Source: an optimization exercise on an open RTL-to-GDS flow (aim: a short achievable clock period and few clock cycles). Production flows keep margins and buffers that such runs may drop.
In this exercise RTL edits were held to simulation tests only and were not proved equivalent to the original.
The series may have gaps, and a smaller design here may also do less where the tests do not look.
No activity file was given, so power comes from the tool's default toggle rates.

Fig. 1: run 1, placement view
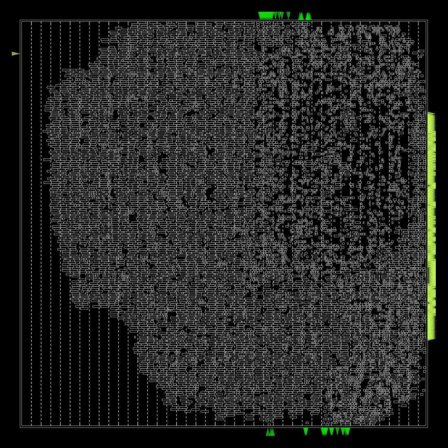
Fig. 2: run 1, cell area per tile
(0.5 px per um) 29 x 29 tiles, from dark purple (low) to yellow (high), 0 to 100% covered.
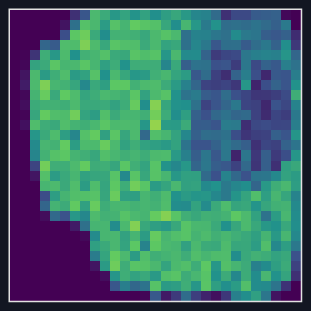
Fig. 3: run 1, metal layers overlaid
(1 px per um)
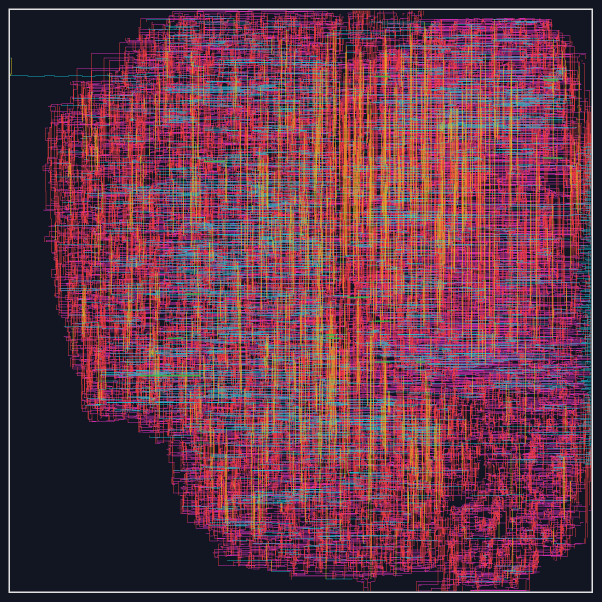
Fig. 4: run 1, congestion heat map
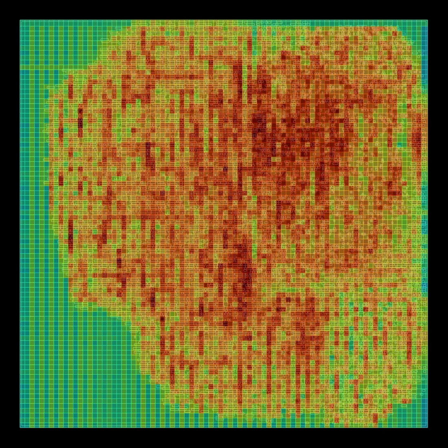
[flow/config.mk]
export PLATFORM = sky130hd
export DESIGN_NAME = Pipelined_HazardD
export DESIGN_NICKNAME = Pipelined_HazardD
export VERILOG_FILES = /design/flow/design.v
export SDC_FILE = /design/flow/constraint.sdc
export NUM_CORES = 4
export LEC_CHECK = 0
export CAP_MARGIN = 20
export CORE_MARGIN = 2
export CORE_UTILIZATION = 40
export SLEW_MARGIN = 20
[flow/constraint.sdc]
create_clock -name core_clock -period 11.0 [get_ports {clk}]
set_input_delay 2.2000 -clock core_clock [delete_from_list [all_inputs] [get_ports {clk}]]
set_output_delay 2.2000 -clock core_clock [all_outputs]
set_load 0.01 [all_outputs]
[flow/design.v]
`timescale 1ns / 1ps
module ALU_64(
input [63:0]a,
input [63:0]b,
input [3:0]ALUop,
output reg [63:0]Result,
output reg Zero,
output reg Is_Greater
);
always @(*)
begin
case (ALUop)
default: Result = a + b;
4'b0000: Result = a & b;
4'b0001: Result = a | b;
4'b0010: Result = a + b;
4'b0110: Result = a - b;
4'b1100: Result = ~(a | b);
4'b0111: Result = a << b;
endcase
    if (Result == 64'd0)
        Zero = 1'b1;
    else
        Zero = 1'b0;
    Is_Greater = ($signed(a) >= $signed(b)) ? 1'b1 : 1'b0;  
end
endmodule
`timescale 1ns / 1ps
module ALU_Control(
    input [1:0] ALUOp, input [3:0] Funct,
    output [3:0] Operation
);
reg [3:0] Op_reg;
always @(*) begin
    Op_reg = 4'b0010;
    case (ALUOp)
    2'b00: begin 
        case ({Funct[2:0]})
            3'b001: Op_reg = 4'b0111;  
            default: Op_reg = 4'b0010;  
        endcase
    end
   2'b01: begin
        case ({Funct[2:0]})
        3'b000: Op_reg = 4'b0110;  
        3'b001: Op_reg = 4'b0110;  
        3'b101: Op_reg = 4'b0110;  
        endcase
    end 
    2'b10: 
    begin
        case (Funct)
        4'b0000: Op_reg = 4'b0010;
        4'b1000: Op_reg = 4'b0110; 
        4'b0111: Op_reg = 4'b0000;
        4'b0110: Op_reg = 4'b0001;
        endcase    
    end 
endcase
end
assign Operation = Op_reg;
endmodule
`timescale 1ns / 1ps
module Adder(
input [63:0] a, b,
    output [63:0] out
);
    assign out = a + b;
endmodule
module Branch
(
    input Branch, Zero, Is_Greater,
    input [3:0] funct,
    output reg switch_branch
);
always @(*) begin
    switch_branch = 0;
    if (Branch) begin
        case ({funct[2:0]})
            3'b000: switch_branch = Zero ? 1 : 0;
            3'b001: switch_branch = Zero ? 0 : 1;
            3'b101: switch_branch = Is_Greater ? 1 : 0;
        endcase
    end
    else
        switch_branch = 0;
end
endmodule  
`timescale 1ns / 1ps
module Control_Unit(
    input [6:0] Opcode,
    output reg Branch, MemRead, MemtoReg, MemWrite, ALUSrc, RegWrite,
    output reg [1:0] ALUop 
); 
    always @(*) begin 
        ALUop = 2'b00; Branch = 0; MemRead = 0; MemtoReg = 0;
        MemWrite = 0; ALUSrc = 0; RegWrite = 0;
        case (Opcode)
            7'b0110011: begin  
                ALUop = 2'b10; 
                Branch = 0; 
                MemRead = 0; 
                MemtoReg = 0; 
                MemWrite = 0; 
                ALUSrc = 0; 
                RegWrite = 1; 
            end
            7'b0000011: begin  
                ALUop = 2'b00; 
                Branch = 0; 
                MemRead = 1; 
                MemtoReg = 1; 
                MemWrite = 0; 
                ALUSrc = 1; 
                RegWrite = 1; 
            end
            7'b0100011: begin  
                ALUop = 2'b00; 
                Branch = 0; 
                MemRead = 0; 
                MemtoReg = 1'b0; 
                MemWrite = 1; 
                ALUSrc = 1; 
                RegWrite = 0; 
            end
            7'b1100011: begin  
                ALUop = 2'b01; 
                Branch = 1; 
                MemRead = 0; 
                MemtoReg = 1'b0; 
                MemWrite = 0; 
                ALUSrc = 0; 
                RegWrite = 0; 
            end
            7'b0010011: begin  
                ALUop = 2'b00; 
                Branch = 0; 
                MemRead = 0; 
                MemtoReg = 0; 
                MemWrite = 0; 
                ALUSrc = 1; 
                RegWrite = 1; 
            end
        endcase
    end 
endmodule
`timescale 1ns / 1ps
module ImmGen
(
    input [31:0] instruc,
    output reg [63:0] imm_data
);
wire [6:0] opcode;
assign opcode = instruc[6:0];
reg [63:0] imm_data_reg;
always @(*)
begin
    case (opcode)
        7'b0000011: imm_data =  {{52{instruc[31]}}, instruc [31:20]};  
        7'b0100011: imm_data = {{52{instruc[31]}}, instruc [31:25], instruc [11:7]};  
        7'b1100011: imm_data = {{52{instruc[31]}}, instruc [31] , instruc [7], instruc [30:25], instruc [11:8]};
        7'b0010011: imm_data = {    {52{instruc[31]}}, instruc[31:20] };
        default : imm_data = 64'd0;
    endcase
end
endmodule
`timescale 1ns / 1ps
module InsParser(
    input [31:0] instruc,
    output [6:0] opcode,
    output [4:0] rd,
    output [2:0] funct3,
    output [4:0] rs1,
    output [4:0] rs2,
    output [6:0] funct7
);
assign opcode = instruc[6:0];
assign rd = instruc[11:7];
assign funct3 = instruc[14:12];
assign rs1 = instruc[19:15];
assign rs2 = instruc[24:20];
assign funct7 = instruc[31:25];
endmodule 
`timescale 1ns / 1ps
module Mux(
input [63:0] a,b,
input sel,  
output [0:63]output_data  
);
assign output_data = sel? a : b;  
endmodule
`timescale 1ns / 1ps
module Program_Counter(
    input clk,           
    input reset,         
    input PCWrite,       
    input [63:0] PC_In,  
    output reg [63:0] PC_Out  
);
always @(posedge clk) begin
    if (reset)
        PC_Out <= 64'd0;
    else if (PCWrite)
        PC_Out <= PC_In;
end
endmodule
`timescale 1ns / 1ps
module RegisterFile(
    input clk, reset, RegWrite,
    input [63:0] WriteData,
    input [4:0] RS1, RS2, RD,
    output reg [63:0] ReadData1, ReadData2    
);
reg [63:0] Registers [31:1];
always @(posedge clk) begin
    if (RegWrite && RD != 5'd0) begin
        Registers[RD] <= WriteData;
    end
end
always@(*) begin
    if (reset || RS1 == 5'd0)
        ReadData1 = 64'd0;
    else if (RegWrite && RD == RS1)
        ReadData1 = WriteData;
    else
        ReadData1 = Registers[RS1];
    if (reset || RS2 == 5'd0)
        ReadData2 = 64'd0;
    else if (RegWrite && RD == RS2)
        ReadData2 = WriteData;
    else
        ReadData2 = Registers[RS2];
end
endmodule 
`timescale 1ns / 1ps
module InstructionF_InstructionD(
    input clk,
    input reset,
    input IFID_Write,    
    input flush,         
    input [63:0] PC_addr,
    input [31:0] Instruc,
    output reg [63:0] PC_store,
    output reg [31:0] Instr_store
);
always @(posedge clk) begin
    if (reset || flush) begin
        PC_store <= 64'd0;
        Instr_store <= 32'h00000013;  
    end
    else if (IFID_Write) begin
        PC_store <= PC_addr;
        Instr_store <= Instruc;
    end
end
endmodule
`timescale 1ns / 1ps
module InstructionD_Exec(
    input clk,
    input reset,
    input bubble,        
    input [63:0] PC_addr,
    input [63:0] read_data1, read_data2,
    input [63:0] imm_val,
    input [3:0] funct_in,
    input [4:0] rd_in,
    input [4:0] rs1_in, rs2_in,
    input MemtoReg, RegWrite,
    input Branch, MemWrite, MemRead,
    input ALUSrc,
    input [1:0] ALU_op,
    output reg [63:0] PC_addr_store,
    output reg [63:0] read_data1_store, read_data2_store,
    output reg [63:0] imm_val_store,
    output reg [3:0] funct_in_store,
    output reg [4:0] rd_in_store,
    output reg [4:0] rs1_in_store, rs2_in_store,
    output reg MemtoReg_store, RegWrite_store,
    output reg Branch_store, MemWrite_store, MemRead_store,
    output reg ALUSrc_store,
    output reg [1:0] ALU_op_store
);
always @(posedge clk) begin
    PC_addr_store <= PC_addr;
    read_data1_store <= read_data1;
    read_data2_store <= read_data2;
    imm_val_store <= imm_val;
    funct_in_store <= funct_in;
    rd_in_store <= rd_in;
    rs1_in_store <= rs1_in;
    rs2_in_store <= rs2_in;
    MemtoReg_store <= MemtoReg;
    ALUSrc_store <= ALUSrc;
    ALU_op_store <= ALU_op;
    if (reset || bubble) begin
        RegWrite_store <= 1'b0;
        Branch_store <= 1'b0;
        MemWrite_store <= 1'b0;
        MemRead_store <= 1'b0;
    end
    else begin
        RegWrite_store <= RegWrite;
        Branch_store <= Branch;
        MemWrite_store <= MemWrite;
        MemRead_store <= MemRead;
    end
end
endmodule
`timescale 1ns / 1ps
module Exec_Mem(
input clk,
    input reset,
    input flush,         
    input RegWrite, MemtoReg,
    input Branch, Zero, MemWrite, MemRead, Is_Greater,
    input [63:0] PCplusimm, ALU_result, WriteData,
    input [3:0] funct_in,
    input [4:0] rd,
    output reg RegWrite_store, MemtoReg_store,
    output reg Branch_store, Zero_store, MemWrite_store, 
                MemRead_store, Is_Greater_store,
    output reg [63:0] PCplusimm_store, ALU_result_store,
            WriteData_store,
    output reg [3:0] funct_in_store,
    output reg [4:0] rd_store
);
always @(posedge clk) begin
    MemtoReg_store <= MemtoReg;
    Zero_store <= Zero;
    Is_Greater_store <= Is_Greater;
    PCplusimm_store <= PCplusimm;
    ALU_result_store <= ALU_result;
    WriteData_store <= WriteData;
    funct_in_store <= funct_in;
    rd_store <= rd;
    if (reset || flush) begin
        RegWrite_store <= 1'b0;
        Branch_store <= 1'b0;
        MemWrite_store <= 1'b0;
        MemRead_store <= 1'b0;
    end
    else begin
        RegWrite_store <= RegWrite;
        Branch_store <= Branch;
        MemWrite_store <= MemWrite;
        MemRead_store <= MemRead;
    end
end
endmodule
`timescale 1ns / 1ps
module Mem_WriteB(
 input clk,
    input reset,
    input RegWrite, MemtoReg,
    input [63:0] ReadData, ALU_result,
    input [4:0] rd,
    output reg RegWrite_store, MemtoReg_store,
    output reg [63:0] ReadData_store, ALU_result_store,
    output reg [4:0] rd_store
);
always @(posedge clk) begin
    RegWrite_store <= reset ? 1'b0 : RegWrite;
    MemtoReg_store <= MemtoReg;
    ReadData_store <= ReadData;
    ALU_result_store <= ALU_result;
    rd_store <= rd;
end
endmodule
`timescale 1ns / 1ps
module Forwarding_Unit(
    input [4:0] EXMEM_rd, MEMWB_rd,
    input [4:0] IDEX_rs1, IDEX_rs2,
    input EXMEM_RegWrite, EXMEM_MemtoReg,
    input MEMWB_RegWrite,
    output reg [1:0] fwd_A, fwd_B
);
always @(*) begin
    fwd_A = 2'b00;  
    fwd_B = 2'b00;
    if (EXMEM_rd == IDEX_rs1 && EXMEM_RegWrite && EXMEM_rd != 0) 
        begin
            fwd_A = 2'b10;
        end
    else if (((MEMWB_rd == IDEX_rs1) && MEMWB_RegWrite && (MEMWB_rd != 0)) 
            &&
            !(EXMEM_RegWrite && (EXMEM_rd != 0) && (EXMEM_rd == IDEX_rs1)))
        begin
            fwd_A = 2'b01;
        end
    else
        begin
            fwd_A = 2'b00;
        end
    if ((EXMEM_rd == IDEX_rs2) && (EXMEM_RegWrite) && (EXMEM_rd != 0))
        begin
            fwd_B = 2'b10;
        end
    else if (((MEMWB_rd == IDEX_rs2) && (MEMWB_RegWrite == 1) && (MEMWB_rd != 0)) 
            &&
            !(EXMEM_RegWrite && (EXMEM_rd != 0) && (EXMEM_rd == IDEX_rs2)
            ))
        begin
            fwd_B = 2'b01;
        end
    else 
        begin
            fwd_B = 2'b00;
        end
end
endmodule
`timescale 1ns / 1ps
module Hazard_Detect(
     input [4:0] IDEX_rd, IFID_rs1, IFID_rs2,
    input IDEX_MemRead,
    output reg IDEX_mux_out,
    output reg IFID_Write, PCWrite
);
always@(*) begin
    if (IDEX_MemRead && (IDEX_rd == IFID_rs1 || IDEX_rd == IFID_rs2))
    begin
        IDEX_mux_out = 0;
        IFID_Write = 0;
        PCWrite = 0;
    end
    else begin
        IDEX_mux_out = 1;
        IFID_Write = 1;
        PCWrite = 1;
    end
end
endmodule
`timescale 1ns / 1ps
module Triple_Mux(
    input [63:0] a, b, c,
    input [1:0] sel,     
    output [63:0] out
);
assign out = (sel == 2'b10) ? c : (sel == 2'b01) ? b : a;
endmodule
`timescale 1ns / 1ps
module Pipelined_HazardD(
    input clk, reset,
    output [63:0] imem_addr,
    input  [31:0] imem_rdata,
    output [63:0] dmem_addr,
    output [63:0] dmem_wdata,
    output dmem_we,
    input  [63:0] dmem_rdata
);
wire [63:0] PC_to_IM;
wire [31:0] IM_to_IFID = imem_rdata;
wire [6:0] opcode_out;
wire [4:0] rd_out, rs1_out, rs2_out;
wire [2:0] funct3_out;
wire [6:0] funct7_out;
wire Branch_out, MemRead_out, MemtoReg_out, MemWrite_out, ALUSrc_out, RegWrite_out;
wire Is_Greater_out;
wire [1:0] ALUOp_out;
wire [63:0] mux_to_reg;
wire [63:0] mux_to_pc_in;
wire [3:0] ALU_C_Operation;
wire [63:0] imm_data_out;
wire [63:0] fixed_4 = 64'd4;
wire [63:0] PC_plus_4_to_mux;
wire [63:0] alu_mux_out;
wire [63:0] alu_result_out;
wire zero_out;
wire [63:0] imm_to_adder;
wire [63:0] DM_Read_Data_out = dmem_rdata;
wire pc_mux_sel_wire;
wire [63:0] ReadData1_out, ReadData2_out;
wire IDEX_Branch_out, IDEX_MemRead_out, IDEX_MemtoReg_out;
wire IDEX_MemWrite_out, IDEX_ALUSrc_out, IDEX_RegWrite_out;
wire [63:0] IDEX_ReadData1_out, IDEX_ReadData2_out;
wire [4:0] IDEX_rd_out, IDEX_rs1_out, IDEX_rs2_out;
wire [63:0] MEMWB_alu_result_out, MEMWB_DM_Read_Data_out;
wire [4:0] MEMWB_rd_out;
wire [63:0] IDEX_PC_addr, IDEX_imm_data_out;
wire [3:0] IDEX_funct_in;
wire [1:0] IDEX_ALUOp_out;
wire EXMEM_Branch_out, EXMEM_MemRead_out, EXMEM_MemtoReg_out;
wire EXMEM_MemWrite_out, EXMEM_RegWrite_out;
wire EXMEM_zero_out, EXMEM_Is_Greater_out;
wire [63:0] EXMEM_PC_plus_imm, EXMEM_alu_result_out, EXMEM_ReadData2_out;
wire [3:0] EXMEM_funct_in;
wire [4:0] EXMEM_rd_out;
wire MEMWB_MemtoReg_out, MEMWB_RegWrite_out;
wire [63:0] IFID_PC_addr;
wire [31:0] IFID_IM_to_parse;
wire [3:0] funct_in;
wire [63:0] pcplusimm_to_EXMEM;
wire [1:0] fwd_A, fwd_B;
wire [63:0] fwd_A_out, fwd_B_out;
wire IDEX_ctrl_keep, IFID_Write, PCWrite;
assign imm_to_adder = IDEX_imm_data_out << 1;
assign imem_addr  = PC_to_IM;
assign dmem_addr  = EXMEM_alu_result_out;
assign dmem_wdata = EXMEM_ReadData2_out;
assign dmem_we    = EXMEM_MemWrite_out;
Mux MUX_PC
(
    EXMEM_PC_plus_imm,    
    PC_plus_4_to_mux,
    pc_mux_sel_wire,
    mux_to_pc_in
);
Program_Counter PC (
    clk,
    reset,
    PCWrite | pc_mux_sel_wire,
    mux_to_pc_in,
    PC_to_IM
);
Adder PC_Inc
(
    PC_to_IM,
    fixed_4,
    PC_plus_4_to_mux
);
InstructionF_InstructionD IF_ID
(
    clk,
    reset,
    IFID_Write,
    pc_mux_sel_wire,
    PC_to_IM,
    IM_to_IFID,
    IFID_PC_addr,
    IFID_IM_to_parse
);
InsParser InsParser
(
    IFID_IM_to_parse,
    opcode_out,
    rd_out,
    funct3_out,
    rs1_out,
    rs2_out,
    funct7_out
);
assign funct_in = {IFID_IM_to_parse[30],IFID_IM_to_parse[14:12]};
Control_Unit CU
(
    opcode_out,
    Branch_out,
    MemRead_out,
    MemtoReg_out,
    MemWrite_out,
    ALUSrc_out,
    RegWrite_out,
    ALUOp_out
);
Hazard_Detect HD
(
    IDEX_rd_out,
    rs1_out,
    rs2_out,
    IDEX_MemRead_out,
    IDEX_ctrl_keep,
    IFID_Write,
    PCWrite
);
RegisterFile RF
(
    clk,
    reset,
    MEMWB_RegWrite_out,
    mux_to_reg,
    rs1_out,
    rs2_out,
    MEMWB_rd_out,
    ReadData1_out,
    ReadData2_out
);
ImmGen IG
(
    IFID_IM_to_parse,
    imm_data_out
);
InstructionD_Exec ID_EX
(
    clk,
    reset,
    ~IDEX_ctrl_keep | pc_mux_sel_wire,
    IFID_PC_addr,
    ReadData1_out,
    ReadData2_out,
    imm_data_out,
    funct_in,
    rd_out,
    rs1_out,
    rs2_out,
    MemtoReg_out,
    RegWrite_out,
    Branch_out,
    MemWrite_out,
    MemRead_out,
    ALUSrc_out,
    ALUOp_out,
    IDEX_PC_addr,
    IDEX_ReadData1_out,
    IDEX_ReadData2_out,
    IDEX_imm_data_out,
    IDEX_funct_in,
    IDEX_rd_out,
    IDEX_rs1_out,
    IDEX_rs2_out,
    IDEX_MemtoReg_out,
    IDEX_RegWrite_out,
    IDEX_Branch_out,
    IDEX_MemWrite_out,
    IDEX_MemRead_out,
    IDEX_ALUSrc_out,
    IDEX_ALUOp_out
);
Forwarding_Unit FU
(
    EXMEM_rd_out,
    MEMWB_rd_out,
    IDEX_rs1_out,
    IDEX_rs2_out,
    EXMEM_RegWrite_out,
    EXMEM_MemtoReg_out,
    MEMWB_RegWrite_out,
    fwd_A,
    fwd_B
);
Triple_Mux MUX_FWD_A
(
    IDEX_ReadData1_out,
    mux_to_reg,
    EXMEM_alu_result_out,
    fwd_A,
    fwd_A_out
);
Triple_Mux MUX_FWD_B
(
    IDEX_ReadData2_out,
    mux_to_reg,
    EXMEM_alu_result_out,
    fwd_B,
    fwd_B_out
);
ALU_Control ALU
(
    IDEX_ALUOp_out,
    IDEX_funct_in,
    ALU_C_Operation
);
Mux MUX_ALU
(
    IDEX_imm_data_out,  
    fwd_B_out,
    IDEX_ALUSrc_out,
    alu_mux_out
);
ALU_64 ALU64
(
    fwd_A_out,
    alu_mux_out,
    ALU_C_Operation,
    alu_result_out,
    zero_out,
    Is_Greater_out
);
Adder IMMInc
(
    IDEX_PC_addr,
    imm_to_adder,
    pcplusimm_to_EXMEM
);
Exec_Mem EX_MEM
(
    clk,
    reset,
    pc_mux_sel_wire,
    IDEX_RegWrite_out,
    IDEX_MemtoReg_out,
    IDEX_Branch_out,
    zero_out,
    Is_Greater_out,
    IDEX_MemWrite_out,
    IDEX_MemRead_out,
    pcplusimm_to_EXMEM,
    alu_result_out,
    fwd_B_out,
    IDEX_funct_in,
    IDEX_rd_out,
    EXMEM_RegWrite_out,
    EXMEM_MemtoReg_out,
    EXMEM_Branch_out,
    EXMEM_zero_out,
    EXMEM_Is_Greater_out,
    EXMEM_MemWrite_out,
    EXMEM_MemRead_out,
    EXMEM_PC_plus_imm,
    EXMEM_alu_result_out,
    EXMEM_ReadData2_out,
    EXMEM_funct_in,
    EXMEM_rd_out
);
Branch BC
(
    EXMEM_Branch_out,
    EXMEM_zero_out,
    EXMEM_Is_Greater_out,
    EXMEM_funct_in,
    pc_mux_sel_wire
);
Mem_WriteB MEM_WB
(
    clk,
    reset,
    EXMEM_RegWrite_out,
    EXMEM_MemtoReg_out,
    DM_Read_Data_out,
    EXMEM_alu_result_out,
    EXMEM_rd_out,
    MEMWB_RegWrite_out,
    MEMWB_MemtoReg_out,
    MEMWB_DM_Read_Data_out,
    MEMWB_alu_result_out,
    MEMWB_rd_out
);
Mux M2
(
    MEMWB_DM_Read_Data_out,  
    MEMWB_alu_result_out,
    MEMWB_MemtoReg_out,
    mux_to_reg
);
endmodule
[flow/run.sh]
#!/bin/bash
# synth_recipe.tcl (not shown) runs the flow's synth.tcl, then flattens the netlist and writes it again
# the make line also repeats each setting of config.mk as NAME=value (left out here)
make -C /OpenROAD-flow-scripts/flow DESIGN_CONFIG=/design/flow/config.mk WORK_HOME=/design/flow/orfs CLKGATE_MAP_FILE= SYNTH_SCRIPT=/design/flow/synth_recipe.tcl finish
==> flow_summary.toml, run 1 <==
[run_status]
status = "finished clean"

[finish]
area_delta_synth_final_pct = 14.2
multi_input_comb_area_um2 = 56100
final-clk-cell-share_pct = 6.46
fillers = 29200
largestClassByArea = "sequential cells"
clkbuf_count = 391
buf_share_pct = 3.77
layout_common_cells = "edfxtp_1, mux4_2, dfxtp_1, a21oi_1, nand2_1"
seq-cell-share_pct = 48.8
final_area_um2 = 152000
buffers = 646
drive_above_1_share_pct = 20.7
ff_latch_area_um2 = 74300
nets = 10400
diodes = 20
seq_cell_count = 2716
multi_input_gates = 6172

[route]
vias_per_cell = 6.63
drt_wl_total_mm = 549
num_vias = 97600
dr.pass1.iters = 6
ant_nets = 0
first_iter_violations = 13800
route.detailed.drc = 0

[synthesis]
synth_flop_cell = "edfxtp_1"
yosysWarnings = 13
synth_compound_area_share_pct = 10.6
yosysTopAreaCell = "edfxtp_1"
ys_ff_latch = 2716
synth_cell_types = 104
syn_area_um2 = 133000
synthCells = 9845
yosysSeqAreaShare_pct = 55.6
synthArstFlopShare_pct = 0
synth.top_cell.area_share_pct = 44.7
synth_common_cells = "edfxtp_1, mux4_2, dfxtp_1, a21oi_1, nor2_1"
syn_area_per_cell_um2 = 13.6
synth_adder_area_share_pct = 2.44
yosys.area_share.simple_pct = 6.66
synth_top_family_by_area = "multiplexers"
synthTopCellsByArea = "edfxtp_1, mux4_2, dfxtp_1, mux2i_1, a21oi_1"

[clock_tree]
cts.path.max_buffers = 4
ctsHoldBuffers = 0
cts_root_buf = "clkbuf_16"
cts-htree-levels = 5
cts_sinks = 2716
cts_tree = "yes"
post_cts_buffers = 0
clk_pin_slew_ps = 70

[placed_design]
dp_hpwl_mm = 354
io_buffer_count = 290
gp_congestion = 1.01

[setup_path]
crit_fanout = 31
cp-start-kind = "flip-flop"
arrival_ps = 10900
required_ps = 11860
path_class = "reg -> reg"
cp-end-kind = "flip-flop"
r2r_cells = 27

[floorplanning]
tapcell.inserted = 4387
ios = 291
die_w_um = 582
dieArea_um2 = 338000

[timing]
relSlewSlack_pct = 19.5
worst_slew_pin_slew_ps = 1200
clock-skew-final_ps = 74.3
rsz0062_at_grt = "false"
fin_crit_ps = 10040
maxSlewViolCount = 0
whs_ps = 310
max_freq_mhz = 99.6
setup-violations-final = 0

[grt]
grt_max_degree = 112
track_usage_pct = 31.6
antenna_found_initial = 57
grt_pass1_vias = 95300
grt_overflow = 0

[pwr]
p_comb_share_pct = 18.8
power_density_nw_per_um2 = 182
internal_power_mw = 19.2
p_clk_share_pct = 36.9
pwr-share-seq_pct = 44.3
ir_drop_mv = 0.121

[job]
max-cap-violations = 0

[hold_path]
hp-class = "reg -> reg"
Testbench counts for the RTL of run 1, summed over its fixed seeds: cycles 56,609.
About Fig. 1:
row count: 212
final instance count without filler cells: 14700

About Fig. 2:
- mean over tiles: 43%
- tiles over 75% full: 3.1%
- fullest tile: 83%
- emptiest ninth of the die: lower left
- nearly empty tiles: 15%
Initial Util: 40.1%
Final Util: 45.8%
Core Area: 333000 um^2

About Fig. 3:
- magenta: met1 (wire length 215 mm)
- cyan: met3 (wire length 63.0 mm)
- yellow: met4 (wire length 32.1 mm)
- green: met5 (wire length 224 um)
- red: met2 (wire length 238 mm)

About Fig. 4:
most used routing layer: met2
GR Layer Usage met1: 43.0%

[run 1: per-layer routing]
layer / vias to the layer above / GRT usage (%) / wire (um)
li1: 39400 / - / -
met1: 50100 / 43.0 / 215000
met2: 6526 / 47.2 / 238000
met3: 1442 / 7.94 / 63000
met4: 26 / 15.7 / 32100
met5: - / 0 / 223
[run 1: path summary, 6_finish.rpt]
check	to	start	slack (ps)
worst min-delay path	MEM_WB.MemtoReg_store	EX_MEM.MemtoReg_store	310
worst max-delay path	EX_MEM.Zero_store	MEM_WB.rd_store[4]	960
worst min register to register	MEM_WB.MemtoReg_store	EX_MEM.MemtoReg_store	310
worst max register to register	EX_MEM.Zero_store	MEM_WB.rd_store[4]	960
[run 1: state kept, by name, indices dropped and copies added, names as in the netlist, 12 cells and up]
name,cells
ID_EX.PC_addr_store,64
IF_ID.PC_store,64
MEM_WB.ReadData_store,64
PC.PC_Out,64
EX_MEM.WriteData_store,64
RF.Registers,1984
EX_MEM.ALU_result_store,64
MEM_WB.ALU_result_store,64
EX_MEM.PCplusimm_store,64
ID_EX.imm_val_store,12
ID_EX.read_data2_store,64
IF_ID.Instr_store,32
ID_EX.read_data1_store,64
[run 1: metrics by stage]
stage,util [%],power (mW),std cells,worst slack (ps)
2_1_floorplan,-,14.9,9845,3480
3_3_place_gp,42.8,17.5,14100,1290
3_5_place_dp,42.8,17.5,14100,1170
6_report,45.8,27.7,14700,958
4_1_cts,45.8,27.6,14700,1130
5_1_grt,45.8,28.4,14700,796
[run 1: power groups by stage]
stage | clock network, mW | registers, mW | logic (mW)
floorplan | 0 | 12.2 | 2.65
global placement | 0 | 12.5 | 4.99
detailed placement | 0 | 12.5 | 5.03
CTS | 10.3 | 12.3 | 5.04
global route | 10.7 | 12.3 | 5.39
finish | 10.2 | 12.3 | 5.21
[run 1: worst max-delay path: stages, from the launching register on]
cell	delay [ps]
dfxtp_1	470
or3_1	710
o311ai_4	690
nor3_1	260
o311ai_4	340
nand2_2	520
inv_2	200
buf_4	480
ha_1	300
inv_1	70
fa_1	490
a211oi_1	440
o21ai_0	180
o211ai_1	300
a2111oi_0	230
nor2_1	300
buf_4	210
nand2_1	80
a211oi_1	360
xnor2_1	100
a222oi_1	480
o221ai_1	360
nor4_1	490
nand4b_1	320
or4_1	710
nor4_1	440
nand4_1	200
nor3_2	190
--- run 2 (changed files replaced; the others as in run 1) ---
==> flow/design.v <==
`timescale 1ns / 1ps
module Pipelined_HazardD(
    input clk, reset,
    output [63:0] imem_addr,
    input  [31:0] imem_rdata,
    output [63:0] dmem_addr,
    output [63:0] dmem_wdata,
    output dmem_we,
    input  [63:0] dmem_rdata
);
localparam BTB_BITS = 4;
localparam BTB_N    = 1 << BTB_BITS;
reg  [9:0]  pc;
reg         id_valid;
reg  [31:0] ir;
reg  [9:0]  id_pc;
reg         id_pred;
reg         ex_valid, ex_pred, ex_btb;
reg         ex_regwrite, ex_load, ex_store, ex_br;
reg         ex_beq, ex_bne, ex_bge;
reg         ex_op_add, ex_op_sub, ex_op_and, ex_op_or, ex_op_sll;
reg  [4:0]  ex_rd;
reg  [63:0] ex_a, ex_b, ex_sd;
reg  [5:0]  ex_sh;
reg  [9:0]  ex_target, ex_pc1, ex_pc;
reg  [2:0]  ex_cidx;
reg         mem_regwrite, mem_load, mem_we;
reg  [4:0]  mem_rd;
reg  [63:0] mem_result, mem_wdata;
reg         wb_regwrite;
reg  [4:0]  wb_rd;
reg  [63:0] wb_val;
reg  [63:0] rf [1:31];
reg  [BTB_N-1:0] btb_valid;
reg  [9-BTB_BITS:0] btb_tag [0:BTB_N-1];
reg  [9:0]  btb_tgt [0:BTB_N-1];
reg         upd_en, upd_set;
reg  [9:0]  upd_pc, upd_tgt;
reg  [1:0]  bctr [0:5];
reg         cupd_en, cupd_taken;
reg  [2:0]  cupd_idx;
assign imem_addr  = {52'd0, pc, 2'b00};
assign dmem_addr  = mem_result;
assign dmem_wdata = mem_wdata;
assign dmem_we    = mem_we;
wire [BTB_BITS-1:0] f_idx = pc[BTB_BITS-1:0];
wire        btb_hit = btb_valid[f_idx] && (btb_tag[f_idx] == pc[9:BTB_BITS]);
wire [9:0]  pred_pc = btb_hit ? btb_tgt[f_idx] : pc + 10'd1;
wire [6:0] op  = ir[6:0];
wire [4:0] rd  = ir[11:7];
wire [2:0] f3  = ir[14:12];
wire [4:0] rs1 = ir[19:15];
wire [4:0] rs2 = ir[24:20];
wire is_r  = (op == 7'b0110011);
wire is_i  = (op == 7'b0010011);
wire is_ld = (op == 7'b0000011);
wire is_st = (op == 7'b0100011);
wire is_br = (op == 7'b1100011);
wire uses_rs2 = is_r | is_st | is_br;
wire b_reg    = is_r | is_br;           
wire d_regwrite = (is_r | is_i | is_ld) && (rd != 5'd0);
wire d_sub = (is_r && ir[30] && f3 == 3'b000);
wire d_and = (is_r && f3 == 3'b111);
wire d_or  = (is_r && f3 == 3'b110);
wire d_sll = (is_i && f3 == 3'b001);
wire d_add = !(d_sub | d_and | d_or | d_sll);
wire [11:0] d_imm = is_st ? {ir[31:25], ir[11:7]} : ir[31:20];
wire [63:0] imm64 = {{52{d_imm[11]}}, d_imm};
wire [9:0]  br_off    = {ir[7], ir[30:25], ir[11:9]};
wire [9:0]  id_target = id_pc + br_off;
wire [63:0] rf_r1 = (rs1 == 5'd0) ? 64'd0 :
                    (wb_regwrite && wb_rd == rs1) ? wb_val : rf[rs1];
wire [63:0] rf_r2 = (rs2 == 5'd0) ? 64'd0 :
                    (wb_regwrite && wb_rd == rs2) ? wb_val : rf[rs2];
wire fa_ex  = ex_regwrite  && (ex_rd  == rs1);
wire fa_mem = mem_regwrite && (mem_rd == rs1) && !fa_ex;
wire fb_ex  = ex_regwrite  && (ex_rd  == rs2);
wire fb_mem = mem_regwrite && (mem_rd == rs2) && !fb_ex;
wire stall = id_valid && ex_load && ex_regwrite &&
             ((ex_rd == rs1) || (uses_rs2 && ex_rd == rs2));
wire [2:0] cnum = (f3 == 3'b101) ? {2'b10, ir[31]} :
                  (f3 == 3'b001) ? {2'b01, ir[31]} : {2'b00, ir[31]};
wire       bctr_taken = bctr[cnum][1];
wire [63:0] sum  = ex_a + ex_b;
wire [63:0] diff = ex_a - ex_b;
wire [63:0] shl  = ex_a << ex_sh;
wire [63:0] result = ({64{ex_op_add}} & sum) |
                     ({64{ex_op_sub}} & diff) |
                     ({64{ex_op_and}} & (ex_a & ex_b)) |
                     ({64{ex_op_or}}  & (ex_a | ex_b)) |
                     ({64{ex_op_sll}} & shl);
wire eq = (ex_a == ex_b);
wire lt = ($signed(ex_a) < $signed(ex_b));
wire taken   = ex_br && ((ex_beq && eq) || (ex_bne && !eq) || (ex_bge && !lt));
wire mispred = ex_valid && (taken != ex_pred);
wire [9:0] redirect_pc = taken ? ex_target : ex_pc1;
wire id_redirect = id_valid && is_br && !id_pred && bctr_taken && !stall;
wire [63:0] mem_val = mem_load ? dmem_rdata : mem_result;
wire [63:0] fwd_a  = fa_ex ? result : fa_mem ? mem_val : rf_r1;
wire [63:0] fwd_b  = fb_ex ? result : fb_mem ? mem_val : rf_r2;
always @(posedge clk) begin
    if (reset)
        pc <= 10'd0;
    else if (mispred)
        pc <= redirect_pc;
    else if (id_redirect)
        pc <= id_target;
    else if (!stall)
        pc <= pred_pc;
    if (reset || mispred || id_redirect)
        id_valid <= 1'b0;
    else if (!stall)
        id_valid <= 1'b1;
    if (!stall) begin
        ir      <= imem_rdata;
        id_pc   <= pc;
        id_pred <= btb_hit;
    end
    if (reset || mispred || stall || !id_valid) begin
        ex_valid    <= 1'b0;
        ex_pred     <= 1'b0;
        ex_btb      <= 1'b0;
        ex_regwrite <= 1'b0;
        ex_load     <= 1'b0;
        ex_store    <= 1'b0;
        ex_br       <= 1'b0;
    end else begin
        ex_valid    <= 1'b1;
        ex_pred     <= id_pred | id_redirect;
        ex_btb      <= id_pred;
        ex_regwrite <= d_regwrite;
        ex_load     <= is_ld;
        ex_store    <= is_st;
        ex_br       <= is_br;
    end
    ex_beq    <= (f3 == 3'b000);
    ex_bne    <= (f3 == 3'b001);
    ex_bge    <= (f3 == 3'b101);
    ex_op_add <= d_add;
    ex_op_sub <= d_sub;
    ex_op_and <= d_and;
    ex_op_or  <= d_or;
    ex_op_sll <= d_sll;
    ex_rd     <= rd;
    ex_a      <= fwd_a;
    ex_b      <= b_reg ? fwd_b : imm64;
    ex_sd     <= fwd_b;
    ex_sh     <= ir[25:20];
    ex_target <= id_target;
    ex_pc1    <= id_pc + 10'd1;
    ex_pc     <= id_pc;
    ex_cidx   <= cnum;
    mem_regwrite <= !reset && ex_regwrite;
    mem_load     <= ex_load;
    mem_we       <= !reset && ex_store;
    mem_rd       <= ex_rd;
    mem_result   <= result;
    mem_wdata    <= ex_sd;
    wb_regwrite <= !reset && mem_regwrite;
    wb_rd       <= mem_rd;
    wb_val      <= mem_val;
    if (wb_regwrite)
        rf[wb_rd] <= wb_val;
    cupd_en    <= !reset && ex_br;
    cupd_taken <= taken;
    cupd_idx   <= ex_cidx;
    if (reset) begin
        bctr[0] <= 2'b01; bctr[1] <= 2'b10;
        bctr[2] <= 2'b01; bctr[3] <= 2'b10;
        bctr[4] <= 2'b01; bctr[5] <= 2'b10;
    end else if (cupd_en) begin
        if (cupd_taken && bctr[cupd_idx] != 2'b11)
            bctr[cupd_idx] <= bctr[cupd_idx] + 2'b01;
        else if (!cupd_taken && bctr[cupd_idx] != 2'b00)
            bctr[cupd_idx] <= bctr[cupd_idx] - 2'b01;
    end
    upd_en  <= !reset && ex_br && (taken != ex_btb);
    upd_set <= taken;
    upd_pc  <= ex_pc;
    upd_tgt <= ex_target;
    if (reset)
        btb_valid <= {BTB_N{1'b0}};
    else if (upd_en)
        btb_valid[upd_pc[BTB_BITS-1:0]] <= upd_set;
    if (upd_en) begin
        btb_tag[upd_pc[BTB_BITS-1:0]] <= upd_pc[9:BTB_BITS];
        btb_tgt[upd_pc[BTB_BITS-1:0]] <= upd_tgt;
    end
end
endmodule
==> flow/config.mk <==
export PLATFORM = sky130hd
export DESIGN_NAME = Pipelined_HazardD
export DESIGN_NICKNAME = Pipelined_HazardD
export VERILOG_FILES = /design/flow/design.v
export SDC_FILE = /design/flow/constraint.sdc
export NUM_CORES = 4
export LEC_CHECK = 0
export ABC_CLOCK_PERIOD_IN_PS = 3000
export CAP_MARGIN = 20
export CORE_MARGIN = 2
export CORE_UTILIZATION = 40
export SETUP_SLACK_MARGIN = 5
export SLEW_MARGIN = 20
Fig. 5: run 2, routed clock nets over the placement
(1 px per um)
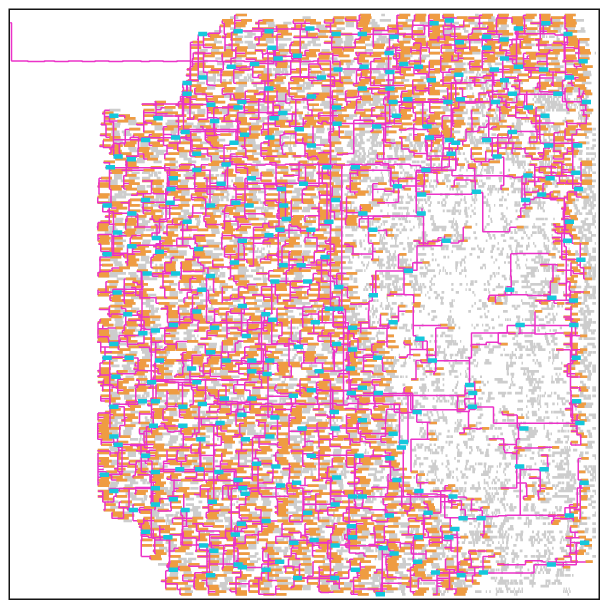
- cyan: cells driving clock nets (count 302)
- orange: flip-flops (count 2821)
- magenta: clock wires (length 35.9 mm)
- flops lie: all over the die

==> run 2 against run 1 <==
Final area up 1.6%; wire length down 6.6%; sequential share of layout area up 2.7 points; clock-buffer cell count down 3; largest cell class unchanged; still clean on timing, DRC and antenna.
==> flow_summary.toml, run 2 <==
[timing]
rsz0062_at_grt = "false"
relSlewSlack_pct = 7.86
worst_slew_pin_slew_ps = 1370
clock-skew-final_ps = 59.0
setup-violations-final = 0
maxSlewViolCount = 0
finalCritPeriodShare_pct = 53.5
finalSetupTns_ps = 0
fin_crit_ps = 5880
finalHoldViolCount = 0
max_freq_mhz = 170

[synthesis]
synthCells = 8780
synth_top_family_by_area = "multiplexers"
synth.top_cell.area_share_pct = 50.5
synth_adder_area_share_pct = 1.99
syn_area_um2 = 137000
syn_area_per_cell_um2 = 15.6
synth_flop_cell = "edfxtp_1"
yosysMostFrequentCell = "edfxtp_1"
yosysWarnings = 1
synthTopCellsByArea = "edfxtp_1, mux4_2, dfxtp_1, mux2i_1, ha_1"
synthArstFlopShare_pct = 0
yosys.area_share.simple_pct = 4.37
ys_ff_latch = 2821
synth_compound_area_share_pct = 7.27
muxShareOfSynthArea_pct = 24.6
synth_edf_count = 2299
synthXorXnorAreaFrac_pct = 0.481
synth_cell_types = 87
yosysTopAreaCell = "edfxtp_1"
synth_common_cells = "edfxtp_1, mux4_2, nor2_1, dfxtp_1, a21oi_1"
yosysSeqAreaShare_pct = 58.2

[placed_design]
io_buffer_count = 236
gp_congestion = 1.03
dp_hpwl_mm = 327

[finish]
final_common_cell = "edfxtp_1"
ff_latch_area_um2 = 79600
area_delta_synth_final_pct = 13.2
finish.utilization_pct = 45.5
largest_reg_flops = 1984
drive_above_1_share_pct = 24.2
layout_common_cells = "edfxtp_1, mux4_2, a21oi_1, nor2_1, dfxtp_1"
top_register = "rf"
multi_input_comb_area_um2 = 53700
nets = 9253

[route]
first_iter_violations = 13500
dr.pass1.iters = 7
wl_per_cell_um = 37.3
drt_wl_total_mm = 512
route.detailed.drc = 0
num_vias = 89600
vias_per_cell = 6.53
ant_nets = 0

[grt]
use_met3_pct = 6.36
gr-usage-met2_pct = 43.9
grt_overflow = 0
grt_pass1_wl_mm = 705
busiest_layer = "met2"
grt_util_met1_pct = 41.0
grt_max_degree = 155
antenna_found_initial = 46
grt_pass1_vias = 87000
track_usage_pct = 28.9

[setup_path]
path_class = "reg -> reg"
critPathMaxStageDelay_ps = 1120
crit_fanout = 13
crit_buf_inv = 3
path_delay_family = "compound AO/OA/AOI/OAI gates"
crit_path_cell_trace = "inv_1 -> ha_1 -> inv_1 -> a21oi_1 -> o311ai_0 -> a2111oi_0 -> o31ai_1 -> buf_4 -> o21ai_0 -> o21ai_0 -> xnor2_1 -> a211o_1 -> a221o_1"
cp_slowest_cell = "a2111oi_0"
cp-end-kind = "flip-flop"
arrival_ps = 6650
cp-start-kind = "flip-flop"
required_ps = 11770

[clock_tree]
cts_resized = 0
cts.path.max_buffers = 4
insertion_delay_ps = 900
cts_sinks = 2821
post_cts_buffers = 0
clk_pin_slew_ps = 70
cts_tree = "yes"
numCtsBuffers = 302
cts-htree-levels = 5
cts_root_buf = "clkbuf_16"
ctsHoldBuffers = 0

[pwr]
ir_drop_mv = 0.117
p_sw_share_pct = 28.7
power.net_switching_mw = 8.11
p_clk_share_pct = 36.9
power.leakage_nw = 52.4
internal_power_mw = 20.2
power_density_nw_per_um2 = 183
p_comb_share_pct = 14.9
pwr-share-seq_pct = 48.2

[job]
max-cap-violations = 0

[floorplanning]
ios = 291
start_util_pct = 40.2
dieArea_um2 = 346000
die_w_um = 588
die_h_um = 588
num_rows = 214
core_area_um2 = 340000

[hold_path]
hp-class = "reg -> reg"

[run_status]
status = "finished clean"
Testbench counts for the RTL of run 2, summed over its fixed seeds: cycles 48,440.
Fig. 6: run 2, placement view
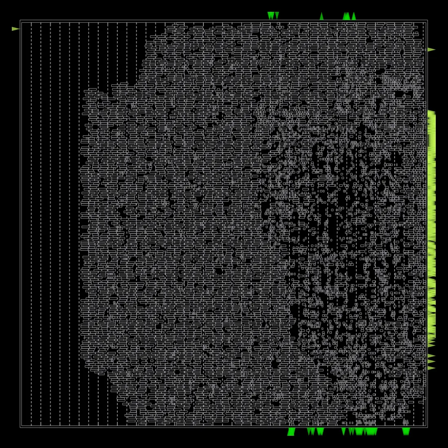
number of fill cells: 29200
Seq area share: 51.4%

run 2: cell types whose count changed after synthesis, sizes merged, moves of 206 or more:
cell | before | now
a221oi | 236 | 30
mux4 | 853 | 1286
mux2 | 316 | 53
nor3 | 347 | 71
edfxtp | 1984 | 2299
dfxtp | 732 | 522
o21ai | 470 | 255
run 2: logic make-up after synthesis:
group                      after synthesis
AOI/OAI and AO/OA                     1530
DFF                                   2821
buffers and inverters                 1031
adders and majority gates              216
xor gates and xnor gates                75
muxes                                 1743
and+or+nand+nor                       1363
other                                    1
run 2: metrics by stage:
stage,power (mW),std cells,hold WS [ps],worst slack [ps],area [um^2]
after CTS,28.2,13700,323,5320,155000
after floorplan,15.5,8833,310,6740,137000
final,28.3,13700,322,5120,155000
after global routing,29.0,13700,323,5110,155000
after global placement,17.8,13200,310,5260,145000
after detailed placement,17.9,13200,312,5330,145000
run 2: path summary, 6_finish.rpt:
check / start / to / slack [ps] / depth (start not counted)
setup reg to reg: ex_a[20] / ex_b[47] / 5120 / 13
hold reg to reg: ex_sd[55] / mem_wdata[55] / 320 / 0
hold / removal: ex_sd[55] / mem_wdata[55] / 320 / 0
setup / recovery: ex_a[20] / ex_b[47] / 5120 / 13
run 2: final cells by class:
cell class,count,share of cell area (%)
flip-flops and latches,2821,51.4
multi-input cells,4981,34.7
clock buffers,388,5.37
well taps,4536,3.67
repair buffers,489,2.91
clock inverters,146,1.04
inverters,344,0.835
diodes,14,0.0226
run 2: per-layer routing:
layer / wire, um / up-vias
met5: 100 / -
met4: 20900 / 16
met3: 56900 / 922
met2: 230000 / 5801
met1: 204000 / 47400
li1: - / 35500
run 2: power by group through the flow:
stage / Clock, mW / Sequential (mW) / Combinational [mW]
final: 10.4 / 13.6 / 4.21
after global routing: 10.9 / 13.7 / 4.32
after CTS: 10.6 / 13.6 / 4.05
after detailed placement: 0 / 13.8 / 4.03
after global placement: 0 / 13.8 / 4.06
after floorplan: 0 / 13.3 / 2.16
## Run 3: files that changed since run 2, shown whole
removed: flow/run.sh
==> flow/design.v <==
`timescale 1ns / 1ps
module Pipelined_HazardD(
    input clk, reset,
    output [63:0] imem_addr,
    input  [31:0] imem_rdata,
    output [63:0] dmem_addr,
    output [63:0] dmem_wdata,
    output dmem_we,
    input  [63:0] dmem_rdata
);
localparam BH_BITS = 3;                  
localparam BH_N    = 1 << BH_BITS;
reg  [9:0]  pc;
reg         id_valid;
reg  [31:0] ir;
reg  [31:1] id_oh1, id_oh2;              
reg  [9:0]  id_pc;
reg         id_pred;
reg         ex_valid, ex_pred;
reg         ex_regwrite, ex_load, ex_store, ex_br;
reg         ex_beq, ex_bne, ex_bge;
reg         ex_op_add, ex_op_sub, ex_op_and, ex_op_or, ex_op_sll;
reg  [4:0]  ex_rd;
reg  [63:0] ex_a, ex_b, ex_sd;
reg  [5:0]  ex_sh;
reg  [9:0]  ex_target, ex_pc1, ex_pc;
reg  [2:0]  ex_kind;
reg         mem_regwrite, mem_load, mem_we;
reg  [4:0]  mem_rd;
reg  [63:0] mem_result, mem_wdata, mem_addr;
reg         wb_regwrite;
reg  [4:0]  wb_rd;
reg  [63:0] wb_val;
reg  [63:0] rf [1:31];
reg  [BH_N-1:0] bh_valid, bh_taken;
reg  [9-BH_BITS:0] bh_tag [0:BH_N-1];
reg  [1:0]  kctr [0:5];
reg         upd_en, upd_taken;
reg  [9:0]  upd_pc;
reg  [2:0]  upd_kind;
assign imem_addr  = {52'd0, pc, 2'b00};
assign dmem_addr  = mem_addr;
assign dmem_wdata = mem_wdata;
assign dmem_we    = mem_we;
wire [31:0] fw = imem_rdata;
wire        f_isbr = (fw[6:0] == 7'b1100011);
wire [9:0]  f_off  = {fw[7], fw[30:25], fw[11:9]};
wire [9:0]  f_tgt  = pc + f_off;
wire [2:0]  f_kind = (fw[14:12] == 3'b101) ? {2'b10, fw[31]} :
                     (fw[14:12] == 3'b001) ? {2'b01, fw[31]} : {2'b00, fw[31]};
wire [BH_BITS-1:0] f_idx = pc[BH_BITS-1:0];
wire        bh_hit = bh_valid[f_idx] && (bh_tag[f_idx] == pc[9:BH_BITS]);
wire        f_dir  = bh_hit ? bh_taken[f_idx] : kctr[f_kind][1];
wire        f_pred = f_isbr && f_dir;
wire [9:0]  pc_inc;
genvar q;
assign pc_inc[0] = ~pc[0];
generate
    for (q = 1; q < 10; q = q + 1) begin : inc
        assign pc_inc[q] = pc[q] ^ (&pc[q-1:0]);
    end
endgenerate
wire [31:1] oh1_n, oh2_n;
genvar h;
generate
    for (h = 1; h < 32; h = h + 1) begin : ohdec
        assign oh1_n[h] = (fw[19:15] == h);
        assign oh2_n[h] = (fw[24:20] == h);
    end
endgenerate
wire [6:0] op  = ir[6:0];
wire [4:0] rd  = ir[11:7];
wire [2:0] f3  = ir[14:12];
wire [4:0] rs1 = ir[19:15];
wire [4:0] rs2 = ir[24:20];
wire is_r  = (op == 7'b0110011);
wire is_i  = (op == 7'b0010011);
wire is_ld = (op == 7'b0000011);
wire is_st = (op == 7'b0100011);
wire is_br = (op == 7'b1100011);
wire uses_rs2 = is_r | is_st | is_br;
wire b_reg    = is_r | is_br;           
wire d_regwrite = (is_r | is_i | is_ld) && (rd != 5'd0);
wire d_sub = (is_r && ir[30] && f3 == 3'b000);
wire d_and = (is_r && f3 == 3'b111);
wire d_or  = (is_r && f3 == 3'b110);
wire d_sll = (is_i && f3 == 3'b001);
wire d_add = !(d_sub | d_and | d_or | d_sll);
wire [11:0] d_imm = is_st ? {ir[31:25], ir[11:7]} : ir[31:20];
wire [63:0] imm64 = {{52{d_imm[11]}}, d_imm};
wire [9:0]  br_off    = {ir[7], ir[30:25], ir[11:9]};
wire [2:0]  d_kind = (f3 == 3'b101) ? {2'b10, ir[31]} :
                     (f3 == 3'b001) ? {2'b01, ir[31]} : {2'b00, ir[31]};
reg  [63:0] rf_r1, rf_r2;
integer k;
always @(*) begin
    rf_r1 = 64'd0;
    rf_r2 = 64'd0;
    for (k = 1; k < 32; k = k + 1) begin
        rf_r1 = rf_r1 | ({64{id_oh1[k]}} & rf[k]);
        rf_r2 = rf_r2 | ({64{id_oh2[k]}} & rf[k]);
    end
end
wire fa_ex  = ex_regwrite  && (ex_rd  == rs1);
wire fa_mem = mem_regwrite && (mem_rd == rs1) && !fa_ex;
wire fa_wb  = wb_regwrite  && (wb_rd  == rs1) && !fa_ex && !fa_mem;
wire fa_rf  = !fa_ex && !fa_mem && !fa_wb;
wire fb_ex  = ex_regwrite  && (ex_rd  == rs2);
wire fb_mem = mem_regwrite && (mem_rd == rs2) && !fb_ex;
wire fb_wb  = wb_regwrite  && (wb_rd  == rs2) && !fb_ex && !fb_mem;
wire fb_rf  = !fb_ex && !fb_mem && !fb_wb;
wire stall = id_valid && ex_load && ex_regwrite &&
             ((ex_rd == rs1) || (uses_rs2 && ex_rd == rs2));
wire [63:0] ag [0:6];
wire [63:0] ap [0:6];
wire [63:0] sg [0:6];
wire [63:0] sp [0:6];
assign ag[0] = ex_a & ex_b;
assign ap[0] = ex_a ^ ex_b;
assign sg[0] = {ex_a[63:1] & ~ex_b[63:1], ex_a[0] | ~ex_b[0]};
assign sp[0] = ex_a ^ ~ex_b;
genvar l, m;
generate
    for (l = 0; l < 6; l = l + 1) begin : ks
        for (m = 0; m < 64; m = m + 1) begin : kb
            if (m >= (1 << l)) begin : comb
                assign ag[l+1][m] = ag[l][m] | (ap[l][m] & ag[l][m-(1<<l)]);
                assign ap[l+1][m] = ap[l][m] & ap[l][m-(1<<l)];
                assign sg[l+1][m] = sg[l][m] | (sp[l][m] & sg[l][m-(1<<l)]);
                assign sp[l+1][m] = sp[l][m] & sp[l][m-(1<<l)];
            end else begin : pass
                assign ag[l+1][m] = ag[l][m];
                assign ap[l+1][m] = ap[l][m];
                assign sg[l+1][m] = sg[l][m];
                assign sp[l+1][m] = sp[l][m];
            end
        end
    end
endgenerate
wire [63:0] sum  = ap[0] ^ {ag[6][62:0], 1'b0};
wire [63:0] diff = sp[0] ^ {sg[6][62:0], 1'b1};
wire [63:0] shl  = ex_a << ex_sh;
wire [63:0] result = ({64{ex_op_add}} & sum) |
                     ({64{ex_op_sub}} & diff) |
                     ({64{ex_op_and}} & (ex_a & ex_b)) |
                     ({64{ex_op_or}}  & (ex_a | ex_b)) |
                     ({64{ex_op_sll}} & shl);
wire [63:0] ca = {~ex_a[63], ex_a[62:0]};
wire [63:0] cb = {~ex_b[63], ex_b[62:0]};
wire [63:0] cg0 = ca & ~cb;
wire [63:0] ce0 = ~(ca ^ cb);
wire [31:0] cg1, ce1;
wire [15:0] cg2, ce2;
wire [7:0]  cg3, ce3;
wire [3:0]  cg4, ce4;
wire [1:0]  cg5, ce5;
genvar j;
generate
    for (j = 0; j < 32; j = j + 1) begin : cmp1
        assign cg1[j] = cg0[2*j+1] | (ce0[2*j+1] & cg0[2*j]);
        assign ce1[j] = ce0[2*j+1] & ce0[2*j];
    end
    for (j = 0; j < 16; j = j + 1) begin : cmp2
        assign cg2[j] = cg1[2*j+1] | (ce1[2*j+1] & cg1[2*j]);
        assign ce2[j] = ce1[2*j+1] & ce1[2*j];
    end
    for (j = 0; j < 8; j = j + 1) begin : cmp3
        assign cg3[j] = cg2[2*j+1] | (ce2[2*j+1] & cg2[2*j]);
        assign ce3[j] = ce2[2*j+1] & ce2[2*j];
    end
    for (j = 0; j < 4; j = j + 1) begin : cmp4
        assign cg4[j] = cg3[2*j+1] | (ce3[2*j+1] & cg3[2*j]);
        assign ce4[j] = ce3[2*j+1] & ce3[2*j];
    end
    for (j = 0; j < 2; j = j + 1) begin : cmp5
        assign cg5[j] = cg4[2*j+1] | (ce4[2*j+1] & cg4[2*j]);
        assign ce5[j] = ce4[2*j+1] & ce4[2*j];
    end
endgenerate
wire eq = ce5[1] & ce5[0];
wire ge = cg5[1] | (ce5[1] & cg5[0]) | eq;
wire taken   = ex_br && ((ex_beq && eq) || (ex_bne && !eq) || (ex_bge && ge));
wire mispred = ex_valid && (taken != ex_pred);
wire [9:0] redirect_pc = taken ? ex_target : ex_pc1;
wire [63:0] mem_val = mem_load ? dmem_rdata : mem_result;
wire [63:0] fwd_a = ({64{fa_ex}}  & result) | ({64{fa_mem}} & mem_val) |
                    ({64{fa_wb}}  & wb_val) | ({64{fa_rf}}  & rf_r1);
wire [63:0] fwd_b = ({64{fb_ex}}  & result) | ({64{fb_mem}} & mem_val) |
                    ({64{fb_wb}}  & wb_val) | ({64{fb_rf}}  & rf_r2);
always @(posedge clk) begin
    if (reset)
        pc <= 10'd0;
    else if (mispred)
        pc <= redirect_pc;
    else if (!stall)
        pc <= f_pred ? f_tgt : pc_inc;
    if (reset || mispred)
        id_valid <= 1'b0;
    else if (!stall)
        id_valid <= 1'b1;
    if (!stall) begin
        ir      <= fw;
        id_oh1  <= oh1_n;
        id_oh2  <= oh2_n;
        id_pc   <= pc;
        id_pred <= f_pred;
    end
    if (reset || mispred || stall || !id_valid) begin
        ex_valid    <= 1'b0;
        ex_pred     <= 1'b0;
        ex_regwrite <= 1'b0;
        ex_load     <= 1'b0;
        ex_store    <= 1'b0;
        ex_br       <= 1'b0;
    end else begin
        ex_valid    <= 1'b1;
        ex_pred     <= id_pred;
        ex_regwrite <= d_regwrite;
        ex_load     <= is_ld;
        ex_store    <= is_st;
        ex_br       <= is_br;
    end
    ex_beq    <= (f3 == 3'b000);
    ex_bne    <= (f3 == 3'b001);
    ex_bge    <= (f3 == 3'b101);
    ex_op_add <= d_add;
    ex_op_sub <= d_sub;
    ex_op_and <= d_and;
    ex_op_or  <= d_or;
    ex_op_sll <= d_sll;
    ex_rd     <= rd;
    ex_a      <= fwd_a;
    ex_b      <= b_reg ? fwd_b : imm64;
    ex_sd     <= fwd_b;
    ex_sh     <= ir[25:20];
    ex_target <= id_pc + br_off;
    ex_pc1    <= id_pc + 10'd1;
    ex_pc     <= id_pc;
    ex_kind   <= d_kind;
    mem_regwrite <= !reset && ex_regwrite;
    mem_load     <= ex_load;
    mem_we       <= !reset && ex_store;
    mem_rd       <= ex_rd;
    mem_result   <= result;
    mem_wdata    <= ex_sd;
    if (ex_load || ex_store)
        mem_addr <= result;
    wb_regwrite <= !reset && mem_regwrite;
    wb_rd       <= mem_rd;
    wb_val      <= mem_val;
    if (wb_regwrite)
        rf[wb_rd] <= wb_val;
    upd_en    <= !reset && ex_br;
    upd_taken <= taken;
    upd_pc    <= ex_pc;
    upd_kind  <= ex_kind;
    if (reset) begin
        kctr[0] <= 2'b01; kctr[1] <= 2'b10;
        kctr[2] <= 2'b01; kctr[3] <= 2'b10;
        kctr[4] <= 2'b01; kctr[5] <= 2'b10;
    end else if (upd_en) begin
        if (upd_taken && kctr[upd_kind] != 2'b11)
            kctr[upd_kind] <= kctr[upd_kind] + 2'b01;
        else if (!upd_taken && kctr[upd_kind] != 2'b00)
            kctr[upd_kind] <= kctr[upd_kind] - 2'b01;
    end
    if (reset)
        bh_valid <= {BH_N{1'b0}};
    else if (upd_en)
        bh_valid[upd_pc[BH_BITS-1:0]] <= 1'b1;
    if (upd_en) begin
        bh_taken[upd_pc[BH_BITS-1:0]] <= upd_taken;
        bh_tag[upd_pc[BH_BITS-1:0]]   <= upd_pc[9:BH_BITS];
    end
end
endmodule
==> flow/flow/run.sh <==
#!/bin/bash
set -euo pipefail
bash standard.sh SETUP_SLACK_MARGIN=7.5 finish > standard.log 2>&1
==> flow/standard.sh <==
#!/bin/bash
# synth_recipe.tcl (not shown) runs the flow's synth.tcl, then flattens the netlist and writes it again
# the make line also repeats each setting of config.mk as NAME=value (left out here)
make -C /OpenROAD-flow-scripts/flow DESIGN_CONFIG=/design/flow/config.mk WORK_HOME=/design/flow/orfs CLKGATE_MAP_FILE= SYNTH_SCRIPT=/design/flow/synth_recipe.tcl "${@:-finish}"
==> flow/config.mk <==
export PLATFORM = sky130hd
export DESIGN_NAME = Pipelined_HazardD
export DESIGN_NICKNAME = Pipelined_HazardD
export VERILOG_FILES = /design/flow/design.v
export SDC_FILE = /design/flow/constraint.sdc
export NUM_CORES = 4
export LEC_CHECK = 0
export ABC_CLOCK_PERIOD_IN_PS = 3000
export CAP_MARGIN = 20
export CORE_MARGIN = 2
export CORE_UTILIZATION = 40
export SLEW_MARGIN = 20
Fig. 7: run 3, metal layers overlaid
(1 px per um)
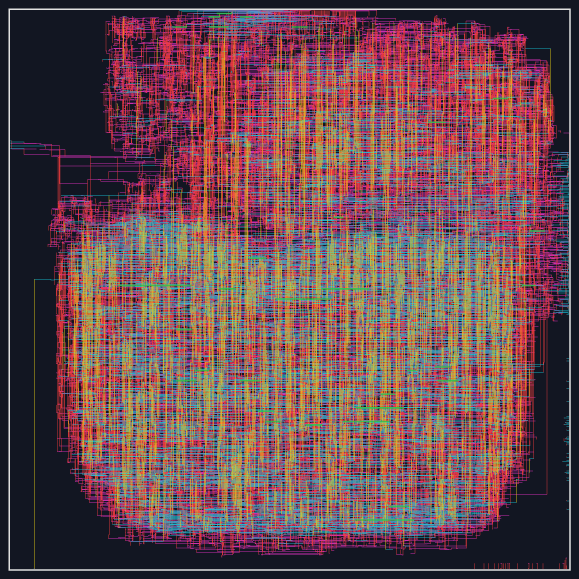
- cyan: met3 (wire length 121 mm)
- yellow: met4 (wire length 68.1 mm)
- magenta: met1 (wire length 224 mm)
- green: met5 (wire length 673 um)
- red: met2 (wire length 264 mm)

==> run 3 against run 2 <==
Cell count is 5.3% higher; highest routed layer unchanged; utilization rose by 3.7 points; non-clock buffer count grew 531; register-to-register slack improved by 1600 ps; largest cell class unchanged; still clean; setup slack improved by 1600 ps; critical path type unchanged; critical path depth stayed put.
==> flow_summary.toml, run 3 <==
[synthesis]
synth_edf_count = 2233
synth_cell_types = 100
yosysWarnings = 1
yosysTopAreaCell = "edfxtp_1"
synth.top_cell.area_share_pct = 54.4
ys_ff_latch = 2726
synthArstFlopShare_pct = 0
synthCells = 9461
synth_common_cells = "edfxtp_1, a221oi_1, a22o_1, dfxtp_1, a22oi_1"
synthTopCellsByArea = "edfxtp_1, dfxtp_1, a221oi_1, a22o_1, a22oi_1"
yosysSeqAreaShare_pct = 62.4
synth_flop_cell = "edfxtp_1"
syn_area_um2 = 123000
syn_area_per_cell_um2 = 13.0
yosysMostFrequentCell = "edfxtp_1"

[finish]
largest_reg_flops = 1984
layout_common_cells = "edfxtp_1, a221oi_1, a22o_1, buf_4, a22oi_1"
drive_above_1_share_pct = 24.2
ff_latch_area_um2 = 77300
top_register = "rf"
multi_input_comb_area_um2 = 47600
final_area_um2 = 151000
nets = 10400
final_common_cell = "edfxtp_1"
fillers = 26400
area_delta_synth_final_pct = 22.2

[clock_tree]
cts-htree-levels = 5
numCtsBuffers = 295
cts_sinks = 2726
clk_pin_slew_ps = 70
cts.path.max_buffers = 4
insertion_delay_ps = 970
cts_tree = "yes"
ctsHoldBuffers = 0
cts_root_buf = "clkbuf_16"

[grt]
grt_overflow = 0
grt_pass1_vias = 102000
grt_pass1_wl_mm = 893
antenna_found_initial = 77
grt_max_degree = 108
track_usage_pct = 41.3

[pwr]
pwr-share-seq_pct = 46.2
ir_drop_mv = 0.117
p_sw_share_pct = 30.9
p_clk_share_pct = 35.1
power.net_switching_mw = 9.08
internal_power_mw = 20.3
p_comb_share_pct = 18.7
power.leakage_nw = 51.0
power_density_nw_per_um2 = 195

[route]
ant_nets = 0
route.detailed.drc = 0
wl_per_cell_um = 46.9
num_vias = 111000
drt_wl_total_mm = 678
dr.pass1.iters = 17
first_iter_violations = 27700
vias_per_cell = 7.68

[timing]
clock-skew-final_ps = 115
relSlewSlack_pct = 9.42
max_freq_mhz = 232
setup-violations-final = 0
finalCritPeriodShare_pct = 39.3
rsz0062_at_grt = "true"
fin_crit_ps = 4320
finalHoldViolCount = 0
finalSetupTns_ps = 0
worst_slew_pin_slew_ps = 1360
maxSlewViolCount = 0
post-route-worst-setup-slack_ps = 6680

[placed_design]
placed_area_um2 = 131000
gp_congestion = 1.01
dp_hpwl_mm = 394
io_buffer_count = 236
dpl_worst_slack_ps = 5340

[floorplanning]
ios = 291
die_h_um = 559
core_area_um2 = 306000
dieArea_um2 = 313000
die_w_um = 559
num_rows = 203

[setup_path]
crit_path_cell_trace = "inv_4 -> ha_4 -> or4_4 -> nor4_4 -> nand4_1 -> nor4_2 -> mux2_4 -> o21ai_4 -> a31oi_4 -> xor2_2 -> and2_4 -> or4b_4 -> nor3_2"
cp_slowest_cell = "or4_4"
cp-start-kind = "flip-flop"
critPathMaxStageDelay_ps = 560
crit_buf_inv = 1
arrival_ps = 5120
cp-end-kind = "flip-flop"
path_delay_family = "simple AND/OR/NAND/NOR gates"
crit_fanout = 6
required_ps = 11800
path_class = "reg -> reg"

[hold_path]
hp-class = "reg -> reg"

[job]
max-cap-violations = 0

[run_status]
status = "finished clean"
Testbench counts for the RTL of run 3, summed over its fixed seeds: cycles 46,870.
Fig. 8: run 3, cell area per tile
(0.5 px per um) 28 x 28 tiles, from dark purple (low) to yellow (high), 0 to 100% covered.
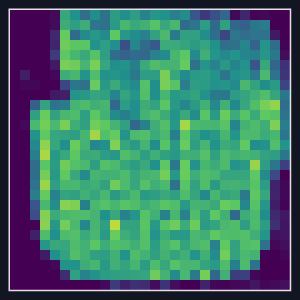
- fullest tile: 90%
- mean over tiles: 47%
- nearly empty tiles: 14%
- tiles over 75% full: 6.4%
- emptiest ninth of the die: upper left
Initial Util: 40.3%
Final Util: 49.2%

==> run 3: per-stage QoR <==
stage,cells,hold WS (ps),utilization (%),total power [mW]
after global placement,13400,313,42.9,17.5
after CTS,14200,312,48.2,28.4
after floorplan,9514,310,-,15.1
after global routing,14400,324,49.2,29.7
final,14400,313,49.2,29.4
after detailed placement,13400,312,42.9,17.6
==> run 3: kinds of logic (layout without fill, tap and decap cells) <==
family | count (synthesis) | in the layout | share of synthesized area, %
AO/OA/AOI/OAI | 3248 | 3248 | 20.2
flip-flops | 2726 | 2726 | 62.4
AND/OR/NAND/NOR | 1728 | 1732 | 6.86
buffers and inverters | 1068 | 1829 | 3.53
multiplexers | 343 | 343 | 3.86
adder cells (fa/ha/maj) | 223 | 223 | 2.29
XOR/XNOR | 124 | 124 | 0.880
other | 1 | 118 | 0.00304
==> run 3: what timing repair did <==
| item | in CTS | in global routing |
|---|---|---|
| gates resized for setup | 1583 | 459 |
| endpoints found under the hold margin | 0 | 0 |
| endpoints found under the setup margin | 1174 | 575 |
| cloned | 11 | 0 |
| buffers inserted | 294 | 135 |
| pin swaps | 203 | 205 |
==> run 3: cell type report <==
class / count / share of cell area (%)
repair buffers: 1020 / 6.46
clock inverters: 149 / 1.08
inverters: 277 / 0.729
clock buffers: 383 / 5.37
multi-input cells: 5724 / 31.6
flip-flops and latches: 2726 / 51.3
diodes: 64 / 0.106
well taps: 4100 / 3.40
==> run 3: layer usage <==
metal | GRT usage (%) | share of wire (%) | vias up
li1 | - | - | 39800
met1 | 50.2 | 33 | 54000
met2 | 56.3 | 39 | 13200
met3 | 19.5 | 18 | 3852
met4 | 31.5 | 10 | 62
met5 | 0.442 | 0.099 | -
==> run 3: final timing paths <==
path | start | endpoint | slack, ps | cells past startpoint
hold / removal | ex_sd[44] | mem_wdata[44] | 310 | 0
hold reg to reg | ex_sd[44] | mem_wdata[44] | 310 | 0
setup / recovery | ex_b[46] | ex_load | 6680 | 13
setup reg to reg | ex_b[46] | ex_load | 6680 | 13
==> run 3: power groups by stage <==
stage / combinational, mW / clock, mW / sequential (mW)
final: 5.49 / 10.3 / 13.6
after global routing: 5.47 / 10.6 / 13.6
after CTS: 4.70 / 10.2 / 13.5
after detailed placement: 3.86 / 0 / 13.7
after global placement: 3.88 / 0 / 13.7
after floorplan: 1.88 / 0 / 13.2
--- run 4 (diff from run 3) ---
--- a/flow/design.v
+++ b/flow/design.v
@@ -15,14 +15,18 @@
 reg  [31:0] ir;
 reg  [31:1] id_oh1, id_oh2;              
+reg         fa_ex, fa_mem, fa_wb, fa_rf;
+reg         fb_ex, fb_mem, fb_wb, fb_rf;
+reg         stall_raw;                   
 reg  [9:0]  id_pc;
 reg         id_pred;
-reg         ex_valid, ex_pred;
 reg         ex_regwrite, ex_load, ex_store, ex_br;
-reg         ex_beq, ex_bne, ex_bge;
+reg         ex_bge;
+reg         ex_t1, ex_t0, ex_m1, ex_m0;
+reg  [9:0]  ex_r1, ex_r0;
 reg         ex_op_add, ex_op_sub, ex_op_and, ex_op_or, ex_op_sll;
 reg  [4:0]  ex_rd;
 reg  [63:0] ex_a, ex_b, ex_sd;
 reg  [5:0]  ex_sh;
-reg  [9:0]  ex_target, ex_pc1, ex_pc;
+reg  [9:0]  ex_pc;
 reg  [2:0]  ex_kind;
 reg         mem_regwrite, mem_load, mem_we;
@@ -102,14 +106,23 @@
     end
 end
-wire fa_ex  = ex_regwrite  && (ex_rd  == rs1);
-wire fa_mem = mem_regwrite && (mem_rd == rs1) && !fa_ex;
-wire fa_wb  = wb_regwrite  && (wb_rd  == rs1) && !fa_ex && !fa_mem;
-wire fa_rf  = !fa_ex && !fa_mem && !fa_wb;
-wire fb_ex  = ex_regwrite  && (ex_rd  == rs2);
-wire fb_mem = mem_regwrite && (mem_rd == rs2) && !fb_ex;
-wire fb_wb  = wb_regwrite  && (wb_rd  == rs2) && !fb_ex && !fb_mem;
-wire fb_rf  = !fb_ex && !fb_mem && !fb_wb;
-wire stall = id_valid && ex_load && ex_regwrite &&
-             ((ex_rd == rs1) || (uses_rs2 && ex_rd == rs2));
+wire        d_t1 = is_br && (f3 != 3'b001);           
+wire        d_t0 = is_br && (f3 == 3'b001);           
+wire [9:0]  d_target = id_pc + br_off;
+wire [9:0]  d_pc1    = id_pc + 10'd1;
+wire stall = id_valid && stall_raw;
+wire        f_uses_rs2 = (fw[6:0] == 7'b0110011) || (fw[6:0] == 7'b0100011) ||
+                         (fw[6:0] == 7'b1100011);
+wire [4:0]  n_rs1 = stall ? rs1 : fw[19:15];
+wire [4:0]  n_rs2 = stall ? rs2 : fw[24:20];
+wire        n_uses_rs2 = stall ? uses_rs2 : f_uses_rs2;
+wire        n_ex_wr   = id_valid && !stall && d_regwrite;
+wire        n_ex_load = id_valid && !stall && d_regwrite && is_ld;
+wire        na_ex  = n_ex_wr && (rd == n_rs1);
+wire        na_mem = ex_regwrite && (ex_rd == n_rs1) && !na_ex;
+wire        na_wb  = mem_regwrite && (mem_rd == n_rs1) && !na_ex && !na_mem;
+wire        nb_ex  = n_ex_wr && (rd == n_rs2);
+wire        nb_mem = ex_regwrite && (ex_rd == n_rs2) && !nb_ex;
+wire        nb_wb  = mem_regwrite && (mem_rd == n_rs2) && !nb_ex && !nb_mem;
+wire        n_stall = n_ex_load && ((rd == n_rs1) || (n_uses_rs2 && rd == n_rs2));
 wire [63:0] ag [0:6];
 wire [63:0] ap [0:6];
@@ -180,12 +193,36 @@
 wire eq = ce5[1] & ce5[0];
 wire ge = cg5[1] | (ce5[1] & cg5[0]) | eq;
-wire taken   = ex_br && ((ex_beq && eq) || (ex_bne && !eq) || (ex_bge && ge));
-wire mispred = ex_valid && (taken != ex_pred);
-wire [9:0] redirect_pc = taken ? ex_target : ex_pc1;
+wire c  = ex_bge ? ge : eq;
+wire taken   = c ? ex_t1 : ex_t0;
+wire mispred = c ? ex_m1 : ex_m0;
+wire [9:0] redirect_pc = c ? ex_r1 : ex_r0;
 wire [63:0] mem_val = mem_load ? dmem_rdata : mem_result;
-wire [63:0] fwd_a = ({64{fa_ex}}  & result) | ({64{fa_mem}} & mem_val) |
-                    ({64{fa_wb}}  & wb_val) | ({64{fa_rf}}  & rf_r1);
-wire [63:0] fwd_b = ({64{fb_ex}}  & result) | ({64{fb_mem}} & mem_val) |
-                    ({64{fb_wb}}  & wb_val) | ({64{fb_rf}}  & rf_r2);
+wire [63:0] lg_and = ex_a & ex_b;
+wire [63:0] lg_or  = ex_a | ex_b;
+wire [63:0] fwd_a = ({64{fa_ex && ex_op_add}} & sum) |
+                    ({64{fa_ex && ex_op_sub}} & diff) |
+                    ({64{fa_ex && ex_op_and}} & lg_and) |
+                    ({64{fa_ex && ex_op_or}}  & lg_or) |
+                    ({64{fa_ex && ex_op_sll}} & shl) |
+                    ({64{fa_mem}} & mem_val) |
+                    ({64{fa_wb}}  & wb_val) |
+                    ({64{fa_rf}}  & rf_r1);
+wire [63:0] fwd_b = ({64{fb_ex && ex_op_add}} & sum) |
+                    ({64{fb_ex && ex_op_sub}} & diff) |
+                    ({64{fb_ex && ex_op_and}} & lg_and) |
+                    ({64{fb_ex && ex_op_or}}  & lg_or) |
+                    ({64{fb_ex && ex_op_sll}} & shl) |
+                    ({64{fb_mem}} & mem_val) |
+                    ({64{fb_wb}}  & wb_val) |
+                    ({64{fb_rf}}  & rf_r2);
+wire [63:0] fwd_bi = ({64{b_reg && fb_ex && ex_op_add}} & sum) |
+                     ({64{b_reg && fb_ex && ex_op_sub}} & diff) |
+                     ({64{b_reg && fb_ex && ex_op_and}} & lg_and) |
+                     ({64{b_reg && fb_ex && ex_op_or}}  & lg_or) |
+                     ({64{b_reg && fb_ex && ex_op_sll}} & shl) |
+                     ({64{b_reg && fb_mem}} & mem_val) |
+                     ({64{b_reg && fb_wb}}  & wb_val) |
+                     ({64{b_reg && fb_rf}}  & rf_r2) |
+                     ({64{!b_reg}}          & imm64);
 always @(posedge clk) begin
     if (reset)
@@ -199,4 +236,13 @@
     else if (!stall)
         id_valid <= 1'b1;
+    fa_ex     <= na_ex;
+    fa_mem    <= na_mem;
+    fa_wb     <= na_wb;
+    fa_rf     <= !na_ex && !na_mem && !na_wb;
+    fb_ex     <= nb_ex;
+    fb_mem    <= nb_mem;
+    fb_wb     <= nb_wb;
+    fb_rf     <= !nb_ex && !nb_mem && !nb_wb;
+    stall_raw <= n_stall;
     if (!stall) begin
         ir      <= fw;
@@ -207,21 +253,23 @@
     end
     if (reset || mispred || stall || !id_valid) begin
-        ex_valid    <= 1'b0;
-        ex_pred     <= 1'b0;
         ex_regwrite <= 1'b0;
         ex_load     <= 1'b0;
         ex_store    <= 1'b0;
         ex_br       <= 1'b0;
+        ex_m1       <= 1'b0;
+        ex_m0       <= 1'b0;
     end else begin
-        ex_valid    <= 1'b1;
-        ex_pred     <= id_pred;
         ex_regwrite <= d_regwrite;
         ex_load     <= is_ld;
         ex_store    <= is_st;
         ex_br       <= is_br;
-    end
-    ex_beq    <= (f3 == 3'b000);
-    ex_bne    <= (f3 == 3'b001);
+        ex_m1       <= id_pred != d_t1;
+        ex_m0       <= id_pred != d_t0;
+    end
     ex_bge    <= (f3 == 3'b101);
+    ex_t1     <= d_t1;
+    ex_t0     <= d_t0;
+    ex_r1     <= d_t1 ? d_target : d_pc1;
+    ex_r0     <= d_t0 ? d_target : d_pc1;
     ex_op_add <= d_add;
     ex_op_sub <= d_sub;
@@ -231,9 +279,7 @@
     ex_rd     <= rd;
     ex_a      <= fwd_a;
-    ex_b      <= b_reg ? fwd_b : imm64;
+    ex_b      <= fwd_bi;
     ex_sd     <= fwd_b;
     ex_sh     <= ir[25:20];
-    ex_target <= id_pc + br_off;
-    ex_pc1    <= id_pc + 10'd1;
     ex_pc     <= id_pc;
     ex_kind   <= d_kind;
@@ -244,6 +290,5 @@
     mem_result   <= result;
     mem_wdata    <= ex_sd;
-    if (ex_load || ex_store)
-        mem_addr <= result;
+    mem_addr     <= {64{ex_load || ex_store}} & sum;    
     wb_regwrite <= !reset && mem_regwrite;
     wb_rd       <= mem_rd;
Fig. 9: run 4, cell area per tile
(0.5 px per um) 28 x 28 tiles, from dark purple (low) to yellow (high), 0 to 100% covered.
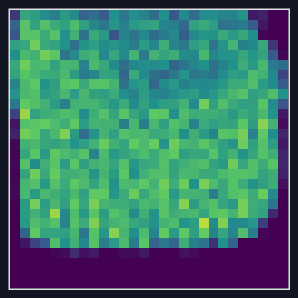
- emptiest ninth of the die: lower right
- densest ninth of the die: centre
- fullest tile: 90%

==> run 4 against run 3 <==
Still clean on timing, DRC and antenna; final area down 1.4%; synthesized area down 0.93%; sequential power about the same; clock skew down 58 ps; via count down 0.68%; utilization down 0.23 points; wire length down 3.1%; clock power about the same; critical path depth down 4; setup slack better by 420 ps; critical endpoint is now ex_b[53]; largest cell class unchanged.
==> flow_summary.toml, run 4 <==
[synthesis]
yosysWarnings = 1
synthTopCellsByArea = "edfxtp_1, dfxtp_1, a22oi_1, a221oi_1, a22o_1"
synth_edf_count = 2169
syn_area_um2 = 122000
synth_common_cells = "edfxtp_1, a22oi_1, dfxtp_1, a221oi_1, a22o_1"
yosysMostFrequentCell = "edfxtp_1"
ys_ff_latch = 2735
yosysTopAreaCell = "edfxtp_1"
synthArstFlopShare_pct = 0
syn_area_per_cell_um2 = 13.0
synth_flop_cell = "edfxtp_1"
yosysSeqAreaShare_pct = 62.6
synth_cell_types = 91
synth.top_cell.area_share_pct = 53.3
synthCells = 9374

[clock_tree]
insertion_delay_ps = 930
cts.path.max_buffers = 4
cts_sinks = 2735
cts_tree = "yes"
numCtsBuffers = 289
cts-htree-levels = 5
clk_pin_slew_ps = 60
cts_root_buf = "clkbuf_16"

[grt]
grt_max_degree = 79
track_usage_pct = 40.2
grt_pass1_vias = 100000
grt_pass1_wl_mm = 855
grt_overflow = 0
antenna_found_initial = 67

[placed_design]
dp_hpwl_mm = 369
io_buffer_count = 236
gp_congestion = 1.00

[finish]
largest_reg_flops = 1984
nets = 10200
area_delta_synth_final_pct = 21.7
top_register = "rf"
layout_common_cells = "edfxtp_1, a22oi_1, a221oi_1, a22o_1, buf_4"
drive_above_1_share_pct = 23.3
finish.utilization_pct = 49.0
final_common_cell = "edfxtp_1"

[setup_path]
crit_path_cell_trace = "buf_12 -> buf_4 -> a221oi_1 -> nand3_1 -> or4_4 -> a222oi_1 -> o21ai_1 -> a2111oi_2 -> nor2_1"
r2r-start = "id_oh2[1]"
path_class = "reg -> reg"
critPathMaxStageDelay_ps = 660
startpoint = "id_oh2[1]"
cp-start-kind = "flip-flop"
arrival_ps = 4650
cp_slowest_cell = "a222oi_1"
crit_fanout = 47
path_delay_family = "compound AO/OA/AOI/OAI gates"
required_ps = 11750
cp-end-kind = "flip-flop"
crit_buf_inv = 2

[timing]
finalSetupTns_ps = 0
rsz0062_at_grt = "true"
finalHoldViolCount = 0
max_freq_mhz = 257
finalCritPeriodShare_pct = 35.4
whs_ps = 321
maxSlewViolCount = 0
relSlewSlack_pct = 5.89
fin_crit_ps = 3900
clock-skew-final_ps = 56.8
setup-violations-final = 0
worst_slew_pin_slew_ps = 1400

[pwr]
totalPowerFinal_mw = 28.8
power.leakage_nw = 50.9
ir_drop_mv = 0.134
power_density_nw_per_um2 = 194

[floorplanning]
start_util_pct = 40.3
die_w_um = 557
ios = 291
die_h_um = 557
dieArea_um2 = 310000

[route]
vias_per_cell = 7.71
wl_per_cell_um = 46.0
first_iter_violations = 27300
dr.pass1.iters = 15
route.detailed.drc = 0
drt_wl_total_mm = 657
ant_nets = 0
num_vias = 110000

[hold_path]
hp-class = "reg -> reg"
min-delay-start = "ex_sd[51]"

[job]
max-cap-violations = 0

[run_status]
status = "finished clean"
Testbench counts for the RTL of run 4, summed over its fixed seeds: cycles 46,870.
Fig. 10: run 4, placement view
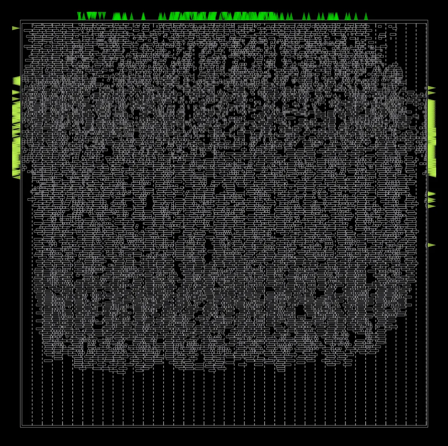
number of fill cells: 26000
Core Area: 304000 um^2
row count: 202
FF+latch count: 2735

==> run 4: cell types whose count changed in the layout (fill, tap and decap cells not counted), sizes merged, moves of 113 or more <==
cell,before,now
a22oi,485,798
a221oi,686,551
a21oi,349,236
a22o,656,528
nand3,124,367
nand4,289,172
==> run 4: what timing repair did <==
item / in CTS / in global routing
buffers inserted: 189 / 162
gates cloned: 16 / 11
hold buffers: 0 / 0
endpoints found under the setup margin: 678 / 379
gates resized for setup: 1490 / 527
pin swaps: 170 / 225
==> run 4: worst paths after layout <==
kind,endpoint,slack (ps),depth (start not counted)
worst max-delay path,ex_b[53],7100,9
worst min-delay path,mem_wdata[51],320,0
worst max register to register,ex_b[53],7100,9
worst min register to register,mem_wdata[51],320,0
==> run 4: report_power, final <==
group          internal (mW)  switching, mW  leakage (nW)  total (mW)
logic                   1.88           3.20          21.6        5.09
clock network           5.83           4.39          4.71        10.2
registers               12.5           1.02          24.5        13.5
==> run 4: layout make-up <==
type / count / area, um^2 / area share [%]
diodes: 81 / 203 / 0.136
flip-flops and latches: 2735 / 76900 / 51.7
repair buffers: 952 / 9720 / 6.53
multi-input cells: 5686 / 46200 / 31.1
inverters: 232 / 910 / 0.612
clock inverters: 161 / 1780 / 1.20
clock buffers: 361 / 7860 / 5.28
well taps: 4080 / 5100 / 3.43
==> run 4: cells by family after synthesis <==
| family | share of synthesized area [%] |
|---|---|
| xor gates and xnor gates | 1.15 |
| buffers and inverters | 3.29 |
| and+or+nand+nor | 7.26 |
| other | 0.00307 |
| adders and majority gates | 2.31 |
| DFF | 62.6 |
| AOI/OAI and AO/OA | 20.0 |
| muxes | 3.40 |
==> run 4: layer usage <==
metal / GRT usage (%) / vias up / share of wire, %
met4: 28.5 / 60 / 9.6
met1: 51.2 / 53700 / 34
met2: 53.1 / 13400 / 38
met3: 18.8 / 3670 / 19
met5: 0.232 / - / 0.088
li1: - / 39400 / -
==> run 4: per-stage QoR <==
stage	cells	cell area, um^2	setup slack, ps
floorplan	9427	123000	6650
global placement	13300	130000	5720
detailed placement	13300	130000	5770
CTS	14000	145000	7200
global route	14200	149000	7050
finish	14300	149000	7100
--- run 5 (diff from run 4) ---
--- a/flow/design.v
+++ b/flow/design.v
@@ -18,4 +18,5 @@
 reg         fb_ex, fb_mem, fb_wb, fb_rf;
 reg         stall_raw;                   
+reg         zf, zf_bne;                  
 reg  [9:0]  id_pc;
 reg         id_pred;
@@ -27,7 +28,9 @@
 reg  [4:0]  ex_rd;
 reg  [63:0] ex_a, ex_b, ex_sd;
-reg  [5:0]  ex_sh;
+reg         ex_sd_ex;                    
+reg  [7:0]  ex_sh_lo, ex_sh_hi;          
 reg  [9:0]  ex_pc;
-reg  [2:0]  ex_kind;
+reg  [1:0]  ex_kind;
+reg         ex_fwd;
 reg         mem_regwrite, mem_load, mem_we;
 reg  [4:0]  mem_rd;
@@ -39,8 +42,9 @@
 reg  [BH_N-1:0] bh_valid, bh_taken;
 reg  [9-BH_BITS:0] bh_tag [0:BH_N-1];
-reg  [1:0]  kctr [0:5];
+reg  [1:0]  kctr [0:2];
 reg         upd_en, upd_taken;
 reg  [9:0]  upd_pc;
-reg  [2:0]  upd_kind;
+reg  [1:0]  upd_kind;
+reg         upd_fwd;
 assign imem_addr  = {52'd0, pc, 2'b00};
 assign dmem_addr  = mem_addr;
@@ -51,9 +55,9 @@
 wire [9:0]  f_off  = {fw[7], fw[30:25], fw[11:9]};
 wire [9:0]  f_tgt  = pc + f_off;
-wire [2:0]  f_kind = (fw[14:12] == 3'b101) ? {2'b10, fw[31]} :
-                     (fw[14:12] == 3'b001) ? {2'b01, fw[31]} : {2'b00, fw[31]};
+wire [1:0]  f_kind = (fw[14:12] == 3'b101) ? 2'd2 :
+                     (fw[14:12] == 3'b001) ? 2'd1 : 2'd0;
 wire [BH_BITS-1:0] f_idx = pc[BH_BITS-1:0];
 wire        bh_hit = bh_valid[f_idx] && (bh_tag[f_idx] == pc[9:BH_BITS]);
-wire        f_dir  = bh_hit ? bh_taken[f_idx] : kctr[f_kind][1];
+wire        f_dir  = bh_hit ? bh_taken[f_idx] : (fw[31] | kctr[f_kind][1]);
 wire        f_pred = f_isbr && f_dir;
 wire [9:0]  pc_inc;
@@ -94,6 +98,6 @@
 wire [63:0] imm64 = {{52{d_imm[11]}}, d_imm};
 wire [9:0]  br_off    = {ir[7], ir[30:25], ir[11:9]};
-wire [2:0]  d_kind = (f3 == 3'b101) ? {2'b10, ir[31]} :
-                     (f3 == 3'b001) ? {2'b01, ir[31]} : {2'b00, ir[31]};
+wire [1:0]  d_kind = (f3 == 3'b101) ? 2'd2 :
+                     (f3 == 3'b001) ? 2'd1 : 2'd0;
 reg  [63:0] rf_r1, rf_r2;
 integer k;
@@ -125,4 +129,7 @@
 wire        nb_wb  = mem_regwrite && (mem_rd == n_rs2) && !nb_ex && !nb_mem;
 wire        n_stall = n_ex_load && ((rd == n_rs1) || (n_uses_rs2 && rd == n_rs2));
+wire        n_zf = id_valid && !stall && d_regwrite && d_add && !is_ld &&
+                   (fw[6:0] == 7'b1100011) && (fw[14:13] == 2'b00) &&
+                   (fw[24:20] == 5'd0) && (rd == fw[19:15]);
 wire [63:0] ag [0:6];
 wire [63:0] ap [0:6];
@@ -153,5 +160,14 @@
 wire [63:0] sum  = ap[0] ^ {ag[6][62:0], 1'b0};
 wire [63:0] diff = sp[0] ^ {sg[6][62:0], 1'b1};
-wire [63:0] shl  = ex_a << ex_sh;
+reg  [63:0] sh1, shl;
+integer t;
+always @(*) begin
+    sh1 = 64'd0;
+    shl = 64'd0;
+    for (t = 0; t < 8; t = t + 1)
+        sh1 = sh1 | ({64{ex_sh_lo[t]}} & (ex_a << t));
+    for (t = 0; t < 8; t = t + 1)
+        shl = shl | ({64{ex_sh_hi[t]}} & (sh1 << (8 * t)));
+end
 wire [63:0] result = ({64{ex_op_add}} & sum) |
                      ({64{ex_op_sub}} & diff) |
@@ -197,4 +213,11 @@
 wire mispred = c ? ex_m1 : ex_m0;
 wire [9:0] redirect_pc = c ? ex_r1 : ex_r0;
+wire [63:0] zt = (ex_a ^ ex_b) ^ {ex_a[62:0] | ex_b[62:0], 1'b0};
+wire        ex_sum_zero = ~|zt;
+wire        id_fast  = id_valid && zf;
+wire        id_taken = zf_bne ? !ex_sum_zero : ex_sum_zero;
+wire        id_mis   = id_fast && (id_taken != id_pred);
+wire [9:0]  id_fix_pc = id_pred ? d_pc1 : d_target;
+wire        id_pred2 = id_fast ? id_taken : id_pred;
 wire [63:0] mem_val = mem_load ? dmem_rdata : mem_result;
 wire [63:0] lg_and = ex_a & ex_b;
@@ -208,12 +231,4 @@
                     ({64{fa_wb}}  & wb_val) |
                     ({64{fa_rf}}  & rf_r1);
-wire [63:0] fwd_b = ({64{fb_ex && ex_op_add}} & sum) |
-                    ({64{fb_ex && ex_op_sub}} & diff) |
-                    ({64{fb_ex && ex_op_and}} & lg_and) |
-                    ({64{fb_ex && ex_op_or}}  & lg_or) |
-                    ({64{fb_ex && ex_op_sll}} & shl) |
-                    ({64{fb_mem}} & mem_val) |
-                    ({64{fb_wb}}  & wb_val) |
-                    ({64{fb_rf}}  & rf_r2);
 wire [63:0] fwd_bi = ({64{b_reg && fb_ex && ex_op_add}} & sum) |
                      ({64{b_reg && fb_ex && ex_op_sub}} & diff) |
@@ -230,7 +245,9 @@
     else if (mispred)
         pc <= redirect_pc;
+    else if (id_mis)
+        pc <= id_fix_pc;
     else if (!stall)
         pc <= f_pred ? f_tgt : pc_inc;
-    if (reset || mispred)
+    if (reset || mispred || id_mis)
         id_valid <= 1'b0;
     else if (!stall)
@@ -245,4 +262,6 @@
     fb_rf     <= !nb_ex && !nb_mem && !nb_wb;
     stall_raw <= n_stall;
+    zf        <= n_zf;
+    zf_bne    <= fw[12];
     if (!stall) begin
         ir      <= fw;
@@ -264,6 +283,6 @@
         ex_store    <= is_st;
         ex_br       <= is_br;
-        ex_m1       <= id_pred != d_t1;
-        ex_m0       <= id_pred != d_t0;
+        ex_m1       <= id_pred2 != d_t1;
+        ex_m0       <= id_pred2 != d_t0;
     end
     ex_bge    <= (f3 == 3'b101);
@@ -280,8 +299,12 @@
     ex_a      <= fwd_a;
     ex_b      <= fwd_bi;
-    ex_sd     <= fwd_b;
-    ex_sh     <= ir[25:20];
+    ex_sd     <= ({64{fb_mem}} & mem_val) | ({64{fb_wb}} & wb_val) |
+                 ({64{fb_rf}}  & rf_r2);
+    ex_sd_ex  <= fb_ex;
+    ex_sh_lo  <= 8'd1 << ir[22:20];
+    ex_sh_hi  <= 8'd1 << ir[25:23];
     ex_pc     <= id_pc;
     ex_kind   <= d_kind;
+    ex_fwd    <= !ir[31];
     mem_regwrite <= !reset && ex_regwrite;
     mem_load     <= ex_load;
@@ -289,5 +312,5 @@
     mem_rd       <= ex_rd;
     mem_result   <= result;
-    mem_wdata    <= ex_sd;
+    mem_wdata    <= ex_sd_ex ? mem_result : ex_sd;
     mem_addr     <= {64{ex_load || ex_store}} & sum;    
     wb_regwrite <= !reset && mem_regwrite;
@@ -300,9 +323,8 @@
     upd_pc    <= ex_pc;
     upd_kind  <= ex_kind;
+    upd_fwd   <= ex_fwd;
     if (reset) begin
-        kctr[0] <= 2'b01; kctr[1] <= 2'b10;
-        kctr[2] <= 2'b01; kctr[3] <= 2'b10;
-        kctr[4] <= 2'b01; kctr[5] <= 2'b10;
-    end else if (upd_en) begin
+        kctr[0] <= 2'b01; kctr[1] <= 2'b01; kctr[2] <= 2'b01;
+    end else if (upd_en && upd_fwd) begin
         if (upd_taken && kctr[upd_kind] != 2'b11)
             kctr[upd_kind] <= kctr[upd_kind] + 2'b01;
Fig. 11: run 5, cell area per tile
(0.5 px per um) 28 x 28 tiles, from dark purple (low) to yellow (high), 0 to 100% covered.
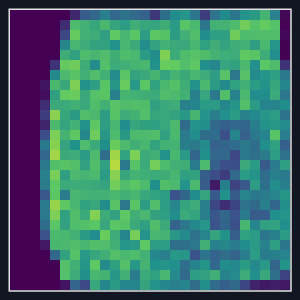
- mean over tiles: 46%
- emptiest ninth of the die: upper left
- nearly empty tiles: 14%
- tiles over 75% full: 4.0%
- fullest tile: 89%
Initial Util: 40.2%
Final Util: 49.1%
Core Area: 309000 um^2

==> run 5 against run 4 <==
Now fails the layout checks on antenna violations; power grew 5.4%; critical path depth grew 6; combinational power grew 27%; clock power is essentially flat; clock skew shrank 5.3 ps; critical path type unchanged; largest cell class unchanged; largest power group unchanged.
==> flow_summary.toml, run 5 <==
[timing]
clock-skew-final_ps = 51.5
max_freq_mhz = 260
maxSlewViolCount = 0
finalHoldViolCount = 0
post-route-worst-setup-slack_ps = 7150
finalSetupTns_ps = 0
worst_slew_pin_slew_ps = 1250
whs_ps = 324
rsz0062_at_grt = "true"
finalCritPeriodShare_pct = 35.0
setup-violations-final = 0
fin_crit_ps = 3850
relSlewSlack_pct = 15.7

[pwr]
p_comb_share_pct = 21.3
power_density_nw_per_um2 = 201
pwr-share-seq_pct = 44.6
totalPowerFinal_mw = 30.4
p_sw_share_pct = 32.1
ir_drop_mv = 0.138
internal_power_mw = 20.6
power.leakage_nw = 51.5
p_clk_share_pct = 34.1
power.net_switching_mw = 9.76

[setup_path]
path_class = "reg -> reg"
crit_path_cell_trace = "inv_1 -> ha_4 -> inv_2 -> nand2_1 -> nor2_1 -> a221oi_2 -> o41ai_4 -> buf_4 -> a211oi_4 -> o221a_4 -> a31oi_4 -> buf_12 -> mux2_4 -> or3_4 -> a21oi_2"
cp-start-kind = "flip-flop"
path_delay_family = "compound AO/OA/AOI/OAI gates"
cp-end-kind = "flip-flop"
crit_buf_inv = 4
critPathMaxStageDelay_ps = 430
cp_slowest_cell = "dfxtp_4"
crit_fanout = 8
rrSetupSlack_ps = 7150
required_ps = 11820
arrival_ps = 4670

[clock_tree]
cts_root_buf = "clkbuf_16"
cts-htree-levels = 5
insertion_delay_ps = 910
numCtsBuffers = 295
cts_sinks = 2740
cts.path.max_buffers = 4
cts_tree = "yes"
ctsHoldBuffers = 0
clk_pin_slew_ps = 70

[placed_design]
placed_area_um2 = 132000
dpl_worst_slack_ps = 5540
dp_hpwl_mm = 409
gp_congestion = 1.03
io_buffer_count = 236
dpl.cell_count = 13600

[synthesis]
synthCells = 9684
syn_area_per_cell_um2 = 12.8
ys_ff_latch = 2740
synth_edf_count = 2161
synth_common_cells = "edfxtp_1, a22oi_1, a221oi_1, dfxtp_1, a22o_1"
synth_cell_types = 109
yosysSeqAreaShare_pct = 61.7
yosysWarnings = 1
yosysMostFrequentCell = "edfxtp_1"
synthTopCellsByArea = "edfxtp_1, dfxtp_1, a22oi_1, a221oi_1, a22o_1"
syn_area_um2 = 124000
synth.top_cell.area_share_pct = 52.3
synthArstFlopShare_pct = 0
synth_flop_cell = "edfxtp_1"
yosysTopAreaCell = "edfxtp_1"

[route]
vias_per_cell = 7.79
drt_wl_total_mm = 704
dr.pass1.iters = 14
route.detailed.drc = 0
first_iter_violations = 27600
num_vias = 114000
ant_nets = 1
wl_per_cell_um = 47.9

[finish]
stdcell_count = 14700
top_register = "rf"
final_area_um2 = 151000
largest_reg_flops = 1984
layout_common_cells = "edfxtp_1, a22oi_1, buf_4, a221oi_1, a22o_1"
area_delta_synth_final_pct = 22.1
final_common_cell = "edfxtp_1"
drive_above_1_share_pct = 23.6
nets = 10600

[floorplanning]
die_h_um = 561
num_rows = 204
dieArea_um2 = 314000
ios = 291
die_w_um = 561

[grt]
antenna_found_initial = 86
grt_overflow = 0
grt_pass1_wl_mm = 917
track_usage_pct = 42.4
grt_max_degree = 70
grt_pass1_vias = 104000

[run_status]
failed_checks = "antenna violations"
status = "failed layout checks"

[job]
max-cap-violations = 0

[hold_path]
hp-class = "reg -> reg"
Testbench counts for the RTL of run 5, summed over its fixed seeds: cycles 45,447.
Fig. 12: run 5, metal layers overlaid
(1 px per um)
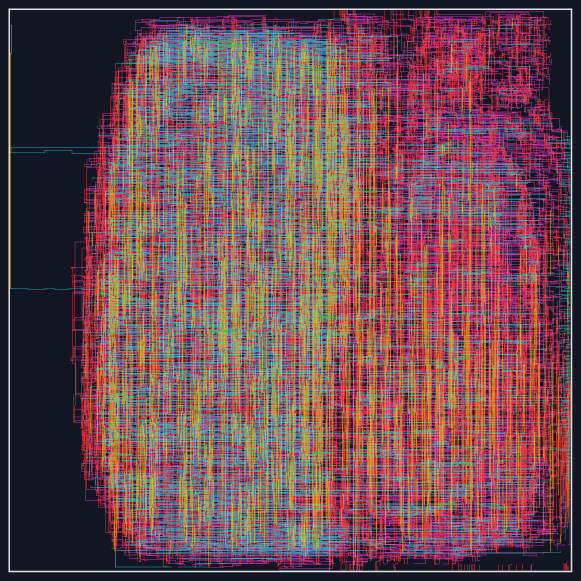
- yellow: met4 (wire length 69.0 mm)
- cyan: met3 (wire length 124 mm)
- green: met5 (wire length 263 um)
- magenta: met1 (wire length 231 mm)
- red: met2 (wire length 280 mm)

## run 5: cell types whose count changed in the layout (fill, tap and decap cells not counted), moves of 45 or more
cell | previous run | this run
a221oi_1 | 530 | 581
a22oi_1 | 797 | 1029
buf_4 | 514 | 614
mux2_2 | 86 | 134
mux4_2 | 99 | 19
nand2_1 | 440 | 332
nand4_1 | 172 | 242
nor2_1 | 336 | 291
## run 5: cell families (layout without fill, tap and decap cells)
group / Yosys count / in the layout / share of synthesized area, %
AOI/OAI and AO/OA: 3420 / 3420 / 21.7
xor gates and xnor gates: 223 / 223 / 1.58
adders and majority gates: 223 / 223 / 2.27
buffers and inverters: 1169 / 1904 / 3.81
DFF: 2740 / 2740 / 61.7
muxes: 215 / 217 / 2.08
other: 1 / 146 / 0.00302
and+or+nand+nor: 1693 / 1693 / 6.88
## run 5: power groups by stage
stage | clock [mW] | combinational (mW) | sequential, mW
floorplan | 0 | 2.28 | 13.4
global placement | 0 | 4.63 | 13.7
detailed placement | 0 | 4.61 | 13.7
CTS | 10.3 | 5.66 | 13.5
global route | 10.7 | 6.50 | 13.6
finish | 10.3 | 6.48 | 13.6
## run 5: worst register-to-register path, delay by kind of cell (launching register included)
family          cells  cell delay (ps)
flops               1              430
compound gates      6             1390
mux                 1              390
buf+inv             4              550
simple gates        3              640
fa+ha+maj           1              370
## run 5: worst paths after layout
path                    from     endpoint  cells after the start
setup / recovery    ex_a[59]        pc[9]                     15
hold / removal    ex_kind[1]  upd_kind[1]                      0
setup reg to reg    ex_a[59]        pc[9]                     15
hold reg to reg   ex_kind[1]  upd_kind[1]                      0
## run 5: repair_timing
item / CTS / global route
pin swaps: 254 / 164
resized for setup: 1597 / 413
gates cloned: 11 / 9
buffers inserted: 359 / 118
setup endpoints to repair: 676 / 515
## run 5: layout make-up
| cell class | count | area (um^2) |
|---|---|---|
| clock inverters | 161 | 1780 |
| diodes | 92 | 230 |
| repair buffers | 1088 | 10600 |
| multi-input cells | 5830 | 47600 |
| clock buffers | 367 | 7880 |
| inverters | 288 | 1120 |
| fillers | 26600 | 157000 |
| flip-flops and latches | 2740 | 77000 |
| well taps | 4120 | 5150 |
## run 5: metal layers
layer | vias up | wire length, um | GRT usage (%)
li1 | 40700 | - | -
met2 | 13900 | 280000 | 58.9
met5 | - | 262 | 0.0753
met4 | 32 | 69000 | 31.8
met1 | 55600 | 231000 | 51.0
met3 | 4044 | 124000 | 19.6

-- separate check: timing with driven ports --
The results above use ideal ports. As a check the final layouts listed here were re-extracted and re-timed, cells and wires unchanged. Step 1, drivers: a clkbuf_16 drives clk and a buf_2 each remaining input, both assumed. Step 2, shift: input delay + t, output delay - t, t = (earliest + latest rising clock arrival at the registers) / 2. This alone moves slack from input paths to output paths. Slacks: ideal / step 1 / step 2; pairs: ideal / step 1.
run | t (ns) | slack for setup (ns) | worst register clock-pin slew, ns | cell pins on the clock port's net
run 1 | 1.040 | 0.958 / 0.958 / 0.958 | 0.07 / 0.07 | 1
run 2 | 0.988 | 5.120 / 5.120 / 5.120 | 0.07 / 0.07 | 1
run 3 | 1.019 | 6.682 / 6.682 / 6.028 | 0.07 / 0.07 | 1
run 4 | 1.009 | 7.103 / 7.103 / 6.364 | 0.07 / 0.07 | 1
run 5 | 0.998 | 7.153 / 7.153 / 6.287 | 0.08 / 0.08 | 1
The setup slack of run 5, which loses most, moves by 0.000 ns with the drivers and by -0.866 ns with both steps.
